What follows belongs to an exercise in optimizing a design on an open flow for small area and a short achievable clock period; a production flow would make more cautious choices. The RTL was checked by simulation tests, not by an equivalence proof against the original design. Some runs may be left out. An edit can pass the tests and still lose a function that they never use.

File: flow/design.v
module dsp_trader (
    input  wire        clk,
    input  wire        rst,
    input  wire [15:0] price_in,
    input  wire        price_valid,
    output reg  [31:0] trade_word,
    output reg         trade_valid
);
    reg        [31:0] ema_short;
    reg        [31:0] ema_long;
    reg signed [32:0] diff;
    reg signed [32:0] prev_diff;
    reg        [31:0] next_short;
    reg        [31:0] next_long;
    wire signed [32:0] price_q   = $signed({1'b0, price_in, 16'd0});
    wire signed [32:0] err_short = price_q - $signed({1'b0, ema_short});
    wire signed [32:0] err_long  = price_q - $signed({1'b0, ema_long});
    wire signed [32:0] step_short = err_short >>> 3;
    wire signed [32:0] step_long  = err_long  >>> 6;
    reg [7:0] warmup_cnt; 
    localparam signed [32:0] THRESHOLD = 33'sd65536; 
    always @(posedge clk) begin
        if (rst) begin
            ema_short   <= 0;
            ema_long    <= 0;
            diff        <= 0;
            prev_diff   <= 0;
            trade_valid <= 0;
            warmup_cnt  <= 0;
        end else begin
            trade_valid <= 0;  
            if (price_valid) begin
                if (warmup_cnt < 200) begin
                    if (warmup_cnt == 0) begin
                         ema_short <= {price_in, 16'd0};
                         ema_long  <= {price_in, 16'd0};
                    end else begin
                        ema_short <= ema_short + step_short[31:0];
                        ema_long  <= ema_long  + step_long[31:0];
                    end
                    warmup_cnt <= warmup_cnt + 1;
                end 
                else begin
                    next_short = ema_short + step_short[31:0];
                    next_long  = ema_long  + step_long[31:0];
                    ema_short <= next_short;
                    ema_long  <= next_long;
                    prev_diff <= diff;
                    diff      <= $signed({1'b0, next_short}) - $signed({1'b0, next_long});
                    if ((prev_diff < THRESHOLD) && (diff >= THRESHOLD)) begin
                        trade_word  <= {1'b1, 15'd50, price_in};  
                        trade_valid <= 1;
                    end
                    else if ((prev_diff > -THRESHOLD) && (diff <= -THRESHOLD)) begin
                        trade_word  <= {1'b0, 15'd50, price_in};  
                        trade_valid <= 1;
                    end
                end
            end
        end
    end
endmodule
File: flow/run.sh
#!/bin/bash
# synth_recipe.tcl (not shown) runs the flow's synth.tcl, then flattens the netlist and writes it again
# the make line also repeats each setting of config.mk as NAME=value (left out here)
make -C /OpenROAD-flow-scripts/flow DESIGN_CONFIG=/design/flow/config.mk WORK_HOME=/design/flow/orfs CLKGATE_MAP_FILE= SYNTH_SCRIPT=/design/flow/synth_recipe.tcl finish
File: flow/config.mk
export PLATFORM = sky130hd
export DESIGN_NAME = dsp_trader
export DESIGN_NICKNAME = dsp_trader
export VERILOG_FILES = /design/flow/design.v
export SDC_FILE = /design/flow/constraint.sdc
export NUM_CORES = 4
export LEC_CHECK = 0
export CAP_MARGIN = 20
export CORE_MARGIN = 2
export CORE_UTILIZATION = 40
export SLEW_MARGIN = 20
File: flow/constraint.sdc
create_clock -name core_clock -period 7.5 [get_ports {clk}]
set_input_delay 1.5000 -clock core_clock [delete_from_list [all_inputs] [get_ports {clk}]]
set_output_delay 1.5000 -clock core_clock [all_outputs]
set_load 0.01 [all_outputs]
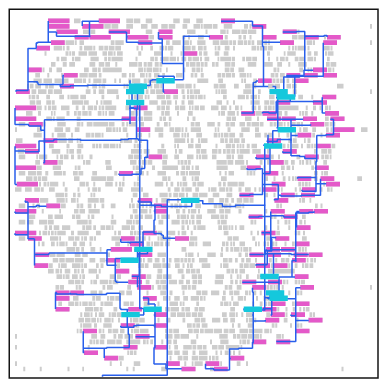
Figure 1: run 1, clock distribution.
Scale: 2 px per micron.
[magenta] flip-flops | count: 156
[blue] clock wires | length: 2,390 microns
[cyan] clock drivers | count: 17
routed clock nets	18
clk latency of the worst-skew pair: 0.44 ns

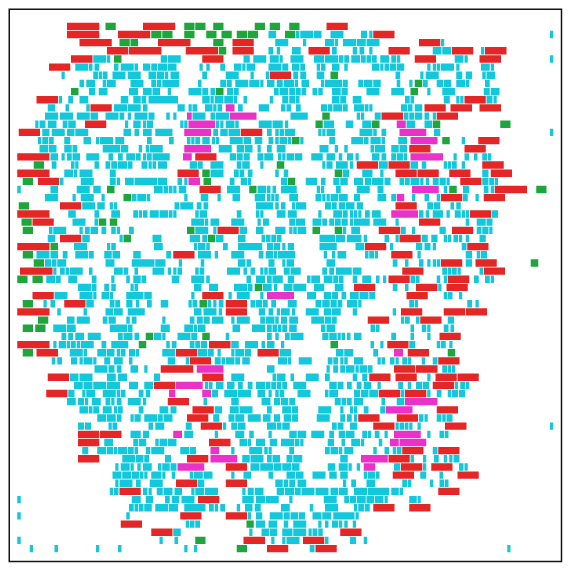
Figure 2: run 1, placed cells, one color a class.
Scale: 3 px per micron.
color	class	cells	share of their area
magenta	clock drivers and dummy loads	32	4.3%
red	sequential cells	156	24%
green	remaining buffers and delay cells	75	4.7%
cyan	combinational and other logic	1,433	67%
Util after Layout: 45.6%
post-route cell area: 14,400 sq um
Seq area share: 22.8%
Core ar.: 31,600 sq um

==> run notes, run 1 <==
- Status: timing/DRC/antenna clean
- Post-Synth Adder-Cell Area: 12.6%
- Worst Setup End Kind: register
- Number of global-route vias before repair: 11,332
- Nets: 1,824
- ANT nets after route: 0
- Initial Util: 40.8%
- EDFF count, synth: 17
- Ant diodes: 0
- Multi-input logic area: 9140 sq um
- Placed insts: 2,066
- Via count: 12,045
- CTS Buffer Depth: 2
- Clk slew on worst S/H paths: 0.07 ns
- Reg2Reg Capture Point: diff[30]
- Synth Area in Compound Gates: 25.2%
- Crit. Startpoint: price_in[0]
- Global placer's final weighted congestion: 0.935
- Die Height: 184 microns
- Max Clk Rate: 142 MHz
- Mapped cell area: 12,900 sq um
- CP Buf/Inv Count: 1
- Minimum clock period: 7.02 ns
- Slowest CP cell: clkdlybuf4s50_1
- Most area-consuming cells after synthesis: dfxtp_1 22%, ha_1 12%, a21oi_1 6.7%
- Maxcap violations: 0
- Post-detail-place hpwl: 28,300 microns
- Fraction of registers with async set or reset after synthesis: 0%
- Crit path max-delay family: compound AO/OA/AOI/OAI gates
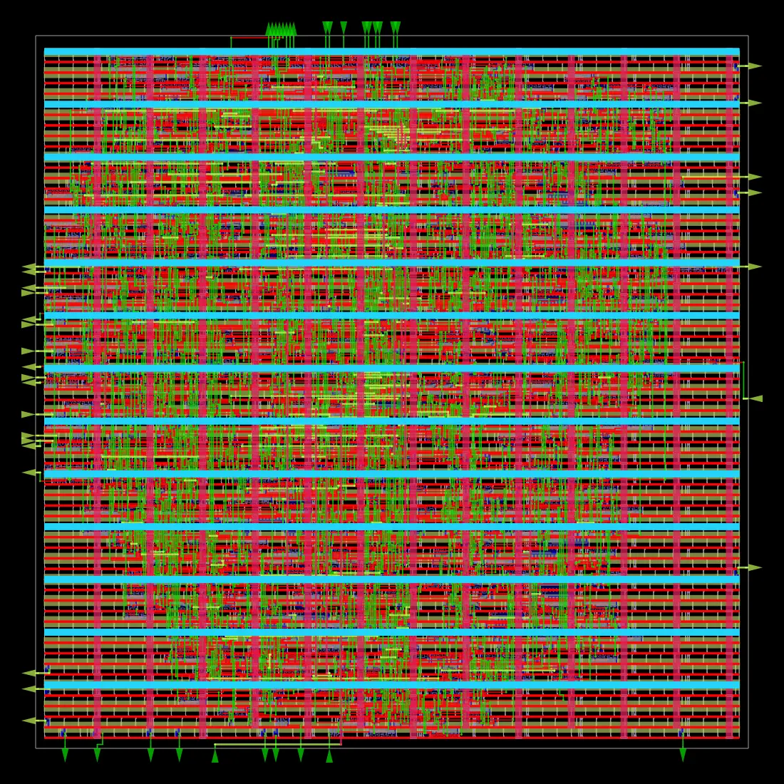
Figure 3: run 1, top view of the die.
row cnt: 65
io pins: 52

[run 1: layout make-up]
cell class,count,area share (%)
Multi-Input combinational cell,1370,63.4
Sequential cell,156,22.8
Timing Repair Buffer,75,4.51
Tap cell,402,3.49
Clock buffer,17,2.95
Inverter,63,1.64
Clock inverter,15,1.19
[run 1: worst max path at each step]
stage,slack [ns],depth (start not counted),to
after global placement,0.1,26,diff[31]
after floorplan,1.18,25,diff[29]
after CTS,0.38,26,diff[31]
after global routing,0.004,26,diff[29]
final,0.48,26,diff[29]
after detailed placement,-0.02,26,diff[31]
[run 1: per-stage QoR]
stage	setup TNS (ns)	setup slack, ns
6_report	0	0.476
5_1_grt	0	0.00366
3_3_place_gp	0	0.0973
3_5_place_dp	-0.0186	-0.0186
4_1_cts	0	0.376
2_1_floorplan	0	1.18
[run 1: flip-flops by register name, summed over array words and instances, names as in the netlist]
| signal | flops |
|---|---|
| diff | 33 |
| ema_short | 32 |
| trade_word | 17 |
| trade_valid | 1 |
| ema_long | 32 |
| warmup_cnt | 8 |
| prev_diff | 33 |
[run 1: layer usage]
metal	part of all wire, %	up-vias	GRT usage, %
met2	44	275	34.6
met4	2.1	0	6.66
met1	49	5694	31.6
li1	-	6033	-
met5	0	-	0
met3	4.4	43	2.06
[run 1: worst reg2reg max path, delay by kind of cell, from the launching register on]
kind / cells / cell delay [ns]
XOR/XNOR: 2 / 0.61
buffers and inverters: 1 / 0.20
flip-flops: 1 / 0.33
AND/OR/NAND/NOR: 13 / 2.35
adder cells (fa/ha/maj): 2 / 0.62
AO/OA/AOI/OAI: 10 / 2.54
[run 1: cells in the final DEF, fill, tap and decap left out, types with 16 or more instances in the layout]
cell type / n
a211oi_1: 29
a21o_1: 31
a21oi_1: 172
a22oi_1: 16
a31oi_1: 16
and2_1: 20
buf_4: 40
clkbuf_16: 17
clkdlybuf4s50_1: 35
dfxtp_1: 139
edfxtp_1: 17
ha_1: 119
inv_1: 62
nand2_1: 208
nand2b_1: 24
nand3_1: 27
nand4_1: 25
nor2_1: 154
nor2b_1: 17
nor3_1: 33
nor4_1: 31
o211ai_1: 22
o21a_1: 33
o21ai_0: 59
xnor2_1: 71
xor2_1: 47
--- run 2 (diff from run 1) ---
==> flow/design.v (replaced) <==
module dsp_trader (
    input  wire        clk,
    input  wire        rst,
    input  wire [15:0] price_in,
    input  wire        price_valid,
    output wire [31:0] trade_word,
    output reg         trade_valid
);
    reg [31:0] ema_short;
    reg [31:0] ema_long;
    reg [7:0]  cnt;
    reg        p_ge;
    reg        p_le;
    reg [15:0] last_price;
    wire signed [32:0] price_q    = $signed({1'b0, price_in, 16'd0});
    wire signed [32:0] err_short  = price_q - $signed({1'b0, ema_short});
    wire signed [32:0] err_long   = price_q - $signed({1'b0, ema_long});
    wire signed [32:0] step_short = err_short >>> 3;
    wire signed [32:0] step_long  = err_long  >>> 6;
    wire        [31:0] next_short = ema_short + step_short[31:0];
    wire        [31:0] next_long  = ema_long  + step_long[31:0];
    wire first   = (cnt == 8'd0);
    wire trading = (cnt >= 8'd200);
    wire d_valid = (cnt == 8'd201);
    wire [32:0] diff_sl = {1'b0, ema_short} - {1'b0, ema_long} - 33'd65536;
    wire [32:0] diff_ls = {1'b0, ema_long} - {1'b0, ema_short} - 33'd65536;
    wire d_ge = d_valid & ~diff_sl[32];
    wire d_le = d_valid & ~diff_ls[32];
    always @(posedge clk) begin
        if (price_valid) begin
            ema_short <= first ? {price_in, 16'd0} : next_short;
            ema_long  <= first ? {price_in, 16'd0} : next_long;
        end
        if (price_valid && trading) begin
            p_ge <= d_ge;
            p_le <= d_le;
        end
        last_price <= price_in;
    end
    always @(posedge clk) begin
        if (rst) begin
            cnt         <= 8'd0;
            trade_valid <= 1'b0;
        end else begin
            trade_valid <= price_valid & trading & ((~p_ge & d_ge) | (~p_le & d_le));
            if (price_valid && cnt != 8'd201)
                cnt <= cnt + 8'd1;
        end
    end
    assign trade_word = {p_ge, 15'd50, last_price};
endmodule
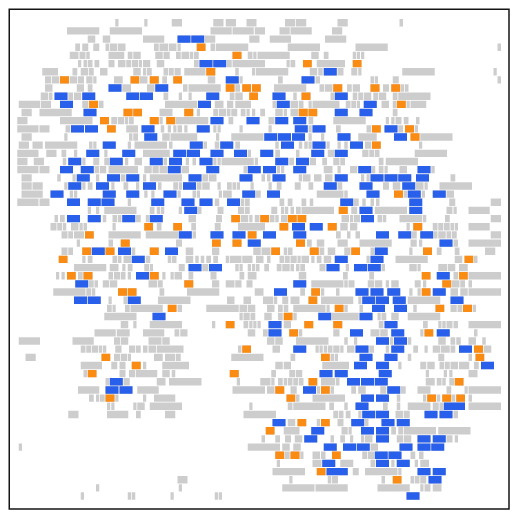
Figure 4: run 2, gate families picked out.
Scale: 3 px per micron.
color	family	cells	where
orange	xor and xnor cells	105	all over the die
blue	fa/ha/maj cells	223	all over the die
Post-Layout Cell Count: 1,576
commonest non-fill, non-tap cell in the layout: ha_1
multi-input combinational area share: 64.6%

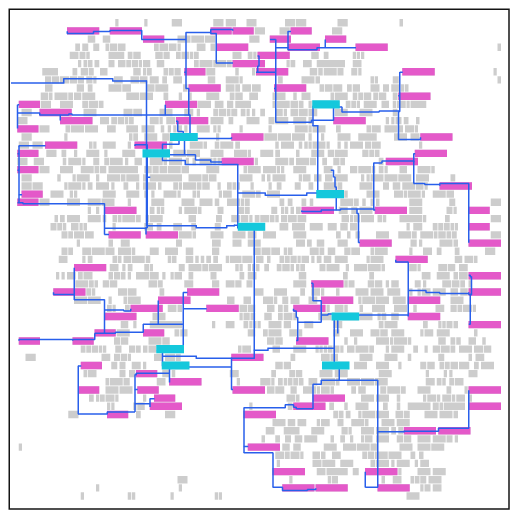
Figure 5: run 2, clock distribution.
Scale: 3 px per micron.
[magenta] flip-flops | count: 91
[cyan] clock drivers | count: 9
[blue] clock wires | length: 1,640 microns
flops lie	all over the die
routed clock nets	10
clk latency of the worst-skew pair: 0.36 ns

==> run 2 against run 1 <==
  * Still clean
  * First-iteration DRC count shrank 40%
  * Fmax grew 21%
  * Clock-buffer cell count down 7
  * Synthesized cell count down 27%
  * Hold slack better by 0.038 ns
  * Non-clock buffer count fell by 36
  * Critical path type unchanged
==> run notes, run 2 <==
- Status: timing/DRC/antenna clean
- DP Worst Slack: 1.36 ns (+1.38 ns)
- Ant diodes: 0 (unchanged)
- Met1 Use GR: 25.6% (-6.0 points)
- Drt pass-1 iters: 5
- Multi-input logic area: 7440 sq um (-19%)
- Mapped cell area: 10,500 sq um (-19%)
- Maxcap violations: 0 (unchanged)
- CP Buf/Inv Count: 1 (unchanged)
- Via count: 8,501 (-29%)
- Number of global-route vias before repair: 8,199 (-28%)
- CP endpoint: ema_short[30]
- Most frequent cells in the layout: 221 x ha_1, 123 x inv_1, 96 x a21oi_1
- Minimum clock period: 5.81 ns (-1.21 ns)
- Fraction of registers with async set or reset after synthesis: 0% (unchanged)
- Stages on the worst setup path: 20 (-23%)
- Gr ovfl total: 0
- Max Clk Rate: 172 MHz (+21%)
- Slowest CP cell: or4_4
- P&R area growth vs syn: 9.48%
- Initial Util: 40.6% (-0.22 points)
- Die Height: 166 microns (-9.5%)
- Clk slew on worst S/H paths: 0.07 ns (about the same)
- Util after Layout: 44.4% (-1.2 points)
- Reg2Reg Capture Point: ema_short[30]
- CTS Buffer Depth: 2 (unchanged)
- Crit-path cells: clkdlybuf4s50_1 -> ha_1 -> or3_1 -> o21a_1 -> a21oi_1 -> o21ai_0 -> a21oi_1 -> xnor2_1 -> ha_1 -> nand2_1 -> nor2_1 -> nand2_1 -> nor3_1 -> or4_4 -> a211oi_1 -> nor2_1 -> a211o_1 -> a21oi_1 -> xor2_1 -> o21ai_1
- Synth cell types: 74
- Most area-consuming cells after synthesis: ha_1 26%, edfxtp_1 19%, xnor2_1 5.5%
- Global placer's final weighted congestion: 0.912 (-2.4%)
- Largest regs: ema_long: 32 flops, ema_short: 32 flops, last_price: 16 flops
- Core ar.: 25,900 sq um (-18%)
- Row cnt: 59 (-9.2%)
- Post-detail-place hpwl: 20,600 microns (-27%)
- Crit path max-delay family: compound AO/OA/AOI/OAI gates
- Reg2reg setup slack: 2.09 ns
- Rel. slew slack: 33.7%
- Grt peak-use layer: met2
- Io pins: 52 (unchanged)
- Final worst slack: 1.69 ns (+1.21 ns)
- GRT met2 Usage: 31.8% (-2.8 points)
- Crit. Startpoint: price_in[1]
- M3 GR Usage: 2.57% (+0.51 points)
==> run 2: kinds of logic (layout without fill, tap and decap cells) <==
family	count (synthesis)	count (layout)	share of synthesized area (%)
flip-flops	91	91	23.6
AO/OA/AOI/OAI	310	310	19.4
XOR/XNOR	105	105	8.75
adder cells (fa/ha/maj)	223	223	26.7
other	2	15	0.0715
AND/OR/NAND/NOR	319	319	15.3
buffers and inverters	156	178	6.21
==> run 2: worst min-delay path by stage <==
stage	to	slack [ns]	depth (start not counted)
3_5_place_dp	cnt[1]	0.49	2
4_1_cts	cnt[1]	0.50	2
3_3_place_gp	cnt[1]	0.48	2
6_report	cnt[1]	0.49	2
2_1_floorplan	cnt[1]	0.47	2
5_1_grt	cnt[1]	0.52	2
==> run 2: worst register-to-register path, cell delays in order (launching register included) <==
cell and delay, ns:
edfxtp_1 0.50, nor4_2 0.51, and3_1 0.32, nand3_1 0.17, nor3_1 0.41, nand2_1 0.19, nor4_1 0.37, xor2_1 0.25
ha_1 0.34, a21oi_1 0.30, o21a_1 0.18, nor2_1 0.05, or4_4 0.49, a211oi_1 0.24, nor2_1 0.14, a211o_1 0.28
a21oi_1 0.18, xor2_1 0.17, o21ai_1 0.07
==> run 2: through the flow <==
stage | std cells | instance area [sq um]
after floorplan | 1219 | 10600
after global placement | 1560 | 11200
after detailed placement | 1560 | 11200
after CTS | 1576 | 11500
after global routing | 1576 | 11500
final | 1576 | 11500
==> run 2: layout make-up <==
type	instances	share of cell area, %
Multi-Input combinational cell	972	64.6
Sequential cell	91	21.6
Inverter	123	4.01
Tap cell	335	3.64
Timing Repair Buffer	39	3.31
Clock buffer	10	2.08
Clock inverter	6	0.761
==> run 2: routing by layer <==
layer  up-vias  wire length (microns)
met5         -                      0
met4         0                    542
met3        36                    850
met2       146                  11900
met1      3966                  12600
li1       4353                      -
--- run 3 (diff from run 2) ---
--- a/flow/design.v
+++ b/flow/design.v
@@ -12,13 +12,10 @@
     reg        p_ge;
     reg        p_le;
     reg [15:0] last_price;
-    wire signed [32:0] price_q    = $signed({1'b0, price_in, 16'd0});
-    wire signed [32:0] err_short  = price_q - $signed({1'b0, ema_short});
-    wire signed [32:0] err_long   = price_q - $signed({1'b0, ema_long});
-    wire signed [32:0] step_short = err_short >>> 3;
-    wire signed [32:0] step_long  = err_long  >>> 6;
-    wire        [31:0] next_short = ema_short + step_short[31:0];
-    wire        [31:0] next_long  = ema_long  + step_long[31:0];
+    wire [34:0] sum_short = {ema_short, 3'b0} + {3'b0, price_in, 16'd0} - {3'b0, ema_short};
+    wire [37:0] sum_long  = {ema_long,  6'b0} + {6'b0, price_in, 16'd0} - {6'b0, ema_long};
+    wire [31:0] next_short = sum_short[34:3];
+    wire [31:0] next_long  = sum_long[37:6];
     wire first   = (cnt == 8'd0);
     wire trading = (cnt >= 8'd200);
     wire d_valid = (cnt == 8'd201);
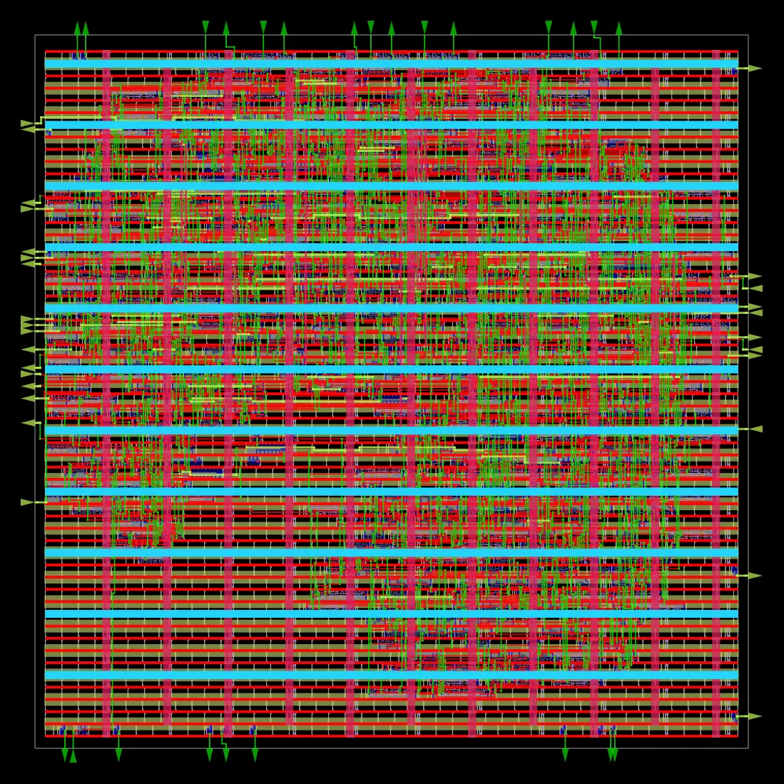
Figure 6: run 3, top view of the die.
Die Height: 159 microns
total wire length: 21,700 microns

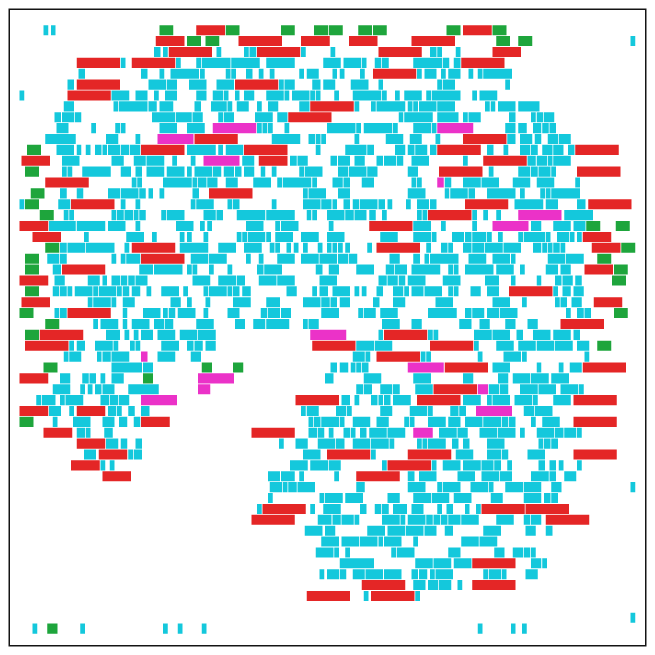
Figure 7: run 3, placed cells, one color a class.
Scale: 4 px per micron.
color	class	cells	share of their area
magenta	clock drivers and dummy loads	16	3.2%
red	sequential cells	91	24%
cyan	combinational and other logic	909	69%
green	remaining buffers and delay cells	39	3.7%
post-route cell area: 10,600 sq um
Seq area share: 23.5%

==> run 3 against run 2 <==
  * Area after synthesis fell by 8.9%
  * Largest cell class unchanged
  * Via count decreased by 17%
  * First-iteration DRC count is 38% lower
  * Still clean
  * Setup slack better by 0.85 ns
  * Clock-buffer cell count is the same
  * Non-clock buffer count unchanged
==> run notes, run 3 <==
- Status: timing/DRC/antenna clean
- Commonest non-fill, non-tap cell in the layout: ha_1
- Clk slew on worst S/H paths: 0.07 ns (about the same)
- Row cnt: 56 (-5.1%)
- Io pins: 52 (unchanged)
- Primary FF master, synth: edfxtp_1
- Clk latency of the worst-skew pair: 0.36 ns (about the same)
- Post-Layout Cell Count: 1,374 (-13%)
- Top post-synthesis cells by count: 200 x ha_1, 194 x inv_1, 66 x edfxtp_1
- Crit-path cells: clkdlybuf4s50_1 -> inv_1 -> fa_1 -> inv_1 -> ha_1 -> a211o_1 -> a2111oi_2 -> and2_1 -> nand3_1 -> nand3b_1 -> nand2_1 -> a21o_1 -> and4_1 -> or3_1
- Crit path max-delay family: simple AND/OR/NAND/NOR gates
- Rel. slew slack: 30.7% (-3.0 points)
- CTS Buffer Depth: 2 (unchanged)
- Synth cell types: 72 (-2.7%)
- Mapped cell area: 9580 sq um (-8.9%)
- Stages on the worst setup path: 14 (-30%)
- Global placer's final weighted congestion: 0.823 (-9.8%)
- Post-synthesis cell count: 1,016
- CTS Sinks: 91
- Via count: 7,061 (-17%)
- Final worst slack: 2.53 ns (+0.846 ns)
- Largest regs: ema_long: 32 flops, ema_short: 32 flops, last_price: 16 flops
- Minimum clock period: 4.97 ns (-0.846 ns)
- Worst hold stages: 2 (unchanged)
- Mapped Avg Cell Area: 9.43 sq um
- Initial DRC count: 313
- Initial Util: 40.8% (+0.24 points)
- Maxcap violations: 0 (unchanged)
- Ant diodes: 0 (unchanged)
- Most frequent cells in the layout: 200 x ha_1, 194 x inv_1, 66 x edfxtp_1
- Reg2reg setup slack: 3.84 ns (+1.75 ns)
- Core ar.: 23,500 sq um (-9.4%)
- Most area-consuming cells after synthesis: ha_1 26%, edfxtp_1 21%, inv_1 7.6%
- Slowest CP cell: fa_1
- Gr ovfl total: 0 (unchanged)
- CP Buf/Inv Count: 3 (+2)
- DP Worst Slack: 2.18 ns (+0.825 ns)
- P&R area growth vs syn: 10.2%
- Unrepaired setup endpoints after global routing: false
- Crit. Startpoint: price_in[9]
- Proportion of layout cells with a drive suffix above 1: 4.27%
- Max Clk Rate: 201 MHz (+17%)
- CTS Root Cell: clkbuf_16
- Post-detail-place hpwl: 17,400 microns (-16%)
- Placed insts: 1,358 (-13%)
- Fraction of registers with async set or reset after synthesis: 0% (unchanged)
==> run 3: path summary, 6_finish.rpt <==
kind | to
min reg2reg | cnt[5]
max | ema_long[28]
min | cnt[5]
max reg2reg | ema_long[28]
==> run 3: layout make-up <==
| class | instances | share of cell area, % |
|---|---|---|
| multi-input cells | 715 | 59.1 |
| flip-flops and latches | 91 | 23.5 |
| inverters | 194 | 6.90 |
| well taps | 319 | 3.78 |
| repair buffers | 39 | 3.60 |
| clock buffers | 10 | 2.26 |
| clock inverters | 6 | 0.818 |
==> run 3: worst min-delay path, delay by kind of cell, from the launching register on <==
family,cells,cell delay (ns)
flip-flops,1,0.33
AO/OA/AOI/OAI,2,0.14
==> run 3: kinds of logic (layout without fill, tap and decap cells) <==
family	count (synthesis)	in the layout	share of synthesized area, %
fa+ha+maj	236	236	33.2
buf+inv	223	249	9.55
compound gates	207	207	14.7
simple gates	186	186	9.94
flops	91	91	25.9
xor+xnor	67	67	6.13
mux	4	4	0.418
other cells	2	15	0.0784
==> run 3: routing by layer <==
metal	track usage, %	vias up	part of all wire [%]
met5	0	-	0
met4	5.00	0	1.9
met3	3.16	30	4.0
met2	29.7	136	47
met1	23.3	3371	47
li1	-	3524	-
==> run 3: metrics by stage <==
stage                     area [sq um]  utilization (%)
after CTS                        10600             45.0
after detailed placement         10200             43.6
final                            10600             45.0
after floorplan                   9630                -
after global routing             10600             45.0
after global placement           10200             43.6
## Run 4: files that changed since run 3, shown whole
==> flow/design.v <==
module dsp_trader (
    input  wire        clk,
    input  wire        rst,
    input  wire [15:0] price_in,
    input  wire        price_valid,
    output wire [31:0] trade_word,
    output reg         trade_valid
);
    reg [31:0] ema_short;
    reg [31:0] ema_long;
    reg [7:0]  cnt;
    reg        p_ge;    
    reg        p_le;    
    reg [15:0] last_price;
    wire n1 = ~ema_short[3];
    wire n2 = ~ema_short[4];
    wire n3 = ~ema_short[5];
    wire n4 = ~ema_short[6];
    wire n5 = ~ema_short[7];
    wire n6 = ~ema_short[8];
    wire n7 = ~ema_short[9];
    wire n8 = ~ema_short[10];
    wire n9 = ~ema_short[11];
    wire n10 = ~ema_short[12];
    wire n11 = ~ema_short[13];
    wire n12 = ~ema_short[14];
    wire n13 = ~ema_short[15];
    wire n14 = ~ema_short[16];
    wire n15 = ~ema_short[17];
    wire n16 = ~ema_short[18];
    wire n17 = ~ema_short[19];
    wire n18 = ~ema_short[20];
    wire n19 = ~ema_short[21];
    wire n20 = ~ema_short[22];
    wire n21 = ~ema_short[23];
    wire n22 = ~ema_short[24];
    wire n23 = ~ema_short[25];
    wire n24 = ~ema_short[26];
    wire n25 = ~ema_short[27];
    wire n26 = ~ema_short[28];
    wire n27 = ~ema_short[29];
    wire n28 = ~ema_short[30];
    wire n29 = ~ema_short[31];
    wire n30 = ~|ema_short[2:0];
    wire n31 = ema_short[13] ^ price_in[0];
    wire n32 = n31 ^ n14;
    wire n33 = ema_short[13] & price_in[0];
    wire n34 = ema_short[13] ^ price_in[0];
    wire n35 = n14 & n34;
    wire n36 = n33 | n35;
    wire n37 = ema_short[14] ^ price_in[1];
    wire n38 = n37 ^ n15;
    wire n39 = ema_short[14] & price_in[1];
    wire n40 = ema_short[14] ^ price_in[1];
    wire n41 = n15 & n40;
    wire n42 = n39 | n41;
    wire n43 = ema_short[15] ^ price_in[2];
    wire n44 = n43 ^ n16;
    wire n45 = ema_short[15] & price_in[2];
    wire n46 = ema_short[15] ^ price_in[2];
    wire n47 = n16 & n46;
    wire n48 = n45 | n47;
    wire n49 = ema_short[16] ^ price_in[3];
    wire n50 = n49 ^ n17;
    wire n51 = ema_short[16] & price_in[3];
    wire n52 = ema_short[16] ^ price_in[3];
    wire n53 = n17 & n52;
    wire n54 = n51 | n53;
    wire n55 = ema_short[17] ^ price_in[4];
    wire n56 = n55 ^ n18;
    wire n57 = ema_short[17] & price_in[4];
    wire n58 = ema_short[17] ^ price_in[4];
    wire n59 = n18 & n58;
    wire n60 = n57 | n59;
    wire n61 = ema_short[18] ^ price_in[5];
    wire n62 = n61 ^ n19;
    wire n63 = ema_short[18] & price_in[5];
    wire n64 = ema_short[18] ^ price_in[5];
    wire n65 = n19 & n64;
    wire n66 = n63 | n65;
    wire n67 = ema_short[19] ^ price_in[6];
    wire n68 = n67 ^ n20;
    wire n69 = ema_short[19] & price_in[6];
    wire n70 = ema_short[19] ^ price_in[6];
    wire n71 = n20 & n70;
    wire n72 = n69 | n71;
    wire n73 = ema_short[20] ^ price_in[7];
    wire n74 = n73 ^ n21;
    wire n75 = ema_short[20] & price_in[7];
    wire n76 = ema_short[20] ^ price_in[7];
    wire n77 = n21 & n76;
    wire n78 = n75 | n77;
    wire n79 = ema_short[21] ^ price_in[8];
    wire n80 = n79 ^ n22;
    wire n81 = ema_short[21] & price_in[8];
    wire n82 = ema_short[21] ^ price_in[8];
    wire n83 = n22 & n82;
    wire n84 = n81 | n83;
    wire n85 = ema_short[22] ^ price_in[9];
    wire n86 = n85 ^ n23;
    wire n87 = ema_short[22] & price_in[9];
    wire n88 = ema_short[22] ^ price_in[9];
    wire n89 = n23 & n88;
    wire n90 = n87 | n89;
    wire n91 = ema_short[23] ^ price_in[10];
    wire n92 = n91 ^ n24;
    wire n93 = ema_short[23] & price_in[10];
    wire n94 = ema_short[23] ^ price_in[10];
    wire n95 = n24 & n94;
    wire n96 = n93 | n95;
    wire n97 = ema_short[24] ^ price_in[11];
    wire n98 = n97 ^ n25;
    wire n99 = ema_short[24] & price_in[11];
    wire n100 = ema_short[24] ^ price_in[11];
    wire n101 = n25 & n100;
    wire n102 = n99 | n101;
    wire n103 = ema_short[25] ^ price_in[12];
    wire n104 = n103 ^ n26;
    wire n105 = ema_short[25] & price_in[12];
    wire n106 = ema_short[25] ^ price_in[12];
    wire n107 = n26 & n106;
    wire n108 = n105 | n107;
    wire n109 = ema_short[26] ^ price_in[13];
    wire n110 = n109 ^ n27;
    wire n111 = ema_short[26] & price_in[13];
    wire n112 = ema_short[26] ^ price_in[13];
    wire n113 = n27 & n112;
    wire n114 = n111 | n113;
    wire n115 = ema_short[27] ^ price_in[14];
    wire n116 = n115 ^ n28;
    wire n117 = ema_short[27] & price_in[14];
    wire n118 = ema_short[27] ^ price_in[14];
    wire n119 = n28 & n118;
    wire n120 = n117 | n119;
    wire n121 = ema_short[28] ^ price_in[15];
    wire n122 = n121 ^ n29;
    wire n123 = ema_short[28] & price_in[15];
    wire n124 = ema_short[28] ^ price_in[15];
    wire n125 = n29 & n124;
    wire n126 = n123 | n125;
    wire n127 = ~ema_short[29];
    wire n128 = n127 ^ n126;
    wire n129 = ema_short[29] | n126;
    wire n130 = ~ema_short[30];
    wire n131 = n130 ^ n129;
    wire n132 = ema_short[30] | n129;
    wire n133 = ~ema_short[31];
    wire n134 = n133 ^ n132;
    wire n135 = ema_short[31] | n132;
    wire n136 = ema_short[0] & n1;
    wire n137 = ema_short[1] & n2;
    wire n138 = ema_short[2] & n3;
    wire n139 = ema_short[3] & n4;
    wire n140 = ema_short[4] & n5;
    wire n141 = ema_short[5] & n6;
    wire n142 = ema_short[6] & n7;
    wire n143 = ema_short[7] & n8;
    wire n144 = ema_short[8] & n9;
    wire n145 = ema_short[9] & n10;
    wire n146 = ema_short[10] & n11;
    wire n147 = ema_short[11] & n12;
    wire n148 = ema_short[12] & n13;
    wire n149 = n36 & n38;
    wire n150 = n42 & n44;
    wire n151 = n48 & n50;
    wire n152 = n54 & n56;
    wire n153 = n60 & n62;
    wire n154 = n66 & n68;
    wire n155 = n72 & n74;
    wire n156 = n78 & n80;
    wire n157 = n84 & n86;
    wire n158 = n90 & n92;
    wire n159 = n96 & n98;
    wire n160 = n102 & n104;
    wire n161 = n108 & n110;
    wire n162 = n114 & n116;
    wire n163 = n120 & n122;
    wire n164 = ema_short[0] ^ n1;
    wire n165 = ema_short[1] ^ n2;
    wire n166 = ema_short[2] ^ n3;
    wire n167 = ema_short[3] ^ n4;
    wire n168 = ema_short[4] ^ n5;
    wire n169 = ema_short[5] ^ n6;
    wire n170 = ema_short[6] ^ n7;
    wire n171 = ema_short[7] ^ n8;
    wire n172 = ema_short[8] ^ n9;
    wire n173 = ema_short[9] ^ n10;
    wire n174 = ema_short[10] ^ n11;
    wire n175 = ema_short[11] ^ n12;
    wire n176 = ema_short[12] ^ n13;
    wire n177 = n36 ^ n38;
    wire n178 = n42 ^ n44;
    wire n179 = n48 ^ n50;
    wire n180 = n54 ^ n56;
    wire n181 = n60 ^ n62;
    wire n182 = n66 ^ n68;
    wire n183 = n72 ^ n74;
    wire n184 = n78 ^ n80;
    wire n185 = n84 ^ n86;
    wire n186 = n90 ^ n92;
    wire n187 = n96 ^ n98;
    wire n188 = n102 ^ n104;
    wire n189 = n108 ^ n110;
    wire n190 = n114 ^ n116;
    wire n191 = n120 ^ n122;
    wire n192 = n164 & n30;
    wire n193 = n136 | n192;
    wire n194 = n165 & n193;
    wire n195 = n137 | n194;
    wire n196 = n165 & n164;
    wire n197 = n167 & n138;
    wire n198 = n139 | n197;
    wire n199 = n167 & n166;
    wire n200 = n169 & n140;
    wire n201 = n141 | n200;
    wire n202 = n169 & n168;
    wire n203 = n171 & n142;
    wire n204 = n143 | n203;
    wire n205 = n171 & n170;
    wire n206 = n173 & n144;
    wire n207 = n145 | n206;
    wire n208 = n173 & n172;
    wire n209 = n175 & n146;
    wire n210 = n147 | n209;
    wire n211 = n175 & n174;
    wire n212 = n32 & n148;
    wire n213 = n32 & n176;
    wire n214 = n178 & n149;
    wire n215 = n150 | n214;
    wire n216 = n178 & n177;
    wire n217 = n180 & n151;
    wire n218 = n152 | n217;
    wire n219 = n180 & n179;
    wire n220 = n182 & n153;
    wire n221 = n154 | n220;
    wire n222 = n182 & n181;
    wire n223 = n184 & n155;
    wire n224 = n156 | n223;
    wire n225 = n184 & n183;
    wire n226 = n186 & n157;
    wire n227 = n158 | n226;
    wire n228 = n186 & n185;
    wire n229 = n188 & n159;
    wire n230 = n160 | n229;
    wire n231 = n188 & n187;
    wire n232 = n190 & n161;
    wire n233 = n162 | n232;
    wire n234 = n190 & n189;
    wire n235 = n128 & n163;
    wire n236 = n128 & n191;
    wire n237 = n134 & n131;
    wire n238 = n166 & n195;
    wire n239 = n138 | n238;
    wire n240 = n166 & n196;
    wire n241 = n199 & n195;
    wire n242 = n198 | n241;
    wire n243 = n199 & n196;
    wire n244 = n170 & n201;
    wire n245 = n142 | n244;
    wire n246 = n170 & n202;
    wire n247 = n205 & n201;
    wire n248 = n204 | n247;
    wire n249 = n205 & n202;
    wire n250 = n174 & n207;
    wire n251 = n146 | n250;
    wire n252 = n174 & n208;
    wire n253 = n211 & n207;
    wire n254 = n210 | n253;
    wire n255 = n211 & n208;
    wire n256 = n177 & n212;
    wire n257 = n149 | n256;
    wire n258 = n177 & n213;
    wire n259 = n216 & n212;
    wire n260 = n215 | n259;
    wire n261 = n216 & n213;
    wire n262 = n181 & n218;
    wire n263 = n153 | n262;
    wire n264 = n181 & n219;
    wire n265 = n222 & n218;
    wire n266 = n221 | n265;
    wire n267 = n222 & n219;
    wire n268 = n185 & n224;
    wire n269 = n157 | n268;
    wire n270 = n185 & n225;
    wire n271 = n228 & n224;
    wire n272 = n227 | n271;
    wire n273 = n228 & n225;
    wire n274 = n189 & n230;
    wire n275 = n161 | n274;
    wire n276 = n189 & n231;
    wire n277 = n234 & n230;
    wire n278 = n233 | n277;
    wire n279 = n234 & n231;
    wire n280 = n131 & n235;
    wire n281 = n131 & n236;
    wire n282 = n237 & n235;
    wire n283 = n237 & n236;
    wire n284 = n168 & n242;
    wire n285 = n140 | n284;
    wire n286 = n168 & n243;
    wire n287 = n202 & n242;
    wire n288 = n201 | n287;
    wire n289 = n202 & n243;
    wire n290 = n246 & n242;
    wire n291 = n245 | n290;
    wire n292 = n246 & n243;
    wire n293 = n249 & n242;
    wire n294 = n248 | n293;
    wire n295 = n249 & n243;
    wire n296 = n176 & n254;
    wire n297 = n148 | n296;
    wire n298 = n176 & n255;
    wire n299 = n213 & n254;
    wire n300 = n212 | n299;
    wire n301 = n213 & n255;
    wire n302 = n258 & n254;
    wire n303 = n257 | n302;
    wire n304 = n258 & n255;
    wire n305 = n261 & n254;
    wire n306 = n260 | n305;
    wire n307 = n261 & n255;
    wire n308 = n183 & n266;
    wire n309 = n155 | n308;
    wire n310 = n183 & n267;
    wire n311 = n225 & n266;
    wire n312 = n224 | n311;
    wire n313 = n225 & n267;
    wire n314 = n270 & n266;
    wire n315 = n269 | n314;
    wire n316 = n270 & n267;
    wire n317 = n273 & n266;
    wire n318 = n272 | n317;
    wire n319 = n273 & n267;
    wire n320 = n191 & n278;
    wire n321 = n163 | n320;
    wire n322 = n191 & n279;
    wire n323 = n236 & n278;
    wire n324 = n235 | n323;
    wire n325 = n236 & n279;
    wire n326 = n281 & n278;
    wire n327 = n280 | n326;
    wire n328 = n281 & n279;
    wire n329 = n283 & n278;
    wire n330 = n282 | n329;
    wire n331 = n283 & n279;
    wire n332 = n172 & n294;
    wire n333 = n144 | n332;
    wire n334 = n172 & n295;
    wire n335 = n208 & n294;
    wire n336 = n207 | n335;
    wire n337 = n208 & n295;
    wire n338 = n252 & n294;
    wire n339 = n251 | n338;
    wire n340 = n252 & n295;
    wire n341 = n255 & n294;
    wire n342 = n254 | n341;
    wire n343 = n255 & n295;
    wire n344 = n298 & n294;
    wire n345 = n297 | n344;
    wire n346 = n298 & n295;
    wire n347 = n301 & n294;
    wire n348 = n300 | n347;
    wire n349 = n301 & n295;
    wire n350 = n304 & n294;
    wire n351 = n303 | n350;
    wire n352 = n304 & n295;
    wire n353 = n307 & n294;
    wire n354 = n306 | n353;
    wire n355 = n307 & n295;
    wire n356 = n187 & n318;
    wire n357 = n159 | n356;
    wire n358 = n187 & n319;
    wire n359 = n231 & n318;
    wire n360 = n230 | n359;
    wire n361 = n231 & n319;
    wire n362 = n276 & n318;
    wire n363 = n275 | n362;
    wire n364 = n276 & n319;
    wire n365 = n279 & n318;
    wire n366 = n278 | n365;
    wire n367 = n279 & n319;
    wire n368 = n322 & n318;
    wire n369 = n321 | n368;
    wire n370 = n322 & n319;
    wire n371 = n325 & n318;
    wire n372 = n324 | n371;
    wire n373 = n325 & n319;
    wire n374 = n328 & n318;
    wire n375 = n327 | n374;
    wire n376 = n328 & n319;
    wire n377 = n331 & n318;
    wire n378 = n330 | n377;
    wire n379 = n331 & n319;
    wire n380 = n179 & n354;
    wire n381 = n151 | n380;
    wire n382 = n179 & n355;
    wire n383 = n219 & n354;
    wire n384 = n218 | n383;
    wire n385 = n219 & n355;
    wire n386 = n264 & n354;
    wire n387 = n263 | n386;
    wire n388 = n264 & n355;
    wire n389 = n267 & n354;
    wire n390 = n266 | n389;
    wire n391 = n267 & n355;
    wire n392 = n310 & n354;
    wire n393 = n309 | n392;
    wire n394 = n310 & n355;
    wire n395 = n313 & n354;
    wire n396 = n312 | n395;
    wire n397 = n313 & n355;
    wire n398 = n316 & n354;
    wire n399 = n315 | n398;
    wire n400 = n316 & n355;
    wire n401 = n319 & n354;
    wire n402 = n318 | n401;
    wire n403 = n319 & n355;
    wire n404 = n358 & n354;
    wire n405 = n357 | n404;
    wire n406 = n358 & n355;
    wire n407 = n361 & n354;
    wire n408 = n360 | n407;
    wire n409 = n361 & n355;
    wire n410 = n364 & n354;
    wire n411 = n363 | n410;
    wire n412 = n364 & n355;
    wire n413 = n367 & n354;
    wire n414 = n366 | n413;
    wire n415 = n367 & n355;
    wire n416 = n370 & n354;
    wire n417 = n369 | n416;
    wire n418 = n370 & n355;
    wire n419 = n373 & n354;
    wire n420 = n372 | n419;
    wire n421 = n373 & n355;
    wire n422 = n376 & n354;
    wire n423 = n375 | n422;
    wire n424 = n376 & n355;
    wire n425 = n379 & n354;
    wire n426 = n378 | n425;
    wire n427 = n379 & n355;
    wire n428 = n164 ^ n30;
    wire n429 = n165 ^ n193;
    wire n430 = n166 ^ n195;
    wire n431 = n167 ^ n239;
    wire n432 = n168 ^ n242;
    wire n433 = n169 ^ n285;
    wire n434 = n170 ^ n288;
    wire n435 = n171 ^ n291;
    wire n436 = n172 ^ n294;
    wire n437 = n173 ^ n333;
    wire n438 = n174 ^ n336;
    wire n439 = n175 ^ n339;
    wire n440 = n176 ^ n342;
    wire n441 = n32 ^ n345;
    wire n442 = n177 ^ n348;
    wire n443 = n178 ^ n351;
    wire n444 = n179 ^ n354;
    wire n445 = n180 ^ n381;
    wire n446 = n181 ^ n384;
    wire n447 = n182 ^ n387;
    wire n448 = n183 ^ n390;
    wire n449 = n184 ^ n393;
    wire n450 = n185 ^ n396;
    wire n451 = n186 ^ n399;
    wire n452 = n187 ^ n402;
    wire n453 = n188 ^ n405;
    wire n454 = n189 ^ n408;
    wire n455 = n190 ^ n411;
    wire n456 = n191 ^ n414;
    wire n457 = n128 ^ n417;
    wire n458 = n131 ^ n420;
    wire n459 = n134 ^ n423;
    wire n460 = ~ema_long[6];
    wire n461 = ~ema_long[7];
    wire n462 = ~ema_long[8];
    wire n463 = ~ema_long[9];
    wire n464 = ~ema_long[10];
    wire n465 = ~ema_long[11];
    wire n466 = ~ema_long[12];
    wire n467 = ~ema_long[13];
    wire n468 = ~ema_long[14];
    wire n469 = ~ema_long[15];
    wire n470 = ~ema_long[16];
    wire n471 = ~ema_long[17];
    wire n472 = ~ema_long[18];
    wire n473 = ~ema_long[19];
    wire n474 = ~ema_long[20];
    wire n475 = ~ema_long[21];
    wire n476 = ~ema_long[22];
    wire n477 = ~ema_long[23];
    wire n478 = ~ema_long[24];
    wire n479 = ~ema_long[25];
    wire n480 = ~ema_long[26];
    wire n481 = ~ema_long[27];
    wire n482 = ~ema_long[28];
    wire n483 = ~ema_long[29];
    wire n484 = ~ema_long[30];
    wire n485 = ~ema_long[31];
    wire n486 = ~|ema_long[5:0];
    wire n487 = ema_long[10] ^ price_in[0];
    wire n488 = n487 ^ n470;
    wire n489 = ema_long[10] & price_in[0];
    wire n490 = ema_long[10] ^ price_in[0];
    wire n491 = n470 & n490;
    wire n492 = n489 | n491;
    wire n493 = ema_long[11] ^ price_in[1];
    wire n494 = n493 ^ n471;
    wire n495 = ema_long[11] & price_in[1];
    wire n496 = ema_long[11] ^ price_in[1];
    wire n497 = n471 & n496;
    wire n498 = n495 | n497;
    wire n499 = ema_long[12] ^ price_in[2];
    wire n500 = n499 ^ n472;
    wire n501 = ema_long[12] & price_in[2];
    wire n502 = ema_long[12] ^ price_in[2];
    wire n503 = n472 & n502;
    wire n504 = n501 | n503;
    wire n505 = ema_long[13] ^ price_in[3];
    wire n506 = n505 ^ n473;
    wire n507 = ema_long[13] & price_in[3];
    wire n508 = ema_long[13] ^ price_in[3];
    wire n509 = n473 & n508;
    wire n510 = n507 | n509;
    wire n511 = ema_long[14] ^ price_in[4];
    wire n512 = n511 ^ n474;
    wire n513 = ema_long[14] & price_in[4];
    wire n514 = ema_long[14] ^ price_in[4];
    wire n515 = n474 & n514;
    wire n516 = n513 | n515;
    wire n517 = ema_long[15] ^ price_in[5];
    wire n518 = n517 ^ n475;
    wire n519 = ema_long[15] & price_in[5];
    wire n520 = ema_long[15] ^ price_in[5];
    wire n521 = n475 & n520;
    wire n522 = n519 | n521;
    wire n523 = ema_long[16] ^ price_in[6];
    wire n524 = n523 ^ n476;
    wire n525 = ema_long[16] & price_in[6];
    wire n526 = ema_long[16] ^ price_in[6];
    wire n527 = n476 & n526;
    wire n528 = n525 | n527;
    wire n529 = ema_long[17] ^ price_in[7];
    wire n530 = n529 ^ n477;
    wire n531 = ema_long[17] & price_in[7];
    wire n532 = ema_long[17] ^ price_in[7];
    wire n533 = n477 & n532;
    wire n534 = n531 | n533;
    wire n535 = ema_long[18] ^ price_in[8];
    wire n536 = n535 ^ n478;
    wire n537 = ema_long[18] & price_in[8];
    wire n538 = ema_long[18] ^ price_in[8];
    wire n539 = n478 & n538;
    wire n540 = n537 | n539;
    wire n541 = ema_long[19] ^ price_in[9];
    wire n542 = n541 ^ n479;
    wire n543 = ema_long[19] & price_in[9];
    wire n544 = ema_long[19] ^ price_in[9];
    wire n545 = n479 & n544;
    wire n546 = n543 | n545;
    wire n547 = ema_long[20] ^ price_in[10];
    wire n548 = n547 ^ n480;
    wire n549 = ema_long[20] & price_in[10];
    wire n550 = ema_long[20] ^ price_in[10];
    wire n551 = n480 & n550;
    wire n552 = n549 | n551;
    wire n553 = ema_long[21] ^ price_in[11];
    wire n554 = n553 ^ n481;
    wire n555 = ema_long[21] & price_in[11];
    wire n556 = ema_long[21] ^ price_in[11];
    wire n557 = n481 & n556;
    wire n558 = n555 | n557;
    wire n559 = ema_long[22] ^ price_in[12];
    wire n560 = n559 ^ n482;
    wire n561 = ema_long[22] & price_in[12];
    wire n562 = ema_long[22] ^ price_in[12];
    wire n563 = n482 & n562;
    wire n564 = n561 | n563;
    wire n565 = ema_long[23] ^ price_in[13];
    wire n566 = n565 ^ n483;
    wire n567 = ema_long[23] & price_in[13];
    wire n568 = ema_long[23] ^ price_in[13];
    wire n569 = n483 & n568;
    wire n570 = n567 | n569;
    wire n571 = ema_long[24] ^ price_in[14];
    wire n572 = n571 ^ n484;
    wire n573 = ema_long[24] & price_in[14];
    wire n574 = ema_long[24] ^ price_in[14];
    wire n575 = n484 & n574;
    wire n576 = n573 | n575;
    wire n577 = ema_long[25] ^ price_in[15];
    wire n578 = n577 ^ n485;
    wire n579 = ema_long[25] & price_in[15];
    wire n580 = ema_long[25] ^ price_in[15];
    wire n581 = n485 & n580;
    wire n582 = n579 | n581;
    wire n583 = ~ema_long[26];
    wire n584 = n583 ^ n582;
    wire n585 = ema_long[26] | n582;
    wire n586 = ~ema_long[27];
    wire n587 = n586 ^ n585;
    wire n588 = ema_long[27] | n585;
    wire n589 = ~ema_long[28];
    wire n590 = n589 ^ n588;
    wire n591 = ema_long[28] | n588;
    wire n592 = ~ema_long[29];
    wire n593 = n592 ^ n591;
    wire n594 = ema_long[29] | n591;
    wire n595 = ~ema_long[30];
    wire n596 = n595 ^ n594;
    wire n597 = ema_long[30] | n594;
    wire n598 = ~ema_long[31];
    wire n599 = n598 ^ n597;
    wire n600 = ema_long[31] | n597;
    wire n601 = ema_long[0] & n460;
    wire n602 = ema_long[1] & n461;
    wire n603 = ema_long[2] & n462;
    wire n604 = ema_long[3] & n463;
    wire n605 = ema_long[4] & n464;
    wire n606 = ema_long[5] & n465;
    wire n607 = ema_long[6] & n466;
    wire n608 = ema_long[7] & n467;
    wire n609 = ema_long[8] & n468;
    wire n610 = ema_long[9] & n469;
    wire n611 = n492 & n494;
    wire n612 = n498 & n500;
    wire n613 = n504 & n506;
    wire n614 = n510 & n512;
    wire n615 = n516 & n518;
    wire n616 = n522 & n524;
    wire n617 = n528 & n530;
    wire n618 = n534 & n536;
    wire n619 = n540 & n542;
    wire n620 = n546 & n548;
    wire n621 = n552 & n554;
    wire n622 = n558 & n560;
    wire n623 = n564 & n566;
    wire n624 = n570 & n572;
    wire n625 = n576 & n578;
    wire n626 = ema_long[0] ^ n460;
    wire n627 = ema_long[1] ^ n461;
    wire n628 = ema_long[2] ^ n462;
    wire n629 = ema_long[3] ^ n463;
    wire n630 = ema_long[4] ^ n464;
    wire n631 = ema_long[5] ^ n465;
    wire n632 = ema_long[6] ^ n466;
    wire n633 = ema_long[7] ^ n467;
    wire n634 = ema_long[8] ^ n468;
    wire n635 = ema_long[9] ^ n469;
    wire n636 = n492 ^ n494;
    wire n637 = n498 ^ n500;
    wire n638 = n504 ^ n506;
    wire n639 = n510 ^ n512;
    wire n640 = n516 ^ n518;
    wire n641 = n522 ^ n524;
    wire n642 = n528 ^ n530;
    wire n643 = n534 ^ n536;
    wire n644 = n540 ^ n542;
    wire n645 = n546 ^ n548;
    wire n646 = n552 ^ n554;
    wire n647 = n558 ^ n560;
    wire n648 = n564 ^ n566;
    wire n649 = n570 ^ n572;
    wire n650 = n576 ^ n578;
    wire n651 = n626 & n486;
    wire n652 = n601 | n651;
    wire n653 = n627 & n652;
    wire n654 = n602 | n653;
    wire n655 = n627 & n626;
    wire n656 = n629 & n603;
    wire n657 = n604 | n656;
    wire n658 = n629 & n628;
    wire n659 = n631 & n605;
    wire n660 = n606 | n659;
    wire n661 = n631 & n630;
    wire n662 = n633 & n607;
    wire n663 = n608 | n662;
    wire n664 = n633 & n632;
    wire n665 = n635 & n609;
    wire n666 = n610 | n665;
    wire n667 = n635 & n634;
    wire n668 = n636 & n488;
    wire n669 = n638 & n612;
    wire n670 = n613 | n669;
    wire n671 = n638 & n637;
    wire n672 = n640 & n614;
    wire n673 = n615 | n672;
    wire n674 = n640 & n639;
    wire n675 = n642 & n616;
    wire n676 = n617 | n675;
    wire n677 = n642 & n641;
    wire n678 = n644 & n618;
    wire n679 = n619 | n678;
    wire n680 = n644 & n643;
    wire n681 = n646 & n620;
    wire n682 = n621 | n681;
    wire n683 = n646 & n645;
    wire n684 = n648 & n622;
    wire n685 = n623 | n684;
    wire n686 = n648 & n647;
    wire n687 = n650 & n624;
    wire n688 = n625 | n687;
    wire n689 = n650 & n649;
    wire n690 = n587 & n584;
    wire n691 = n593 & n590;
    wire n692 = n599 & n596;
    wire n693 = n628 & n654;
    wire n694 = n603 | n693;
    wire n695 = n628 & n655;
    wire n696 = n658 & n654;
    wire n697 = n657 | n696;
    wire n698 = n658 & n655;
    wire n699 = n632 & n660;
    wire n700 = n607 | n699;
    wire n701 = n632 & n661;
    wire n702 = n664 & n660;
    wire n703 = n663 | n702;
    wire n704 = n664 & n661;
    wire n705 = n488 & n666;
    wire n706 = n488 & n667;
    wire n707 = n668 & n666;
    wire n708 = n611 | n707;
    wire n709 = n668 & n667;
    wire n710 = n639 & n670;
    wire n711 = n614 | n710;
    wire n712 = n639 & n671;
    wire n713 = n674 & n670;
    wire n714 = n673 | n713;
    wire n715 = n674 & n671;
    wire n716 = n643 & n676;
    wire n717 = n618 | n716;
    wire n718 = n643 & n677;
    wire n719 = n680 & n676;
    wire n720 = n679 | n719;
    wire n721 = n680 & n677;
    wire n722 = n647 & n682;
    wire n723 = n622 | n722;
    wire n724 = n647 & n683;
    wire n725 = n686 & n682;
    wire n726 = n685 | n725;
    wire n727 = n686 & n683;
    wire n728 = n584 & n688;
    wire n729 = n584 & n689;
    wire n730 = n690 & n688;
    wire n731 = n690 & n689;
    wire n732 = n596 & n691;
    wire n733 = n692 & n691;
    wire n734 = n630 & n697;
    wire n735 = n605 | n734;
    wire n736 = n630 & n698;
    wire n737 = n661 & n697;
    wire n738 = n660 | n737;
    wire n739 = n661 & n698;
    wire n740 = n701 & n697;
    wire n741 = n700 | n740;
    wire n742 = n701 & n698;
    wire n743 = n704 & n697;
    wire n744 = n703 | n743;
    wire n745 = n704 & n698;
    wire n746 = n637 & n708;
    wire n747 = n612 | n746;
    wire n748 = n637 & n709;
    wire n749 = n671 & n708;
    wire n750 = n670 | n749;
    wire n751 = n671 & n709;
    wire n752 = n712 & n708;
    wire n753 = n711 | n752;
    wire n754 = n712 & n709;
    wire n755 = n715 & n708;
    wire n756 = n714 | n755;
    wire n757 = n715 & n709;
    wire n758 = n645 & n720;
    wire n759 = n620 | n758;
    wire n760 = n645 & n721;
    wire n761 = n683 & n720;
    wire n762 = n682 | n761;
    wire n763 = n683 & n721;
    wire n764 = n724 & n720;
    wire n765 = n723 | n764;
    wire n766 = n724 & n721;
    wire n767 = n727 & n720;
    wire n768 = n726 | n767;
    wire n769 = n727 & n721;
    wire n770 = n590 & n730;
    wire n771 = n590 & n731;
    wire n772 = n691 & n730;
    wire n773 = n691 & n731;
    wire n774 = n732 & n730;
    wire n775 = n732 & n731;
    wire n776 = n733 & n730;
    wire n777 = n733 & n731;
    wire n778 = n634 & n744;
    wire n779 = n609 | n778;
    wire n780 = n634 & n745;
    wire n781 = n667 & n744;
    wire n782 = n666 | n781;
    wire n783 = n667 & n745;
    wire n784 = n706 & n744;
    wire n785 = n705 | n784;
    wire n786 = n706 & n745;
    wire n787 = n709 & n744;
    wire n788 = n708 | n787;
    wire n789 = n709 & n745;
    wire n790 = n748 & n744;
    wire n791 = n747 | n790;
    wire n792 = n748 & n745;
    wire n793 = n751 & n744;
    wire n794 = n750 | n793;
    wire n795 = n751 & n745;
    wire n796 = n754 & n744;
    wire n797 = n753 | n796;
    wire n798 = n754 & n745;
    wire n799 = n757 & n744;
    wire n800 = n756 | n799;
    wire n801 = n757 & n745;
    wire n802 = n649 & n768;
    wire n803 = n624 | n802;
    wire n804 = n649 & n769;
    wire n805 = n689 & n768;
    wire n806 = n688 | n805;
    wire n807 = n689 & n769;
    wire n808 = n729 & n768;
    wire n809 = n728 | n808;
    wire n810 = n729 & n769;
    wire n811 = n731 & n768;
    wire n812 = n730 | n811;
    wire n813 = n731 & n769;
    wire n814 = n771 & n768;
    wire n815 = n770 | n814;
    wire n816 = n771 & n769;
    wire n817 = n773 & n768;
    wire n818 = n772 | n817;
    wire n819 = n773 & n769;
    wire n820 = n775 & n768;
    wire n821 = n774 | n820;
    wire n822 = n775 & n769;
    wire n823 = n777 & n768;
    wire n824 = n776 | n823;
    wire n825 = n777 & n769;
    wire n826 = n641 & n800;
    wire n827 = n616 | n826;
    wire n828 = n641 & n801;
    wire n829 = n677 & n800;
    wire n830 = n676 | n829;
    wire n831 = n677 & n801;
    wire n832 = n718 & n800;
    wire n833 = n717 | n832;
    wire n834 = n718 & n801;
    wire n835 = n721 & n800;
    wire n836 = n720 | n835;
    wire n837 = n721 & n801;
    wire n838 = n760 & n800;
    wire n839 = n759 | n838;
    wire n840 = n760 & n801;
    wire n841 = n763 & n800;
    wire n842 = n762 | n841;
    wire n843 = n763 & n801;
    wire n844 = n766 & n800;
    wire n845 = n765 | n844;
    wire n846 = n766 & n801;
    wire n847 = n769 & n800;
    wire n848 = n768 | n847;
    wire n849 = n769 & n801;
    wire n850 = n804 & n800;
    wire n851 = n803 | n850;
    wire n852 = n804 & n801;
    wire n853 = n807 & n800;
    wire n854 = n806 | n853;
    wire n855 = n807 & n801;
    wire n856 = n810 & n800;
    wire n857 = n809 | n856;
    wire n858 = n810 & n801;
    wire n859 = n813 & n800;
    wire n860 = n812 | n859;
    wire n861 = n813 & n801;
    wire n862 = n816 & n800;
    wire n863 = n815 | n862;
    wire n864 = n816 & n801;
    wire n865 = n819 & n800;
    wire n866 = n818 | n865;
    wire n867 = n819 & n801;
    wire n868 = n822 & n800;
    wire n869 = n821 | n868;
    wire n870 = n822 & n801;
    wire n871 = n825 & n800;
    wire n872 = n824 | n871;
    wire n873 = n825 & n801;
    wire n874 = n626 ^ n486;
    wire n875 = n627 ^ n652;
    wire n876 = n628 ^ n654;
    wire n877 = n629 ^ n694;
    wire n878 = n630 ^ n697;
    wire n879 = n631 ^ n735;
    wire n880 = n632 ^ n738;
    wire n881 = n633 ^ n741;
    wire n882 = n634 ^ n744;
    wire n883 = n635 ^ n779;
    wire n884 = n488 ^ n782;
    wire n885 = n636 ^ n785;
    wire n886 = n637 ^ n788;
    wire n887 = n638 ^ n791;
    wire n888 = n639 ^ n794;
    wire n889 = n640 ^ n797;
    wire n890 = n641 ^ n800;
    wire n891 = n642 ^ n827;
    wire n892 = n643 ^ n830;
    wire n893 = n644 ^ n833;
    wire n894 = n645 ^ n836;
    wire n895 = n646 ^ n839;
    wire n896 = n647 ^ n842;
    wire n897 = n648 ^ n845;
    wire n898 = n649 ^ n848;
    wire n899 = n650 ^ n851;
    wire n900 = n584 ^ n854;
    wire n901 = n587 ^ n857;
    wire n902 = n590 ^ n860;
    wire n903 = n593 ^ n863;
    wire n904 = n596 ^ n866;
    wire n905 = n599 ^ n869;
    wire [31:0] next_short = {n459, n458, n457, n456, n455, n454, n453, n452, n451, n450, n449, n448, n447, n446, n445, n444, n443, n442, n441, n440, n439, n438, n437, n436, n435, n434, n433, n432, n431, n430, n429, n428};
    wire [31:0] next_long = {n905, n904, n903, n902, n901, n900, n899, n898, n897, n896, n895, n894, n893, n892, n891, n890, n889, n888, n887, n886, n885, n884, n883, n882, n881, n880, n879, n878, n877, n876, n875, n874};
    wire n906 = ~ema_long[0];
    wire n907 = ~ema_long[1];
    wire n908 = ~ema_long[2];
    wire n909 = ~ema_long[3];
    wire n910 = ~ema_long[4];
    wire n911 = ~ema_long[5];
    wire n912 = ~ema_long[6];
    wire n913 = ~ema_long[7];
    wire n914 = ~ema_long[8];
    wire n915 = ~ema_long[9];
    wire n916 = ~ema_long[10];
    wire n917 = ~ema_long[11];
    wire n918 = ~ema_long[12];
    wire n919 = ~ema_long[13];
    wire n920 = ~ema_long[14];
    wire n921 = ~ema_long[15];
    wire n922 = ~ema_long[16];
    wire n923 = ~ema_long[17];
    wire n924 = ~ema_long[18];
    wire n925 = ~ema_long[19];
    wire n926 = ~ema_long[20];
    wire n927 = ~ema_long[21];
    wire n928 = ~ema_long[22];
    wire n929 = ~ema_long[23];
    wire n930 = ~ema_long[24];
    wire n931 = ~ema_long[25];
    wire n932 = ~ema_long[26];
    wire n933 = ~ema_long[27];
    wire n934 = ~ema_long[28];
    wire n935 = ~ema_long[29];
    wire n936 = ~ema_long[30];
    wire n937 = ~ema_long[31];
    wire n938 = ema_short[0] & n906;
    wire n939 = ema_short[1] & n907;
    wire n940 = ema_short[2] & n908;
    wire n941 = ema_short[3] & n909;
    wire n942 = ema_short[4] & n910;
    wire n943 = ema_short[5] & n911;
    wire n944 = ema_short[6] & n912;
    wire n945 = ema_short[7] & n913;
    wire n946 = ema_short[8] & n914;
    wire n947 = ema_short[9] & n915;
    wire n948 = ema_short[10] & n916;
    wire n949 = ema_short[11] & n917;
    wire n950 = ema_short[12] & n918;
    wire n951 = ema_short[13] & n919;
    wire n952 = ema_short[14] & n920;
    wire n953 = ema_short[15] & n921;
    wire n954 = ema_short[16] & n922;
    wire n955 = ema_short[17] & n923;
    wire n956 = ema_short[18] & n924;
    wire n957 = ema_short[19] & n925;
    wire n958 = ema_short[20] & n926;
    wire n959 = ema_short[21] & n927;
    wire n960 = ema_short[22] & n928;
    wire n961 = ema_short[23] & n929;
    wire n962 = ema_short[24] & n930;
    wire n963 = ema_short[25] & n931;
    wire n964 = ema_short[26] & n932;
    wire n965 = ema_short[27] & n933;
    wire n966 = ema_short[28] & n934;
    wire n967 = ema_short[29] & n935;
    wire n968 = ema_short[30] & n936;
    wire n969 = ema_short[31] & n937;
    wire n970 = ema_short[0] ^ n906;
    wire n971 = ema_short[1] ^ n907;
    wire n972 = ema_short[2] ^ n908;
    wire n973 = ema_short[3] ^ n909;
    wire n974 = ema_short[4] ^ n910;
    wire n975 = ema_short[5] ^ n911;
    wire n976 = ema_short[6] ^ n912;
    wire n977 = ema_short[7] ^ n913;
    wire n978 = ema_short[8] ^ n914;
    wire n979 = ema_short[9] ^ n915;
    wire n980 = ema_short[10] ^ n916;
    wire n981 = ema_short[11] ^ n917;
    wire n982 = ema_short[12] ^ n918;
    wire n983 = ema_short[13] ^ n919;
    wire n984 = ema_short[14] ^ n920;
    wire n985 = ema_short[15] ^ n921;
    wire n986 = ema_short[16] ^ n922;
    wire n987 = ema_short[17] ^ n923;
    wire n988 = ema_short[18] ^ n924;
    wire n989 = ema_short[19] ^ n925;
    wire n990 = ema_short[20] ^ n926;
    wire n991 = ema_short[21] ^ n927;
    wire n992 = ema_short[22] ^ n928;
    wire n993 = ema_short[23] ^ n929;
    wire n994 = ema_short[24] ^ n930;
    wire n995 = ema_short[25] ^ n931;
    wire n996 = ema_short[26] ^ n932;
    wire n997 = ema_short[27] ^ n933;
    wire n998 = ema_short[28] ^ n934;
    wire n999 = ema_short[29] ^ n935;
    wire n1000 = ema_short[30] ^ n936;
    wire n1001 = ema_short[31] ^ n937;
    wire n1002 = n938 | n970;
    wire n1003 = n971 & n1002;
    wire n1004 = n939 | n1003;
    wire n1005 = n971 & n970;
    wire n1006 = n973 & n940;
    wire n1007 = n941 | n1006;
    wire n1008 = n973 & n972;
    wire n1009 = n975 & n942;
    wire n1010 = n943 | n1009;
    wire n1011 = n975 & n974;
    wire n1012 = n977 & n944;
    wire n1013 = n945 | n1012;
    wire n1014 = n977 & n976;
    wire n1015 = n979 & n946;
    wire n1016 = n947 | n1015;
    wire n1017 = n979 & n978;
    wire n1018 = n981 & n948;
    wire n1019 = n949 | n1018;
    wire n1020 = n981 & n980;
    wire n1021 = n983 & n950;
    wire n1022 = n951 | n1021;
    wire n1023 = n983 & n982;
    wire n1024 = n985 & n952;
    wire n1025 = n953 | n1024;
    wire n1026 = n985 & n984;
    wire n1027 = n987 & n954;
    wire n1028 = n955 | n1027;
    wire n1029 = n987 & n986;
    wire n1030 = n989 & n956;
    wire n1031 = n957 | n1030;
    wire n1032 = n989 & n988;
    wire n1033 = n991 & n958;
    wire n1034 = n959 | n1033;
    wire n1035 = n991 & n990;
    wire n1036 = n993 & n960;
    wire n1037 = n961 | n1036;
    wire n1038 = n993 & n992;
    wire n1039 = n995 & n962;
    wire n1040 = n963 | n1039;
    wire n1041 = n995 & n994;
    wire n1042 = n997 & n964;
    wire n1043 = n965 | n1042;
    wire n1044 = n997 & n996;
    wire n1045 = n999 & n966;
    wire n1046 = n967 | n1045;
    wire n1047 = n999 & n998;
    wire n1048 = n1001 & n968;
    wire n1049 = n969 | n1048;
    wire n1050 = n1001 & n1000;
    wire n1051 = n1008 & n1004;
    wire n1052 = n1007 | n1051;
    wire n1053 = n1008 & n1005;
    wire n1054 = n1014 & n1010;
    wire n1055 = n1013 | n1054;
    wire n1056 = n1014 & n1011;
    wire n1057 = n1020 & n1016;
    wire n1058 = n1019 | n1057;
    wire n1059 = n1020 & n1017;
    wire n1060 = n1026 & n1022;
    wire n1061 = n1025 | n1060;
    wire n1062 = n1026 & n1023;
    wire n1063 = n1032 & n1028;
    wire n1064 = n1031 | n1063;
    wire n1065 = n1032 & n1029;
    wire n1066 = n1038 & n1034;
    wire n1067 = n1037 | n1066;
    wire n1068 = n1038 & n1035;
    wire n1069 = n1044 & n1040;
    wire n1070 = n1043 | n1069;
    wire n1071 = n1044 & n1041;
    wire n1072 = n1050 & n1046;
    wire n1073 = n1049 | n1072;
    wire n1074 = n1050 & n1047;
    wire n1075 = n1056 & n1052;
    wire n1076 = n1055 | n1075;
    wire n1077 = n1056 & n1053;
    wire n1078 = n1062 & n1058;
    wire n1079 = n1061 | n1078;
    wire n1080 = n1062 & n1059;
    wire n1081 = n1068 & n1064;
    wire n1082 = n1067 | n1081;
    wire n1083 = n1068 & n1065;
    wire n1084 = n1074 & n1070;
    wire n1085 = n1073 | n1084;
    wire n1086 = n1074 & n1071;
    wire n1087 = n1080 & n1076;
    wire n1088 = n1079 | n1087;
    wire n1089 = n1080 & n1077;
    wire n1090 = n1086 & n1082;
    wire n1091 = n1085 | n1090;
    wire n1092 = n1086 & n1083;
    wire n1093 = n1092 & n1088;
    wire n1094 = n1091 | n1093;
    wire n1095 = n1092 & n1089;
    wire n1096 = n1083 & n1088;
    wire n1097 = n1082 | n1096;
    wire n1098 = n1083 & n1089;
    wire n1099 = n1059 & n1076;
    wire n1100 = n1058 | n1099;
    wire n1101 = n1059 & n1077;
    wire n1102 = n1065 & n1088;
    wire n1103 = n1064 | n1102;
    wire n1104 = n1065 & n1089;
    wire n1105 = n1071 & n1097;
    wire n1106 = n1070 | n1105;
    wire n1107 = n1071 & n1098;
    wire n1108 = n1011 & n1052;
    wire n1109 = n1010 | n1108;
    wire n1110 = n1011 & n1053;
    wire n1111 = n1017 & n1076;
    wire n1112 = n1016 | n1111;
    wire n1113 = n1017 & n1077;
    wire n1114 = n1023 & n1100;
    wire n1115 = n1022 | n1114;
    wire n1116 = n1023 & n1101;
    wire n1117 = n1029 & n1088;
    wire n1118 = n1028 | n1117;
    wire n1119 = n1029 & n1089;
    wire n1120 = n1035 & n1103;
    wire n1121 = n1034 | n1120;
    wire n1122 = n1035 & n1104;
    wire n1123 = n1041 & n1097;
    wire n1124 = n1040 | n1123;
    wire n1125 = n1041 & n1098;
    wire n1126 = n1047 & n1106;
    wire n1127 = n1046 | n1126;
    wire n1128 = n1047 & n1107;
    wire n1129 = n972 & n1004;
    wire n1130 = n940 | n1129;
    wire n1131 = n972 & n1005;
    wire n1132 = n974 & n1052;
    wire n1133 = n942 | n1132;
    wire n1134 = n974 & n1053;
    wire n1135 = n976 & n1109;
    wire n1136 = n944 | n1135;
    wire n1137 = n976 & n1110;
    wire n1138 = n978 & n1076;
    wire n1139 = n946 | n1138;
    wire n1140 = n978 & n1077;
    wire n1141 = n980 & n1112;
    wire n1142 = n948 | n1141;
    wire n1143 = n980 & n1113;
    wire n1144 = n982 & n1100;
    wire n1145 = n950 | n1144;
    wire n1146 = n982 & n1101;
    wire n1147 = n984 & n1115;
    wire n1148 = n952 | n1147;
    wire n1149 = n984 & n1116;
    wire n1150 = n986 & n1088;
    wire n1151 = n954 | n1150;
    wire n1152 = n986 & n1089;
    wire n1153 = n988 & n1118;
    wire n1154 = n956 | n1153;
    wire n1155 = n988 & n1119;
    wire n1156 = n990 & n1103;
    wire n1157 = n958 | n1156;
    wire n1158 = n990 & n1104;
    wire n1159 = n992 & n1121;
    wire n1160 = n960 | n1159;
    wire n1161 = n992 & n1122;
    wire n1162 = n994 & n1097;
    wire n1163 = n962 | n1162;
    wire n1164 = n994 & n1098;
    wire n1165 = n996 & n1124;
    wire n1166 = n964 | n1165;
    wire n1167 = n996 & n1125;
    wire n1168 = n998 & n1106;
    wire n1169 = n966 | n1168;
    wire n1170 = n998 & n1107;
    wire n1171 = n1000 & n1127;
    wire n1172 = n968 | n1171;
    wire n1173 = n1000 & n1128;
    wire n1174 = ~n970;
    wire n1175 = n971 ^ n1002;
    wire n1176 = n972 ^ n1004;
    wire n1177 = n973 ^ n1130;
    wire n1178 = n974 ^ n1052;
    wire n1179 = n975 ^ n1133;
    wire n1180 = n976 ^ n1109;
    wire n1181 = n977 ^ n1136;
    wire n1182 = n978 ^ n1076;
    wire n1183 = n979 ^ n1139;
    wire n1184 = n980 ^ n1112;
    wire n1185 = n981 ^ n1142;
    wire n1186 = n982 ^ n1100;
    wire n1187 = n983 ^ n1145;
    wire n1188 = n984 ^ n1115;
    wire n1189 = n985 ^ n1148;
    wire n1190 = n986 ^ n1088;
    wire n1191 = n987 ^ n1151;
    wire n1192 = n988 ^ n1118;
    wire n1193 = n989 ^ n1154;
    wire n1194 = n990 ^ n1103;
    wire n1195 = n991 ^ n1157;
    wire n1196 = n992 ^ n1121;
    wire n1197 = n993 ^ n1160;
    wire n1198 = n994 ^ n1097;
    wire n1199 = n995 ^ n1163;
    wire n1200 = n996 ^ n1124;
    wire n1201 = n997 ^ n1166;
    wire n1202 = n998 ^ n1106;
    wire n1203 = n999 ^ n1169;
    wire n1204 = n1000 ^ n1127;
    wire n1205 = n1001 ^ n1172;
    wire n1206 = ~n1094;
    wire [32:0] d_now = {n1206, n1205, n1204, n1203, n1202, n1201, n1200, n1199, n1198, n1197, n1196, n1195, n1194, n1193, n1192, n1191, n1190, n1189, n1188, n1187, n1186, n1185, n1184, n1183, n1182, n1181, n1180, n1179, n1178, n1177, n1176, n1175, n1174};    
    wire s_ge = ~d_now[32] & (|d_now[31:16]);                      
    wire s_le = d_now[32] & ~((&d_now[31:16]) & (|d_now[15:0]));   
    wire first   = (cnt == 8'd0);
    wire trading = (cnt >= 8'd200);
    wire d_valid = (cnt == 8'd201);
    wire d_ge = d_valid & s_ge;
    wire d_le = d_valid & s_le;
    always @(posedge clk) begin
        if (price_valid) begin
            ema_short <= first ? {price_in, 16'd0} : next_short;
            ema_long  <= first ? {price_in, 16'd0} : next_long;
        end
        if (price_valid && trading) begin
            p_ge <= d_ge;
            p_le <= d_le;
        end
        last_price <= price_in;
    end
    always @(posedge clk) begin
        if (rst) begin
            cnt         <= 8'd0;
            trade_valid <= 1'b0;
        end else begin
            trade_valid <= price_valid & trading & ((~p_ge & d_ge) | (~p_le & d_le));
            if (price_valid && cnt != 8'd201)
                cnt <= cnt + 8'd1;
        end
    end
    assign trade_word = {p_ge, 15'd50, last_price};
endmodule
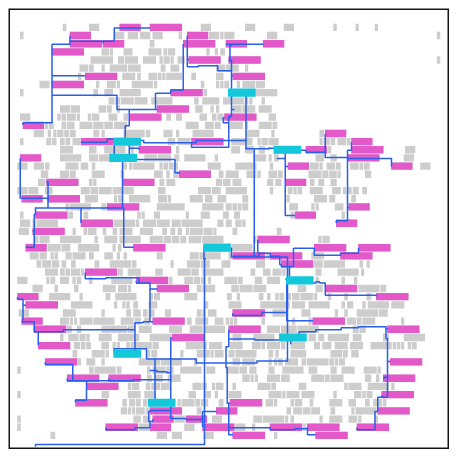
Figure 8: run 4, clock distribution.
Scale: 3 px per micron.
[cyan] clock drivers | count: 9
[blue] clock wires | length: 1,520 microns
[magenta] flip-flops | count: 91
routed clock nets	10
flops lie	all over the die

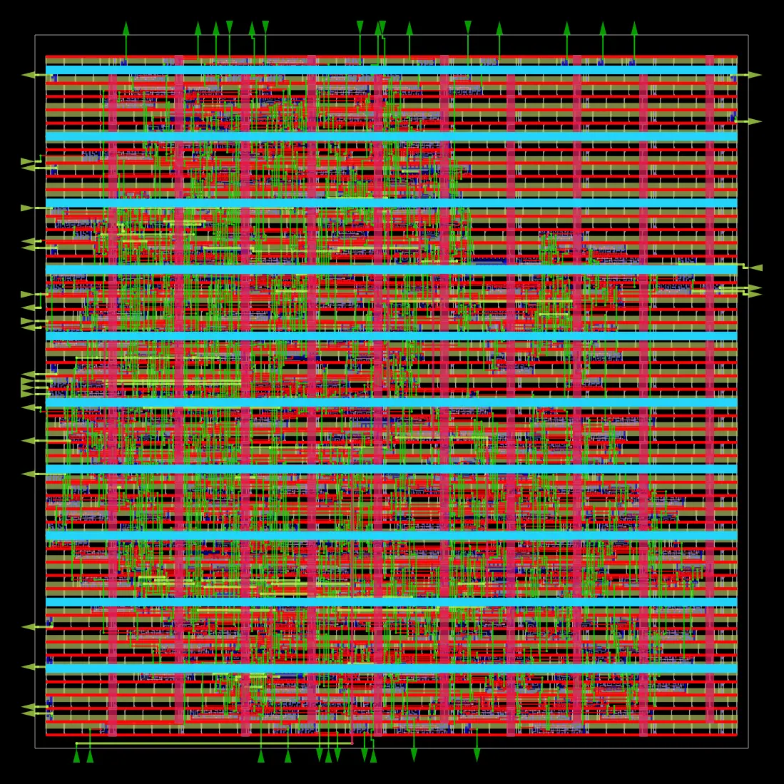
Figure 9: run 4, top view of the die.
post-route cell area: 8920 sq um
Post-Layout Cell Count: 1,092
Util after Layout: 45.5%
row cnt: 51

==> run 4 against run 3 <==
  * Still clean
  * Clock-buffer cell count is 2 higher
  * Register-to-register slack got worse by 0.96 ns
  * Critical path type unchanged
  * Critical endpoint is now ema_short[30]
  * Cell count fell by 21%
  * Global-route usage rose by 0.28 points
==> run notes, run 4 <==
- Status: timing/DRC/antenna clean
- Min-Delay Endpoint: cnt[1]
- Metal2 WL: 8440 microns (-17%)
- Max Clk Rate: 215 MHz (+7.0%)
- CTS Buffer Depth: 2 (unchanged)
- Proportion of layout cells with a drive suffix above 1: 5.08% (+0.81 points)
- Core ar.: 19,600 sq um (-17%)
- Mapped Avg Cell Area: 10.2 sq um (+8.7%)
- DR top layer: met4
- Initial Util: 41.1% (+0.30 points)
- Reg2reg setup slack: 2.88 ns (-0.96 ns)
- CP Buf/Inv Count: 1 (-2)
- Most area-consuming cells after synthesis: edfxtp_1 25%, fa_1 15%, ha_1 14%
- Minimum clock period: 4.64 ns (-0.326 ns)
- P&R area growth vs syn: 10.8%
- Crit path max-delay family: compound AO/OA/AOI/OAI gates
- Met1 WL: 8870 microns (-13%)
- CTS Sinks: 91 (unchanged)
- Commonest non-fill, non-tap cell in the layout: inv_1
- Total wire length: 18,300 microns (-16%)
- Worst hold stages: 2 (unchanged)
- Reg2Reg Capture Point: trade_valid
- Post-synthesis cell count: 786 (-23%)
- Io pins: 52 (unchanged)
- Top post-synthesis cells by count: 93 x inv_1, 90 x ha_1, 66 x edfxtp_1
- Via count: 5,809 (-18%)
- Synth cell types: 66 (-8.3%)
- Rel. slew slack: 39.8% (+9.1 points)
- Global placer's final weighted congestion: 0.835 (+1.5%)
- Initial DRC count: 252 (-19%)
- Primary FF master, synth: edfxtp_1
- Met3 WL: 722 microns (-17%)
- DP Worst Slack: 2.50 ns (+0.321 ns)
- Largest regs: ema_long: 32 flops, ema_short: 32 flops, last_price: 16 flops
- Die Height: 146 microns (-8.1%)
- Slowest CP cell: clkdlybuf4s50_1
- Gr ovfl total: 0 (unchanged)
- Most frequent cells in the layout: 93 x inv_1, 90 x ha_1, 66 x edfxtp_1
- CTS Root Cell: clkbuf_16
- Crit-path cells: clkdlybuf4s50_1 -> fa_1 -> ha_1 -> and4_1 -> a221oi_1 -> or2_2 -> a311oi_4 -> o41ai_2 -> xnor2_1 -> o21ai_0
- Crit. Startpoint: price_in[2]
- Final worst slack: 2.86 ns (+0.326 ns)
[run 4: cells by family (layout without fill, tap and decap cells)]
| group | after synthesis | in the layout | share of synthesized area (%) |
|---|---|---|---|
| other | 2 | 15 | 0.0933 |
| muxes | 1 | 1 | 0.124 |
| AOI/OAI and AO/OA | 161 | 161 | 14.2 |
| and+or+nand+nor | 210 | 210 | 13.9 |
| DFF | 91 | 91 | 30.8 |
| adders and majority gates | 150 | 150 | 28.9 |
| buffers and inverters | 119 | 147 | 6.29 |
| xor gates and xnor gates | 52 | 52 | 5.66 |
[run 4: tightest hold or removal path: cells and delay by family, from the launching register on]
| kind | cells | cell delay (ns) |
|---|---|---|
| flip-flops | 1 | 0.34 |
| AND/OR/NAND/NOR | 1 | 0.07 |
| AO/OA/AOI/OAI | 1 | 0.05 |
[run 4: cell type report]
| type | instances | area [sq um] |
|---|---|---|
| multi-input cells | 589 | 5110 |
| well taps | 265 | 332 |
| inverters | 93 | 349 |
| repair buffers | 38 | 370 |
| flip-flops and latches | 91 | 2480 |
| fillers | 1873 | 10700 |
| clock inverters | 4 | 26.3 |
| clock buffers | 12 | 246 |
[run 4: through the flow]
step / cell area (sq um) / hold WS (ns) / cells
floorplan: 8100 / 0.466 / 799
global placement: 8650 / 0.483 / 1076
detailed placement: 8650 / 0.493 / 1076
CTS: 8920 / 0.502 / 1092
global route: 8920 / 0.527 / 1092
finish: 8920 / 0.505 / 1092
[run 4: how the worst max path moves through the flow]
stage	end	depth (start not counted)
final	ema_short[30]	10
after global routing	trade_valid	18
after CTS	trade_valid	18
after detailed placement	ema_short[31]	11
after global placement	ema_short[30]	10
after floorplan	ema_short[31]	10
[run 4: layer usage]
layer  vias to the layer above  track usage [%]
li1                       2849                -
met1                      2819             25.0
met2                       119             28.9
met3                        22             3.51
met4                         0             4.46
met5                         -                0
--- run 5 (diff from run 4) ---
--- a/flow/design.v
+++ b/flow/design.v
@@ -1015,214 +1015,168 @@
     wire n999 = ema_short[29] ^ n935;
     wire n1000 = ema_short[30] ^ n936;
     wire n1001 = ema_short[31] ^ n937;
-    wire n1002 = n938 | n970;
-    wire n1003 = n971 & n1002;
-    wire n1004 = n939 | n1003;
-    wire n1005 = n971 & n970;
-    wire n1006 = n973 & n940;
-    wire n1007 = n941 | n1006;
-    wire n1008 = n973 & n972;
-    wire n1009 = n975 & n942;
-    wire n1010 = n943 | n1009;
-    wire n1011 = n975 & n974;
-    wire n1012 = n977 & n944;
-    wire n1013 = n945 | n1012;
-    wire n1014 = n977 & n976;
-    wire n1015 = n979 & n946;
-    wire n1016 = n947 | n1015;
-    wire n1017 = n979 & n978;
-    wire n1018 = n981 & n948;
-    wire n1019 = n949 | n1018;
-    wire n1020 = n981 & n980;
-    wire n1021 = n983 & n950;
-    wire n1022 = n951 | n1021;
-    wire n1023 = n983 & n982;
-    wire n1024 = n985 & n952;
-    wire n1025 = n953 | n1024;
-    wire n1026 = n985 & n984;
-    wire n1027 = n987 & n954;
-    wire n1028 = n955 | n1027;
-    wire n1029 = n987 & n986;
-    wire n1030 = n989 & n956;
-    wire n1031 = n957 | n1030;
-    wire n1032 = n989 & n988;
-    wire n1033 = n991 & n958;
-    wire n1034 = n959 | n1033;
-    wire n1035 = n991 & n990;
-    wire n1036 = n993 & n960;
-    wire n1037 = n961 | n1036;
-    wire n1038 = n993 & n992;
-    wire n1039 = n995 & n962;
-    wire n1040 = n963 | n1039;
-    wire n1041 = n995 & n994;
-    wire n1042 = n997 & n964;
-    wire n1043 = n965 | n1042;
-    wire n1044 = n997 & n996;
-    wire n1045 = n999 & n966;
-    wire n1046 = n967 | n1045;
-    wire n1047 = n999 & n998;
-    wire n1048 = n1001 & n968;
-    wire n1049 = n969 | n1048;
-    wire n1050 = n1001 & n1000;
-    wire n1051 = n1008 & n1004;
-    wire n1052 = n1007 | n1051;
-    wire n1053 = n1008 & n1005;
-    wire n1054 = n1014 & n1010;
-    wire n1055 = n1013 | n1054;
-    wire n1056 = n1014 & n1011;
-    wire n1057 = n1020 & n1016;
-    wire n1058 = n1019 | n1057;
-    wire n1059 = n1020 & n1017;
-    wire n1060 = n1026 & n1022;
-    wire n1061 = n1025 | n1060;
-    wire n1062 = n1026 & n1023;
-    wire n1063 = n1032 & n1028;
-    wire n1064 = n1031 | n1063;
-    wire n1065 = n1032 & n1029;
-    wire n1066 = n1038 & n1034;
-    wire n1067 = n1037 | n1066;
-    wire n1068 = n1038 & n1035;
-    wire n1069 = n1044 & n1040;
-    wire n1070 = n1043 | n1069;
-    wire n1071 = n1044 & n1041;
-    wire n1072 = n1050 & n1046;
-    wire n1073 = n1049 | n1072;
-    wire n1074 = n1050 & n1047;
-    wire n1075 = n1056 & n1052;
-    wire n1076 = n1055 | n1075;
-    wire n1077 = n1056 & n1053;
-    wire n1078 = n1062 & n1058;
-    wire n1079 = n1061 | n1078;
-    wire n1080 = n1062 & n1059;
-    wire n1081 = n1068 & n1064;
-    wire n1082 = n1067 | n1081;
-    wire n1083 = n1068 & n1065;
-    wire n1084 = n1074 & n1070;
-    wire n1085 = n1073 | n1084;
-    wire n1086 = n1074 & n1071;
-    wire n1087 = n1080 & n1076;
-    wire n1088 = n1079 | n1087;
-    wire n1089 = n1080 & n1077;
-    wire n1090 = n1086 & n1082;
-    wire n1091 = n1085 | n1090;
-    wire n1092 = n1086 & n1083;
-    wire n1093 = n1092 & n1088;
-    wire n1094 = n1091 | n1093;
-    wire n1095 = n1092 & n1089;
-    wire n1096 = n1083 & n1088;
-    wire n1097 = n1082 | n1096;
-    wire n1098 = n1083 & n1089;
-    wire n1099 = n1059 & n1076;
-    wire n1100 = n1058 | n1099;
-    wire n1101 = n1059 & n1077;
-    wire n1102 = n1065 & n1088;
-    wire n1103 = n1064 | n1102;
-    wire n1104 = n1065 & n1089;
-    wire n1105 = n1071 & n1097;
-    wire n1106 = n1070 | n1105;
-    wire n1107 = n1071 & n1098;
-    wire n1108 = n1011 & n1052;
-    wire n1109 = n1010 | n1108;
-    wire n1110 = n1011 & n1053;
-    wire n1111 = n1017 & n1076;
-    wire n1112 = n1016 | n1111;
-    wire n1113 = n1017 & n1077;
-    wire n1114 = n1023 & n1100;
-    wire n1115 = n1022 | n1114;
-    wire n1116 = n1023 & n1101;
-    wire n1117 = n1029 & n1088;
-    wire n1118 = n1028 | n1117;
-    wire n1119 = n1029 & n1089;
-    wire n1120 = n1035 & n1103;
-    wire n1121 = n1034 | n1120;
-    wire n1122 = n1035 & n1104;
-    wire n1123 = n1041 & n1097;
-    wire n1124 = n1040 | n1123;
-    wire n1125 = n1041 & n1098;
-    wire n1126 = n1047 & n1106;
-    wire n1127 = n1046 | n1126;
-    wire n1128 = n1047 & n1107;
-    wire n1129 = n972 & n1004;
-    wire n1130 = n940 | n1129;
-    wire n1131 = n972 & n1005;
-    wire n1132 = n974 & n1052;
-    wire n1133 = n942 | n1132;
-    wire n1134 = n974 & n1053;
-    wire n1135 = n976 & n1109;
-    wire n1136 = n944 | n1135;
-    wire n1137 = n976 & n1110;
-    wire n1138 = n978 & n1076;
-    wire n1139 = n946 | n1138;
-    wire n1140 = n978 & n1077;
-    wire n1141 = n980 & n1112;
-    wire n1142 = n948 | n1141;
-    wire n1143 = n980 & n1113;
-    wire n1144 = n982 & n1100;
-    wire n1145 = n950 | n1144;
-    wire n1146 = n982 & n1101;
-    wire n1147 = n984 & n1115;
-    wire n1148 = n952 | n1147;
-    wire n1149 = n984 & n1116;
-    wire n1150 = n986 & n1088;
-    wire n1151 = n954 | n1150;
-    wire n1152 = n986 & n1089;
-    wire n1153 = n988 & n1118;
-    wire n1154 = n956 | n1153;
-    wire n1155 = n988 & n1119;
-    wire n1156 = n990 & n1103;
-    wire n1157 = n958 | n1156;
-    wire n1158 = n990 & n1104;
-    wire n1159 = n992 & n1121;
-    wire n1160 = n960 | n1159;
-    wire n1161 = n992 & n1122;
-    wire n1162 = n994 & n1097;
-    wire n1163 = n962 | n1162;
-    wire n1164 = n994 & n1098;
-    wire n1165 = n996 & n1124;
-    wire n1166 = n964 | n1165;
-    wire n1167 = n996 & n1125;
-    wire n1168 = n998 & n1106;
-    wire n1169 = n966 | n1168;
-    wire n1170 = n998 & n1107;
-    wire n1171 = n1000 & n1127;
-    wire n1172 = n968 | n1171;
-    wire n1173 = n1000 & n1128;
-    wire n1174 = ~n970;
-    wire n1175 = n971 ^ n1002;
-    wire n1176 = n972 ^ n1004;
-    wire n1177 = n973 ^ n1130;
-    wire n1178 = n974 ^ n1052;
-    wire n1179 = n975 ^ n1133;
-    wire n1180 = n976 ^ n1109;
-    wire n1181 = n977 ^ n1136;
-    wire n1182 = n978 ^ n1076;
-    wire n1183 = n979 ^ n1139;
-    wire n1184 = n980 ^ n1112;
-    wire n1185 = n981 ^ n1142;
-    wire n1186 = n982 ^ n1100;
-    wire n1187 = n983 ^ n1145;
-    wire n1188 = n984 ^ n1115;
-    wire n1189 = n985 ^ n1148;
-    wire n1190 = n986 ^ n1088;
-    wire n1191 = n987 ^ n1151;
-    wire n1192 = n988 ^ n1118;
-    wire n1193 = n989 ^ n1154;
-    wire n1194 = n990 ^ n1103;
-    wire n1195 = n991 ^ n1157;
-    wire n1196 = n992 ^ n1121;
-    wire n1197 = n993 ^ n1160;
-    wire n1198 = n994 ^ n1097;
-    wire n1199 = n995 ^ n1163;
-    wire n1200 = n996 ^ n1124;
-    wire n1201 = n997 ^ n1166;
-    wire n1202 = n998 ^ n1106;
-    wire n1203 = n999 ^ n1169;
-    wire n1204 = n1000 ^ n1127;
-    wire n1205 = n1001 ^ n1172;
-    wire n1206 = ~n1094;
-    wire [32:0] d_now = {n1206, n1205, n1204, n1203, n1202, n1201, n1200, n1199, n1198, n1197, n1196, n1195, n1194, n1193, n1192, n1191, n1190, n1189, n1188, n1187, n1186, n1185, n1184, n1183, n1182, n1181, n1180, n1179, n1178, n1177, n1176, n1175, n1174};    
-    wire s_ge = ~d_now[32] & (|d_now[31:16]);                      
-    wire s_le = d_now[32] & ~((&d_now[31:16]) & (|d_now[15:0]));   
+    wire n1002 = ema_short[0] | n906;
+    wire n1003 = ema_short[1] | n907;
+    wire n1004 = ema_short[2] | n908;
+    wire n1005 = ema_short[3] | n909;
+    wire n1006 = ema_short[4] | n910;
+    wire n1007 = ema_short[5] | n911;
+    wire n1008 = ema_short[6] | n912;
+    wire n1009 = ema_short[7] | n913;
+    wire n1010 = ema_short[8] | n914;
+    wire n1011 = ema_short[9] | n915;
+    wire n1012 = ema_short[10] | n916;
+    wire n1013 = ema_short[11] | n917;
+    wire n1014 = ema_short[12] | n918;
+    wire n1015 = ema_short[13] | n919;
+    wire n1016 = ema_short[14] | n920;
+    wire n1017 = ema_short[15] | n921;
+    wire n1018 = ema_short[16] | n922;
+    wire n1019 = ema_short[17] | n923;
+    wire n1020 = ema_short[18] | n924;
+    wire n1021 = ema_short[19] | n925;
+    wire n1022 = ema_short[20] | n926;
+    wire n1023 = ema_short[21] | n927;
+    wire n1024 = ema_short[22] | n928;
+    wire n1025 = ema_short[23] | n929;
+    wire n1026 = ema_short[24] | n930;
+    wire n1027 = ema_short[25] | n931;
+    wire n1028 = ema_short[26] | n932;
+    wire n1029 = ema_short[27] | n933;
+    wire n1030 = ema_short[28] | n934;
+    wire n1031 = ema_short[29] | n935;
+    wire n1032 = ema_short[30] | n936;
+    wire n1033 = ema_short[31] | n937;
+    wire n1034 = n971 & n938;
+    wire n1035 = n939 | n1034;
+    wire n1036 = n971 & n970;
+    wire n1037 = n973 & n940;
+    wire n1038 = n941 | n1037;
+    wire n1039 = n973 & n972;
+    wire n1040 = n975 & n942;
+    wire n1041 = n943 | n1040;
+    wire n1042 = n975 & n974;
+    wire n1043 = n977 & n944;
+    wire n1044 = n945 | n1043;
+    wire n1045 = n977 & n976;
+    wire n1046 = n979 & n946;
+    wire n1047 = n947 | n1046;
+    wire n1048 = n979 & n978;
+    wire n1049 = n981 & n948;
+    wire n1050 = n949 | n1049;
+    wire n1051 = n981 & n980;
+    wire n1052 = n983 & n950;
+    wire n1053 = n951 | n1052;
+    wire n1054 = n983 & n982;
+    wire n1055 = n985 & n952;
+    wire n1056 = n953 | n1055;
+    wire n1057 = n985 & n984;
+    wire n1058 = n1039 & n1035;
+    wire n1059 = n1038 | n1058;
+    wire n1060 = n1039 & n1036;
+    wire n1061 = n1045 & n1041;
+    wire n1062 = n1044 | n1061;
+    wire n1063 = n1045 & n1042;
+    wire n1064 = n1051 & n1047;
+    wire n1065 = n1050 | n1064;
+    wire n1066 = n1051 & n1048;
+    wire n1067 = n1057 & n1053;
+    wire n1068 = n1056 | n1067;
+    wire n1069 = n1057 & n1054;
+    wire n1070 = n1063 & n1059;
+    wire n1071 = n1062 | n1070;
+    wire n1072 = n1063 & n1060;
+    wire n1073 = n1069 & n1065;
+    wire n1074 = n1068 | n1073;
+    wire n1075 = n1069 & n1066;
+    wire n1076 = n1075 & n1071;
+    wire n1077 = n1074 | n1076;
+    wire n1078 = n1075 & n1072;
+    wire n1079 = n1077 | n1078;
+    wire n1080 = n987 & n954;
+    wire n1081 = n955 | n1080;
+    wire n1082 = n987 & n986;
+    wire n1083 = n989 & n956;
+    wire n1084 = n957 | n1083;
+    wire n1085 = n989 & n988;
+    wire n1086 = n991 & n958;
+    wire n1087 = n959 | n1086;
+    wire n1088 = n991 & n990;
+    wire n1089 = n993 & n960;
+    wire n1090 = n961 | n1089;
+    wire n1091 = n993 & n992;
+    wire n1092 = n995 & n962;
+    wire n1093 = n963 | n1092;
+    wire n1094 = n995 & n994;
+    wire n1095 = n997 & n964;
+    wire n1096 = n965 | n1095;
+    wire n1097 = n997 & n996;
+    wire n1098 = n999 & n966;
+    wire n1099 = n967 | n1098;
+    wire n1100 = n999 & n998;
+    wire n1101 = n1001 & n968;
+    wire n1102 = n969 | n1101;
+    wire n1103 = n1001 & n1000;
+    wire n1104 = n1085 & n1081;
+    wire n1105 = n1084 | n1104;
+    wire n1106 = n1085 & n1082;
+    wire n1107 = n1091 & n1087;
+    wire n1108 = n1090 | n1107;
+    wire n1109 = n1091 & n1088;
+    wire n1110 = n1097 & n1093;
+    wire n1111 = n1096 | n1110;
+    wire n1112 = n1097 & n1094;
+    wire n1113 = n1103 & n1099;
+    wire n1114 = n1102 | n1113;
+    wire n1115 = n1103 & n1100;
+    wire n1116 = n1109 & n1105;
+    wire n1117 = n1108 | n1116;
+    wire n1118 = n1109 & n1106;
+    wire n1119 = n1115 & n1111;
+    wire n1120 = n1114 | n1119;
+    wire n1121 = n1115 & n1112;
+    wire n1122 = n1121 & n1117;
+    wire n1123 = n1120 | n1122;
+    wire n1124 = n1121 & n1118;
+    wire n1125 = n1124 & n1079;
+    wire n1126 = n1123 | n1125;
+    wire n1127 = ~(n986 ^ n1079);
+    wire n1128 = ~(n987 ^ n1018);
+    wire n1129 = ~(n988 ^ n1019);
+    wire n1130 = ~(n989 ^ n1020);
+    wire n1131 = ~(n990 ^ n1021);
+    wire n1132 = ~(n991 ^ n1022);
+    wire n1133 = ~(n992 ^ n1023);
+    wire n1134 = ~(n993 ^ n1024);
+    wire n1135 = ~(n994 ^ n1025);
+    wire n1136 = ~(n995 ^ n1026);
+    wire n1137 = ~(n996 ^ n1027);
+    wire n1138 = ~(n997 ^ n1028);
+    wire n1139 = ~(n998 ^ n1029);
+    wire n1140 = ~(n999 ^ n1030);
+    wire n1141 = ~(n1000 ^ n1031);
+    wire n1142 = ~(n1001 ^ n1032);
+    wire n1143 = n986 ^ n1079;
+    wire n1144 = n987 ^ n954;
+    wire n1145 = n988 ^ n955;
+    wire n1146 = n989 ^ n956;
+    wire n1147 = n990 ^ n957;
+    wire n1148 = n991 ^ n958;
+    wire n1149 = n992 ^ n959;
+    wire n1150 = n993 ^ n960;
+    wire n1151 = n994 ^ n961;
+    wire n1152 = n995 ^ n962;
+    wire n1153 = n996 ^ n963;
+    wire n1154 = n997 ^ n964;
+    wire n1155 = n998 ^ n965;
+    wire n1156 = n999 ^ n966;
+    wire n1157 = n1000 ^ n967;
+    wire n1158 = n1001 ^ n968;
+    wire dh_zero = n1127 & n1128 & n1129 & n1130 & n1131 & n1132 & n1133 & n1134 & n1135 & n1136 & n1137 & n1138 & n1139 & n1140 & n1141 & n1142;
+    wire dh_ones = n1143 & n1144 & n1145 & n1146 & n1147 & n1148 & n1149 & n1150 & n1151 & n1152 & n1153 & n1154 & n1155 & n1156 & n1157 & n1158;
+    wire s_geq = n1126;
+    wire s_ge = s_geq & ~dh_zero;                                         
+    wire s_le = ~s_geq & ~(dh_ones & (ema_short[15:0] != ema_long[15:0]));   
     wire first   = (cnt == 8'd0);
     wire trading = (cnt >= 8'd200);
     wire d_valid = (cnt == 8'd201);
==> flow/flow/run.sh (new file) <==
#!/bin/bash
# The standard layout, with the port buffers made of buf_2 cells instead of the
# default choice (a slow delay-buffer cell that resizing may not swap out).
set -euo pipefail
bash standard.sh 'BUFFER_PORTS_ARGS=-buffer_cell sky130_fd_sc_hd__buf_2' finish > standard_flow.log 2>&1
==> flow/standard.sh (new file) <==
#!/bin/bash
# synth_recipe.tcl (not shown) runs the flow's synth.tcl, then flattens the netlist and writes it again
# the make line also repeats each setting of config.mk as NAME=value (left out here)
make -C /OpenROAD-flow-scripts/flow DESIGN_CONFIG=/design/flow/config.mk WORK_HOME=/design/flow/orfs CLKGATE_MAP_FILE= SYNTH_SCRIPT=/design/flow/synth_recipe.tcl "${@:-finish}"
--- a/flow/config.mk
+++ b/flow/config.mk
@@ -8,4 +8,5 @@
 export CAP_MARGIN = 20
 export CORE_MARGIN = 2
 export CORE_UTILIZATION = 40
+export SETUP_SLACK_MARGIN = 3.5
 export SLEW_MARGIN = 20
removed: flow/run.sh
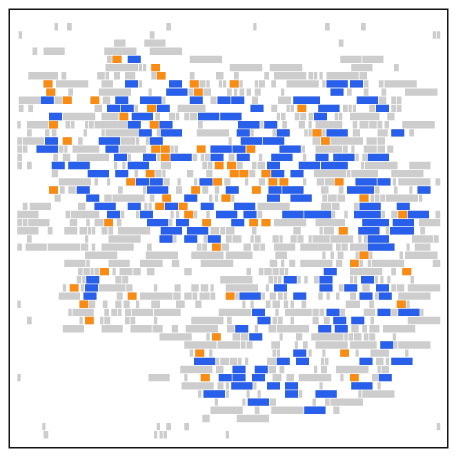
Figure 10: run 5, gate families picked out.
Scale: 3 px per micron.
color	family	cells
orange	xor and xnor cells	65
blue	fa/ha/maj cells	158

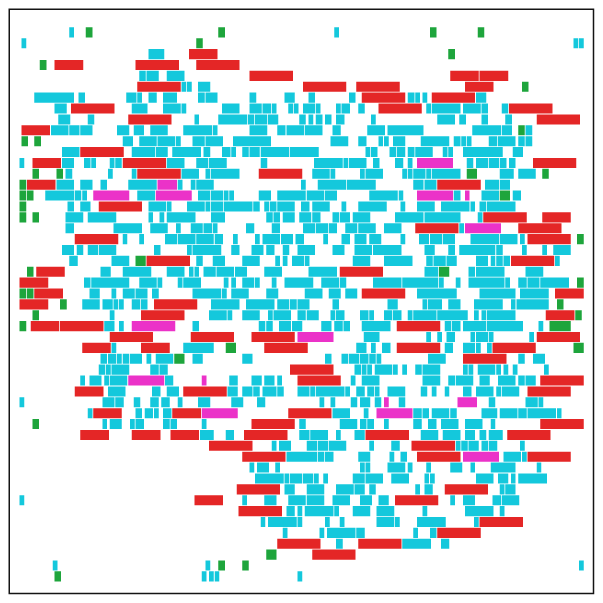
Figure 11: run 5, placed cells, one color a class.
Scale: 4 px per micron.
color	class	cells	share of their area
magenta	clock drivers and dummy loads	16	3.7%
green	remaining buffers and delay cells	43	2.8%
red	sequential cells	91	29%
cyan	combinational and other logic	680	65%
Core ar.: 19,600 sq um
Util after Layout: 46.0%

==> run 5 against run 4 <==
  * Clock skew barely moved
  * Critical path depth up 1
  * First-iteration DRC count rose by 48%
  * Highest routed layer unchanged
  * Hold slack lost 0.0049 ns
==> run notes, run 5 <==
- Post-route cell area: 9020 sq um (+1.1%)
- Clk latency of the worst-skew pair: 0.35 ns
- Total wire length: 19,300 microns (+5.5%)
- Min-Delay Endpoint: cnt[1]
- CTS Buffer Depth: 2 (unchanged)
- RR Startpoint: ema_long[4]
- Crit. Startpoint: price_in[3]
- CTS Root Cell: clkbuf_16
- Gr ovfl total: 0 (unchanged)
- Post-Layout Cell Count: 1,095 (+0.27%)
- Status: timing/DRC/antenna clean
- Worst min-delay path class: register to register
- Most frequent cells in the layout: 99 x ha_1, 93 x inv_1, 66 x edfxtp_1
- Reg2reg setup slack: 4.00 ns (+1.12 ns)
- Global placer's final weighted congestion: 0.916 (+9.7%)
- Row cnt: 51 (unchanged)
- Post-synthesis cell count: 784 (-0.25%)
- Max Clk Rate: 254 MHz (+18%)
- Largest regs: ema_long: 32 flops, ema_short: 32 flops, last_price: 16 flops
- Placed insts: 1,075 (-0.093%)
- Initial DRC count: 372 (+48%)
- Initial Util: 41.0% (-0.11 points)
- Via count: 5,741 (-1.2%)
- CTS Sinks: 91 (unchanged)
- Mapped Avg Cell Area: 10.2 sq um (about the same)
- Reg2Reg Capture Point: ema_long[29]
- Layout fillers: 1,859 (-0.75%)
- DP Area: 8470 sq um (-2.0%)
- Top post-synthesis cells by count: 106 x ha_1, 93 x inv_1, 66 x edfxtp_1
- Minimum clock period: 3.94 ns (-0.705 ns)
- Worst hold stages: 2 (unchanged)
- Rel. slew slack: 42.7% (+2.9 points)
- P&R area growth vs syn: 12.3%
- Crit-path cells: buf_2 -> fa_1 -> ha_4 -> nand4_4 -> a21oi_4 -> a2111oi_4 -> o21ai_2 -> o2111ai_4 -> a2111oi_4 -> xnor2_1 -> o21ai_1
- Most area-consuming cells after synthesis: edfxtp_1 25%, ha_1 17%, fa_1 13%
- Commonest non-fill, non-tap cell in the layout: ha_1
- Proportion of layout cells with a drive suffix above 1: 11.7% (+6.6 points)
- Synth cell types: 67 (+1.5%)
- Slowest CP cell: fa_1
-- run 5: cell type report --
cell class | instances | area [sq um] | area share, %
well taps | 265 | 332 | 3.68
clock inverters | 1 | 30.0 | 0.333
repair buffers | 43 | 245 | 2.72
multi-input cells | 587 | 5290 | 58.7
inverters | 93 | 349 | 3.87
clock buffers | 15 | 289 | 3.20
flip-flops and latches | 91 | 2480 | 27.5
-- run 5: kinds of logic after synthesis --
| group | count (synthesis) | synth area share (%) |
|---|---|---|
| AND/OR/NAND/NOR | 200 | 12.7 |
| AO/OA/AOI/OAI | 149 | 13.4 |
| flip-flops | 91 | 30.9 |
| adder cells (fa/ha/maj) | 158 | 29.5 |
| buffers and inverters | 119 | 6.31 |
| XOR/XNOR | 65 | 7.09 |
| other | 2 | 0.0935 |
-- run 5: timing repair --
item                       CTS  global route
resized for setup            5            29
pin swaps                    3            18
setup endpoints to repair   13            13
setup buffers                0             4
-- run 5: how the worst max path moves through the flow --
| stage | to | cells after the start |
|---|---|---|
| after global routing | ema_short[31] | 11 |
| final | ema_short[31] | 11 |
| after CTS | ema_short[31] | 11 |
| after detailed placement | ema_long[28] | 11 |
| after global placement | ema_long[28] | 11 |
| after floorplan | ema_short[31] | 10 |
-- run 5: worst max-delay path: cells and delay by family --
kind | cells | cell delay [ns]
simple gates | 1 | 0.13
xor+xnor | 1 | 0.16
compound gates | 6 | 1.18
fa+ha+maj | 2 | 0.88
buf+inv | 1 | 0.16
-- run 5: stage by stage --
stage	hold slack [ns]	worst slack (ns)	util, %
6_report	0.501	3.56	46.0
5_1_grt	0.523	3.48	46.0
4_1_cts	0.505	3.53	45.0
3_5_place_dp	0.496	2.95	43.2
3_3_place_gp	0.488	2.99	43.2
2_1_floorplan	0.466	3.52	-
-- run 5: layer usage --
layer	track usage [%]	vias to the layer above	part of all wire [%]
li1	-	2809	-
met1	27.8	2771	50
met2	28.0	133	44
met3	2.95	28	3.7
met4	6.23	0	2.3
met5	0	-	0
--- run 6 (diff from run 5) ---
==> flow/flow/run.sh (replaced) <==
#!/bin/bash
# The standard layout, with the port buffers made of buf_1 cells instead of the
# default choice (a slow delay-buffer cell that resizing may not swap out).
set -euo pipefail
bash standard.sh 'BUFFER_PORTS_ARGS=-buffer_cell sky130_fd_sc_hd__buf_1' finish > standard_flow.log 2>&1
--- a/flow/config.mk
+++ b/flow/config.mk
@@ -8,5 +8,6 @@
 export CAP_MARGIN = 20
 export CORE_MARGIN = 2
 export CORE_UTILIZATION = 40
+export CTS_BUF_LIST = sky130_fd_sc_hd__clkbuf_4 sky130_fd_sc_hd__clkbuf_8
 export SETUP_SLACK_MARGIN = 3.5
 export SLEW_MARGIN = 20
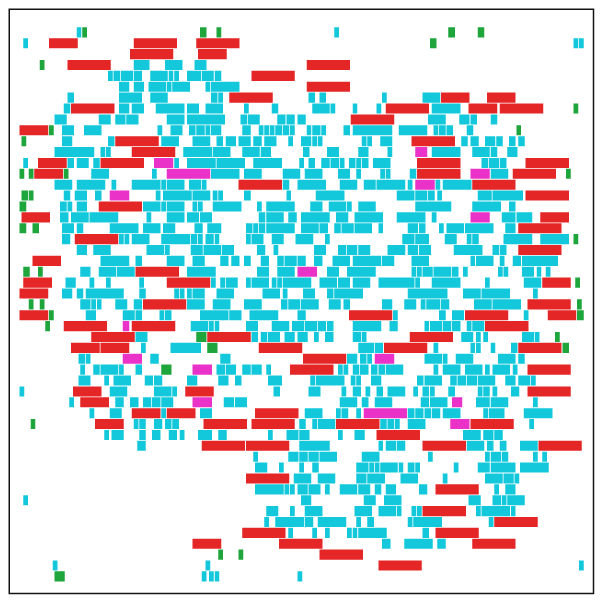
Figure 12: run 6, placed cells, one color a class.
Scale: 4 px per micron.
color	class	cells	share of their area
cyan	combinational and other logic	680	66%
red	sequential cells	91	29%
magenta	clock drivers and dummy loads	16	2.8%
green	remaining buffers and delay cells	39	2.1%

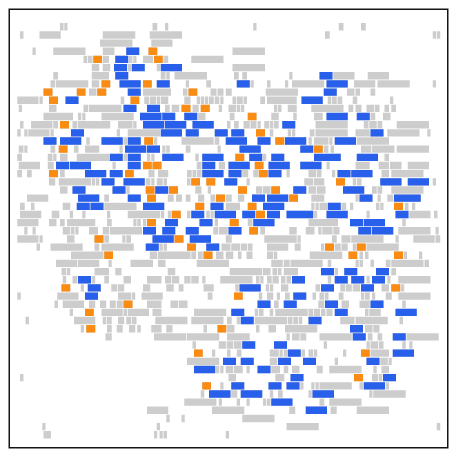
Figure 13: run 6, gate families picked out.
Scale: 3 px per micron.
color	family	cells
orange	xor and xnor cells	65
blue	fa/ha/maj cells	158
multi-input combinational area share: 59.4%
Post-Layout Cell Count: 1,091

==> run 6 against run 5 <==
  * Critical path type unchanged
  * Die area unchanged
  * Register-to-register slack worse by 0.07 ns
  * Fmax is 1.3% higher
==> run notes, run 6 <==
- Global placer's final weighted congestion: 0.892 (-2.6%)
- Crit-path cells: buf_2 -> fa_1 -> ha_1 -> a21oi_2 -> a21oi_2 -> a2111oi_4 -> o21ai_2 -> o2111ai_4 -> a2111oi_4 -> xnor2_1 -> o21ai_1
- Initial DRC count: 250 (-33%)
- Largest regs: ema_long: 32 flops, ema_short: 32 flops, last_price: 16 flops
- Most frequent cells in the layout: 103 x ha_1, 93 x inv_1, 66 x edfxtp_1
- CP Buf/Inv Count: 1 (unchanged)
- Mapped Avg Cell Area: 10.2 sq um (unchanged)
- Minimum clock period: 3.89 ns (-0.0488 ns)
- Status: timing/DRC/antenna clean
- Slowest CP cell: fa_1
- Proportion of layout cells with a drive suffix above 1: 7.63% (-4.1 points)
- Initial Util: 41.0% (unchanged)
- Worst min-delay path class: register to register
- CTS Root Cell: clkbuf_8
- Clk latency of the worst-skew pair: 0.39 ns (+0.04 ns)
- Final worst slack: 3.61 ns (+0.0488 ns)
- Post-route cell area: 8780 sq um (-2.6%)
- Synth cell types: 67 (unchanged)
- Total wire length: 19,300 microns (+0.23%)
- P&R area growth vs syn: 9.41%
- Layout fillers: 1,897 (+2.0%)
- Crit. Startpoint: price_in[2]
- Commonest non-fill, non-tap cell in the layout: ha_1
- Post-synthesis cell count: 784 (unchanged)
- DP Worst Slack: 2.86 ns (-0.0866 ns)
[run 6: final timing paths]
| kind | endpoint | slack [ns] | cells past startpoint |
|---|---|---|---|
| worst max register to register | ema_long[28] | 3.93 | 14 |
| worst min register to register | cnt[1] | 0.50 | 2 |
| worst min-delay path | cnt[1] | 0.50 | 2 |
| worst max-delay path | ema_short[31] | 3.61 | 11 |
[run 6: final cells by class]
type | count | area [sq um] | area share, %
multi-input combinational | 587 | 5210 | 59.4
sequential | 91 | 2480 | 28.3
inverter | 93 | 349 | 3.97
tap | 265 | 332 | 3.77
timing repair buffer | 39 | 175 | 1.99
clock buffer | 12 | 159 | 1.81
clock inverter | 4 | 73.8 | 0.840
[run 6: cells by family (layout without fill, tap and decap cells)]
family	count (synthesis)	in the layout	share of synthesized area (%)
AO/OA/AOI/OAI	149	149	13.4
XOR/XNOR	65	65	7.09
adder cells (fa/ha/maj)	158	158	29.5
buffers and inverters	119	148	6.31
flip-flops	91	91	30.9
other	2	15	0.0935
AND/OR/NAND/NOR	200	200	12.7
[run 6: repair_timing]
item                                    4_1_cts  5_1_grt
pin swaps                                     0        6
gates resized for setup                       8       19
endpoints found under the setup margin       17       15
endpoints found under the hold margin         0        0
[run 6: tightest hold or removal path: stages, from the launching register on]
cell     delay [ns]
dfxtp_1        0.34
nand2_1        0.06
a21oi_1        0.05
[run 6: per-layer routing]
metal	track usage (%)	wire, microns	share of wire (%)
met1	27.3	9520	49
met2	29.8	8750	45
met3	2.88	713	3.7
met4	5.54	359	1.9
met5	0	0	0
[run 6: stage by stage]
step / std cells / utilization (%)
6_report: 1091 / 44.8
3_3_place_gp: 1075 / 43.0
4_1_cts: 1091 / 44.4
3_5_place_dp: 1075 / 43.0
5_1_grt: 1091 / 44.8
2_1_floorplan: 797 / -
--- run 7 (diff from run 6) ---
--- a/flow/design.v
+++ b/flow/design.v
@@ -1180,13 +1180,14 @@
     wire first   = (cnt == 8'd0);
     wire trading = (cnt >= 8'd200);
     wire d_valid = (cnt == 8'd201);
+    wire ld   = price_valid & first;
+    wire hold = ~price_valid;
+    wire upd  = price_valid & ~first;
     wire d_ge = d_valid & s_ge;
     wire d_le = d_valid & s_le;
     always @(posedge clk) begin
-        if (price_valid) begin
-            ema_short <= first ? {price_in, 16'd0} : next_short;
-            ema_long  <= first ? {price_in, 16'd0} : next_long;
-        end
+        ema_short <= ({32{ld}} & {price_in, 16'd0}) | ({32{hold}} & ema_short) | ({32{upd}} & next_short);
+        ema_long  <= ({32{ld}} & {price_in, 16'd0}) | ({32{hold}} & ema_long)  | ({32{upd}} & next_long);
         if (price_valid && trading) begin
             p_ge <= d_ge;
             p_le <= d_le;
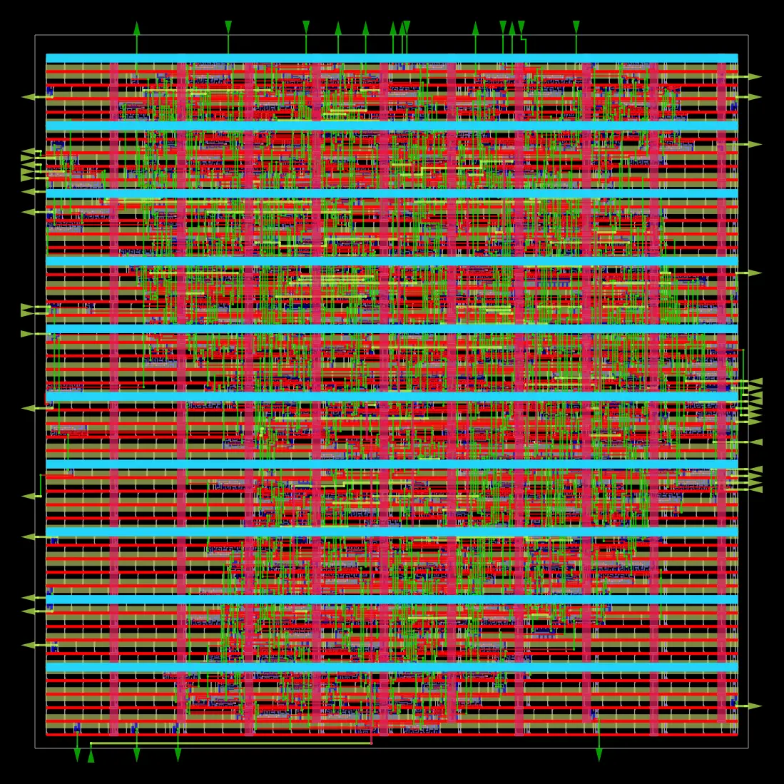
Figure 14: run 7, top view of the die.
Die Height: 143 microns
row cnt: 50

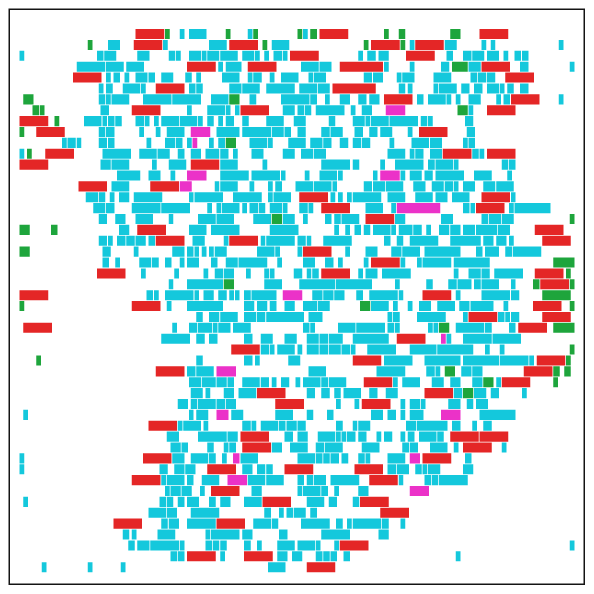
Figure 15: run 7, placed cells, one color a class.
Scale: 4 px per micron.
color	class	cells	share of their area
cyan	combinational and other logic	759	72%
magenta	clock drivers and dummy loads	16	2.3%
green	remaining buffers and delay cells	47	3.4%
red	sequential cells	91	22%

==> run 7 against run 6 <==
  * Critical endpoint is now ema_long[31]
  * Largest cell class unchanged
  * First-iteration DRC count grew 70%
  * Cell count up 7.5%
  * Non-clock buffer count increased by 8
  * Area after synthesis decreased by 3.2%
  * Synthesized cell count increased by 12%
  * Global-route usage rose by 1.2 points
==> run notes, run 7 <==
- Proportion of layout cells with a drive suffix above 1: 9.31% (+1.7 points)
- Post-route cell area: 8720 sq um (-0.68%)
- Met1 WL: 10,100 microns (+6.0%)
- GRT met2 Usage: 29.5% (-0.26 points)
- Initial DRC count: 426 (+70%)
- Total wire length: 19,700 microns (+1.8%)
- Commonest non-fill, non-tap cell in the layout: inv_1
- Ys Warns: 1
- Primary FF master, synth: dfxtp_1
- Initial Util: 41.1% (+0.14 points)
- Maxcap violations: 0
- Met3 WL: 859 microns (+20%)
- Max Clk Rate: 254 MHz
- WS Path Type: input port to register
- Global-route wire length before repair: 31,800 microns
- Metal2 WL: 8280 microns (-5.3%)
- Global placer's final weighted congestion: 0.900 (+0.87%)
- Synth cell types: 58 (-13%)
- Reg2Reg Capture Point: ema_short[16]
- Status: timing/DRC/antenna clean
- DR top layer: met4
- Reg2Reg Depth: 14 (unchanged)
- Hold Violations, Final: 0
- Worst min-delay path startpoint: ema_long[3]
- Post-synthesis cell count: 876 (+12%)
- Arrival time at the worst endpoint: 4.22 ns
- M3 GR Usage: 2.77% (-0.12 points)
- Met1 Use GR: 30.3% (+3.1 points)
- Die area: 20,600 sq um
- Die width: 143 microns
- P&R area growth vs syn: 12.3%
- Nets: 1,085
- Layout fillers: 1,861 (-1.9%)
- Mapped Avg Cell Area: 8.87 sq um (-13%)
- CTS Root Cell: clkbuf_8
- WL/cell: 16.8 microns
- CP endpoint: ema_long[31]
- Slowest CP cell: fa_1
- Grt peak-use layer: met1
- Via count: 6,136
- Minimum clock period: 3.93 ns (+0.0412 ns)
- Worst min-delay path class: register to register
- CTS Buf Count: 9
- Setup tns final: 0 ns
- Hold WS: 0.515 ns
- Yosys top cell area share: 22.9%
- Crit. Startpoint: price_in[1]
- Reg2reg setup slack: 3.84 ns (-0.09 ns)
- Largest regs: ema_long: 32 flops, ema_short: 32 flops, last_price: 16 flops
- Crit-path cells: buf_2 -> fa_1 -> ha_1 -> nand2_1 -> a31oi_4 -> o21bai_4 -> a31o_4 -> a211oi_4 -> o21ai_4 -> or4_4 -> a21oi_2 -> nor3b_2
- Synthesis-stage register bit count: 91
- Post-detail-place hpwl: 15,000 microns
- Most frequent cells in the layout: 113 x inv_1, 94 x ha_1, 89 x dfxtp_1
- Clk latency of the worst-skew pair: 0.40 ns (about the same)
- Crit-path max cell delay: 0.48 ns
[run 7: changes by cell type after synthesis, moves of 15 or more]
| cell | before | now |
|---|---|---|
| dfxtp_1 | 25 | 89 |
| edfxtp_1 | 66 | 2 |
| xnor2_1 | 17 | 45 |
| xor2_1 | 48 | 20 |
| inv_1 | 93 | 120 |
| nand3_1 | 11 | 31 |
| a21o_1 | 11 | 27 |
| a21oi_1 | 26 | 41 |
[run 7: cells by family (layout without fill, tap and decap cells)]
logic type               Yosys count  in the layout  share of synthesized area [%]
buffers and inverters            159            183                           8.45
XOR/XNOR                          65             65                           7.33
adder cells (fa/ha/maj)          158            158                           30.5
AO/OA/AOI/OAI                    200            200                           16.4
other                              2             15                         0.0967
flip-flops                        91             91                           23.7
AND/OR/NAND/NOR                  197            197                           13.0
multiplexers                       4              4                          0.515
[run 7: timing repair]
item / in CTS / in global routing
gates resized for setup: 47 / 25
hold buffers: 0 / 0
endpoints found under the setup margin: 21 / 19
pin swaps: 19 / 19
setup buffers: 7 / 1
[run 7: critical path, delay by kind of cell]
| family | cells | cell delay (ns) |
|---|---|---|
| buffers and inverters | 1 | 0.15 |
| AO/OA/AOI/OAI | 6 | 1.12 |
| adder cells (fa/ha/maj) | 2 | 0.80 |
| AND/OR/NAND/NOR | 3 | 0.64 |
[run 7: worst min-delay path by stage]
stage                        end  slack (ns)  cells past startpoint
CTS                       cnt[1]        0.51                      2
global placement          cnt[1]        0.49                      2
detailed placement        cnt[1]        0.49                      2
finish               ema_long[3]        0.52                      2
floorplan           ema_long[16]        0.47                      2
global route         ema_long[3]        0.54                      2
[run 7: through the flow]
| step | instances | worst slack, ns | util [%] |
|---|---|---|---|
| floorplan | 889 | 3.49 | - |
| global placement | 1149 | 2.76 | 43.1 |
| detailed placement | 1149 | 2.72 | 43.1 |
| CTS | 1172 | 3.42 | 45.3 |
| global route | 1173 | 3.44 | 46.2 |
| finish | 1173 | 3.57 | 46.2 |
[run 7: area by class of cell]
type                    count  area (sq um)  area share (%)
clock buffers               9           124            1.42
clock inverters             7          67.6           0.774
inverters                 120           455            5.22
multi-input cells         639          5630            64.5
flip-flops and latches     91          1840            21.1
well taps                 260           325            3.73
repair buffers             47           284            3.26

==> gallery <==
Clock distribution.
Scale: 3 px per micron.
shot_01.png
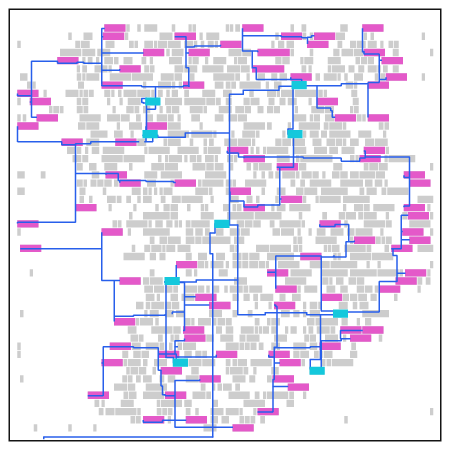
shot_02.png
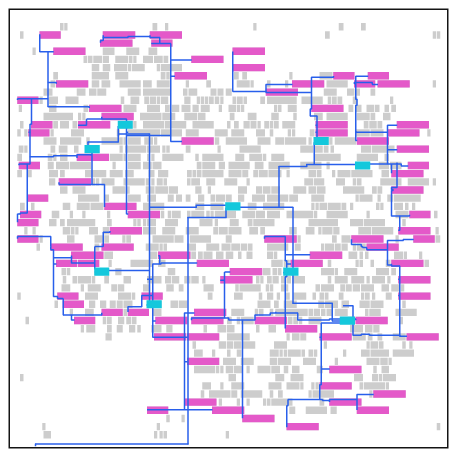
shot_03.png
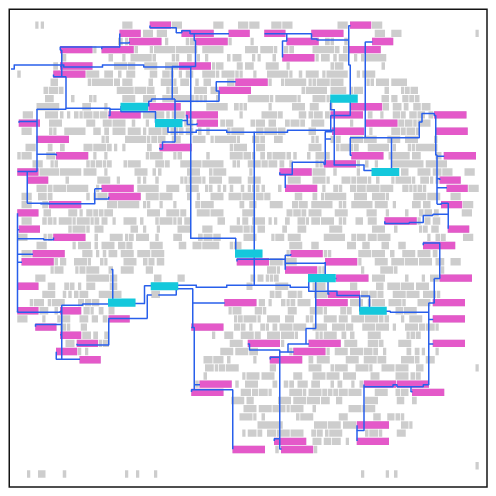
| picture | from |
|---|---|
| shot_03.png | run 3 |
| shot_01.png | run 7 |
| shot_02.png | run 6 |
The one with the largest die is shot_03.png.

## what the ideal ports hide
No port has a modelled driver above. Below, the same layouts with a new extraction and two added sets of constraints.
Step 1 assumes that a clkbuf_16 drives the clock port and a buf_2 every other input.
Step 2, shift: input delay + t, output delay - t, t = (earliest + latest rising clock arrival at the registers) / 2. This alone moves slack from input paths to output paths.
a / b / c = ideal ports / drivers / drivers and shift; a / b = the first two.
run	shift t [ns]	slack for setup (ns)	hold WS [ns]
run 1	0.476	0.476 / 0.493 / 0.018	0.457 / 0.457 / 0.457
run 2	0.402	1.686 / 1.711 / 1.309	0.494 / 0.494 / 0.494
run 3	0.400	2.532 / 2.556 / 2.157	0.525 / 0.525 / 0.525
run 4	0.393	2.858 / 2.877 / 2.484	0.505 / 0.505 / 0.505
run 5	0.388	3.563 / 3.584 / 3.196	0.501 / 0.501 / 0.501
run 6	0.427	3.612 / 3.635 / 3.208	0.497 / 0.497 / 0.497
run 7	0.428	3.570 / 3.555 / 3.127	0.515 / 0.515 / 0.515
After both steps setup and hold are still met in every run listed. For run 1, which loses most, drivers alone change the setup slack by +0.017 ns; drivers and shift together by -0.458 ns.
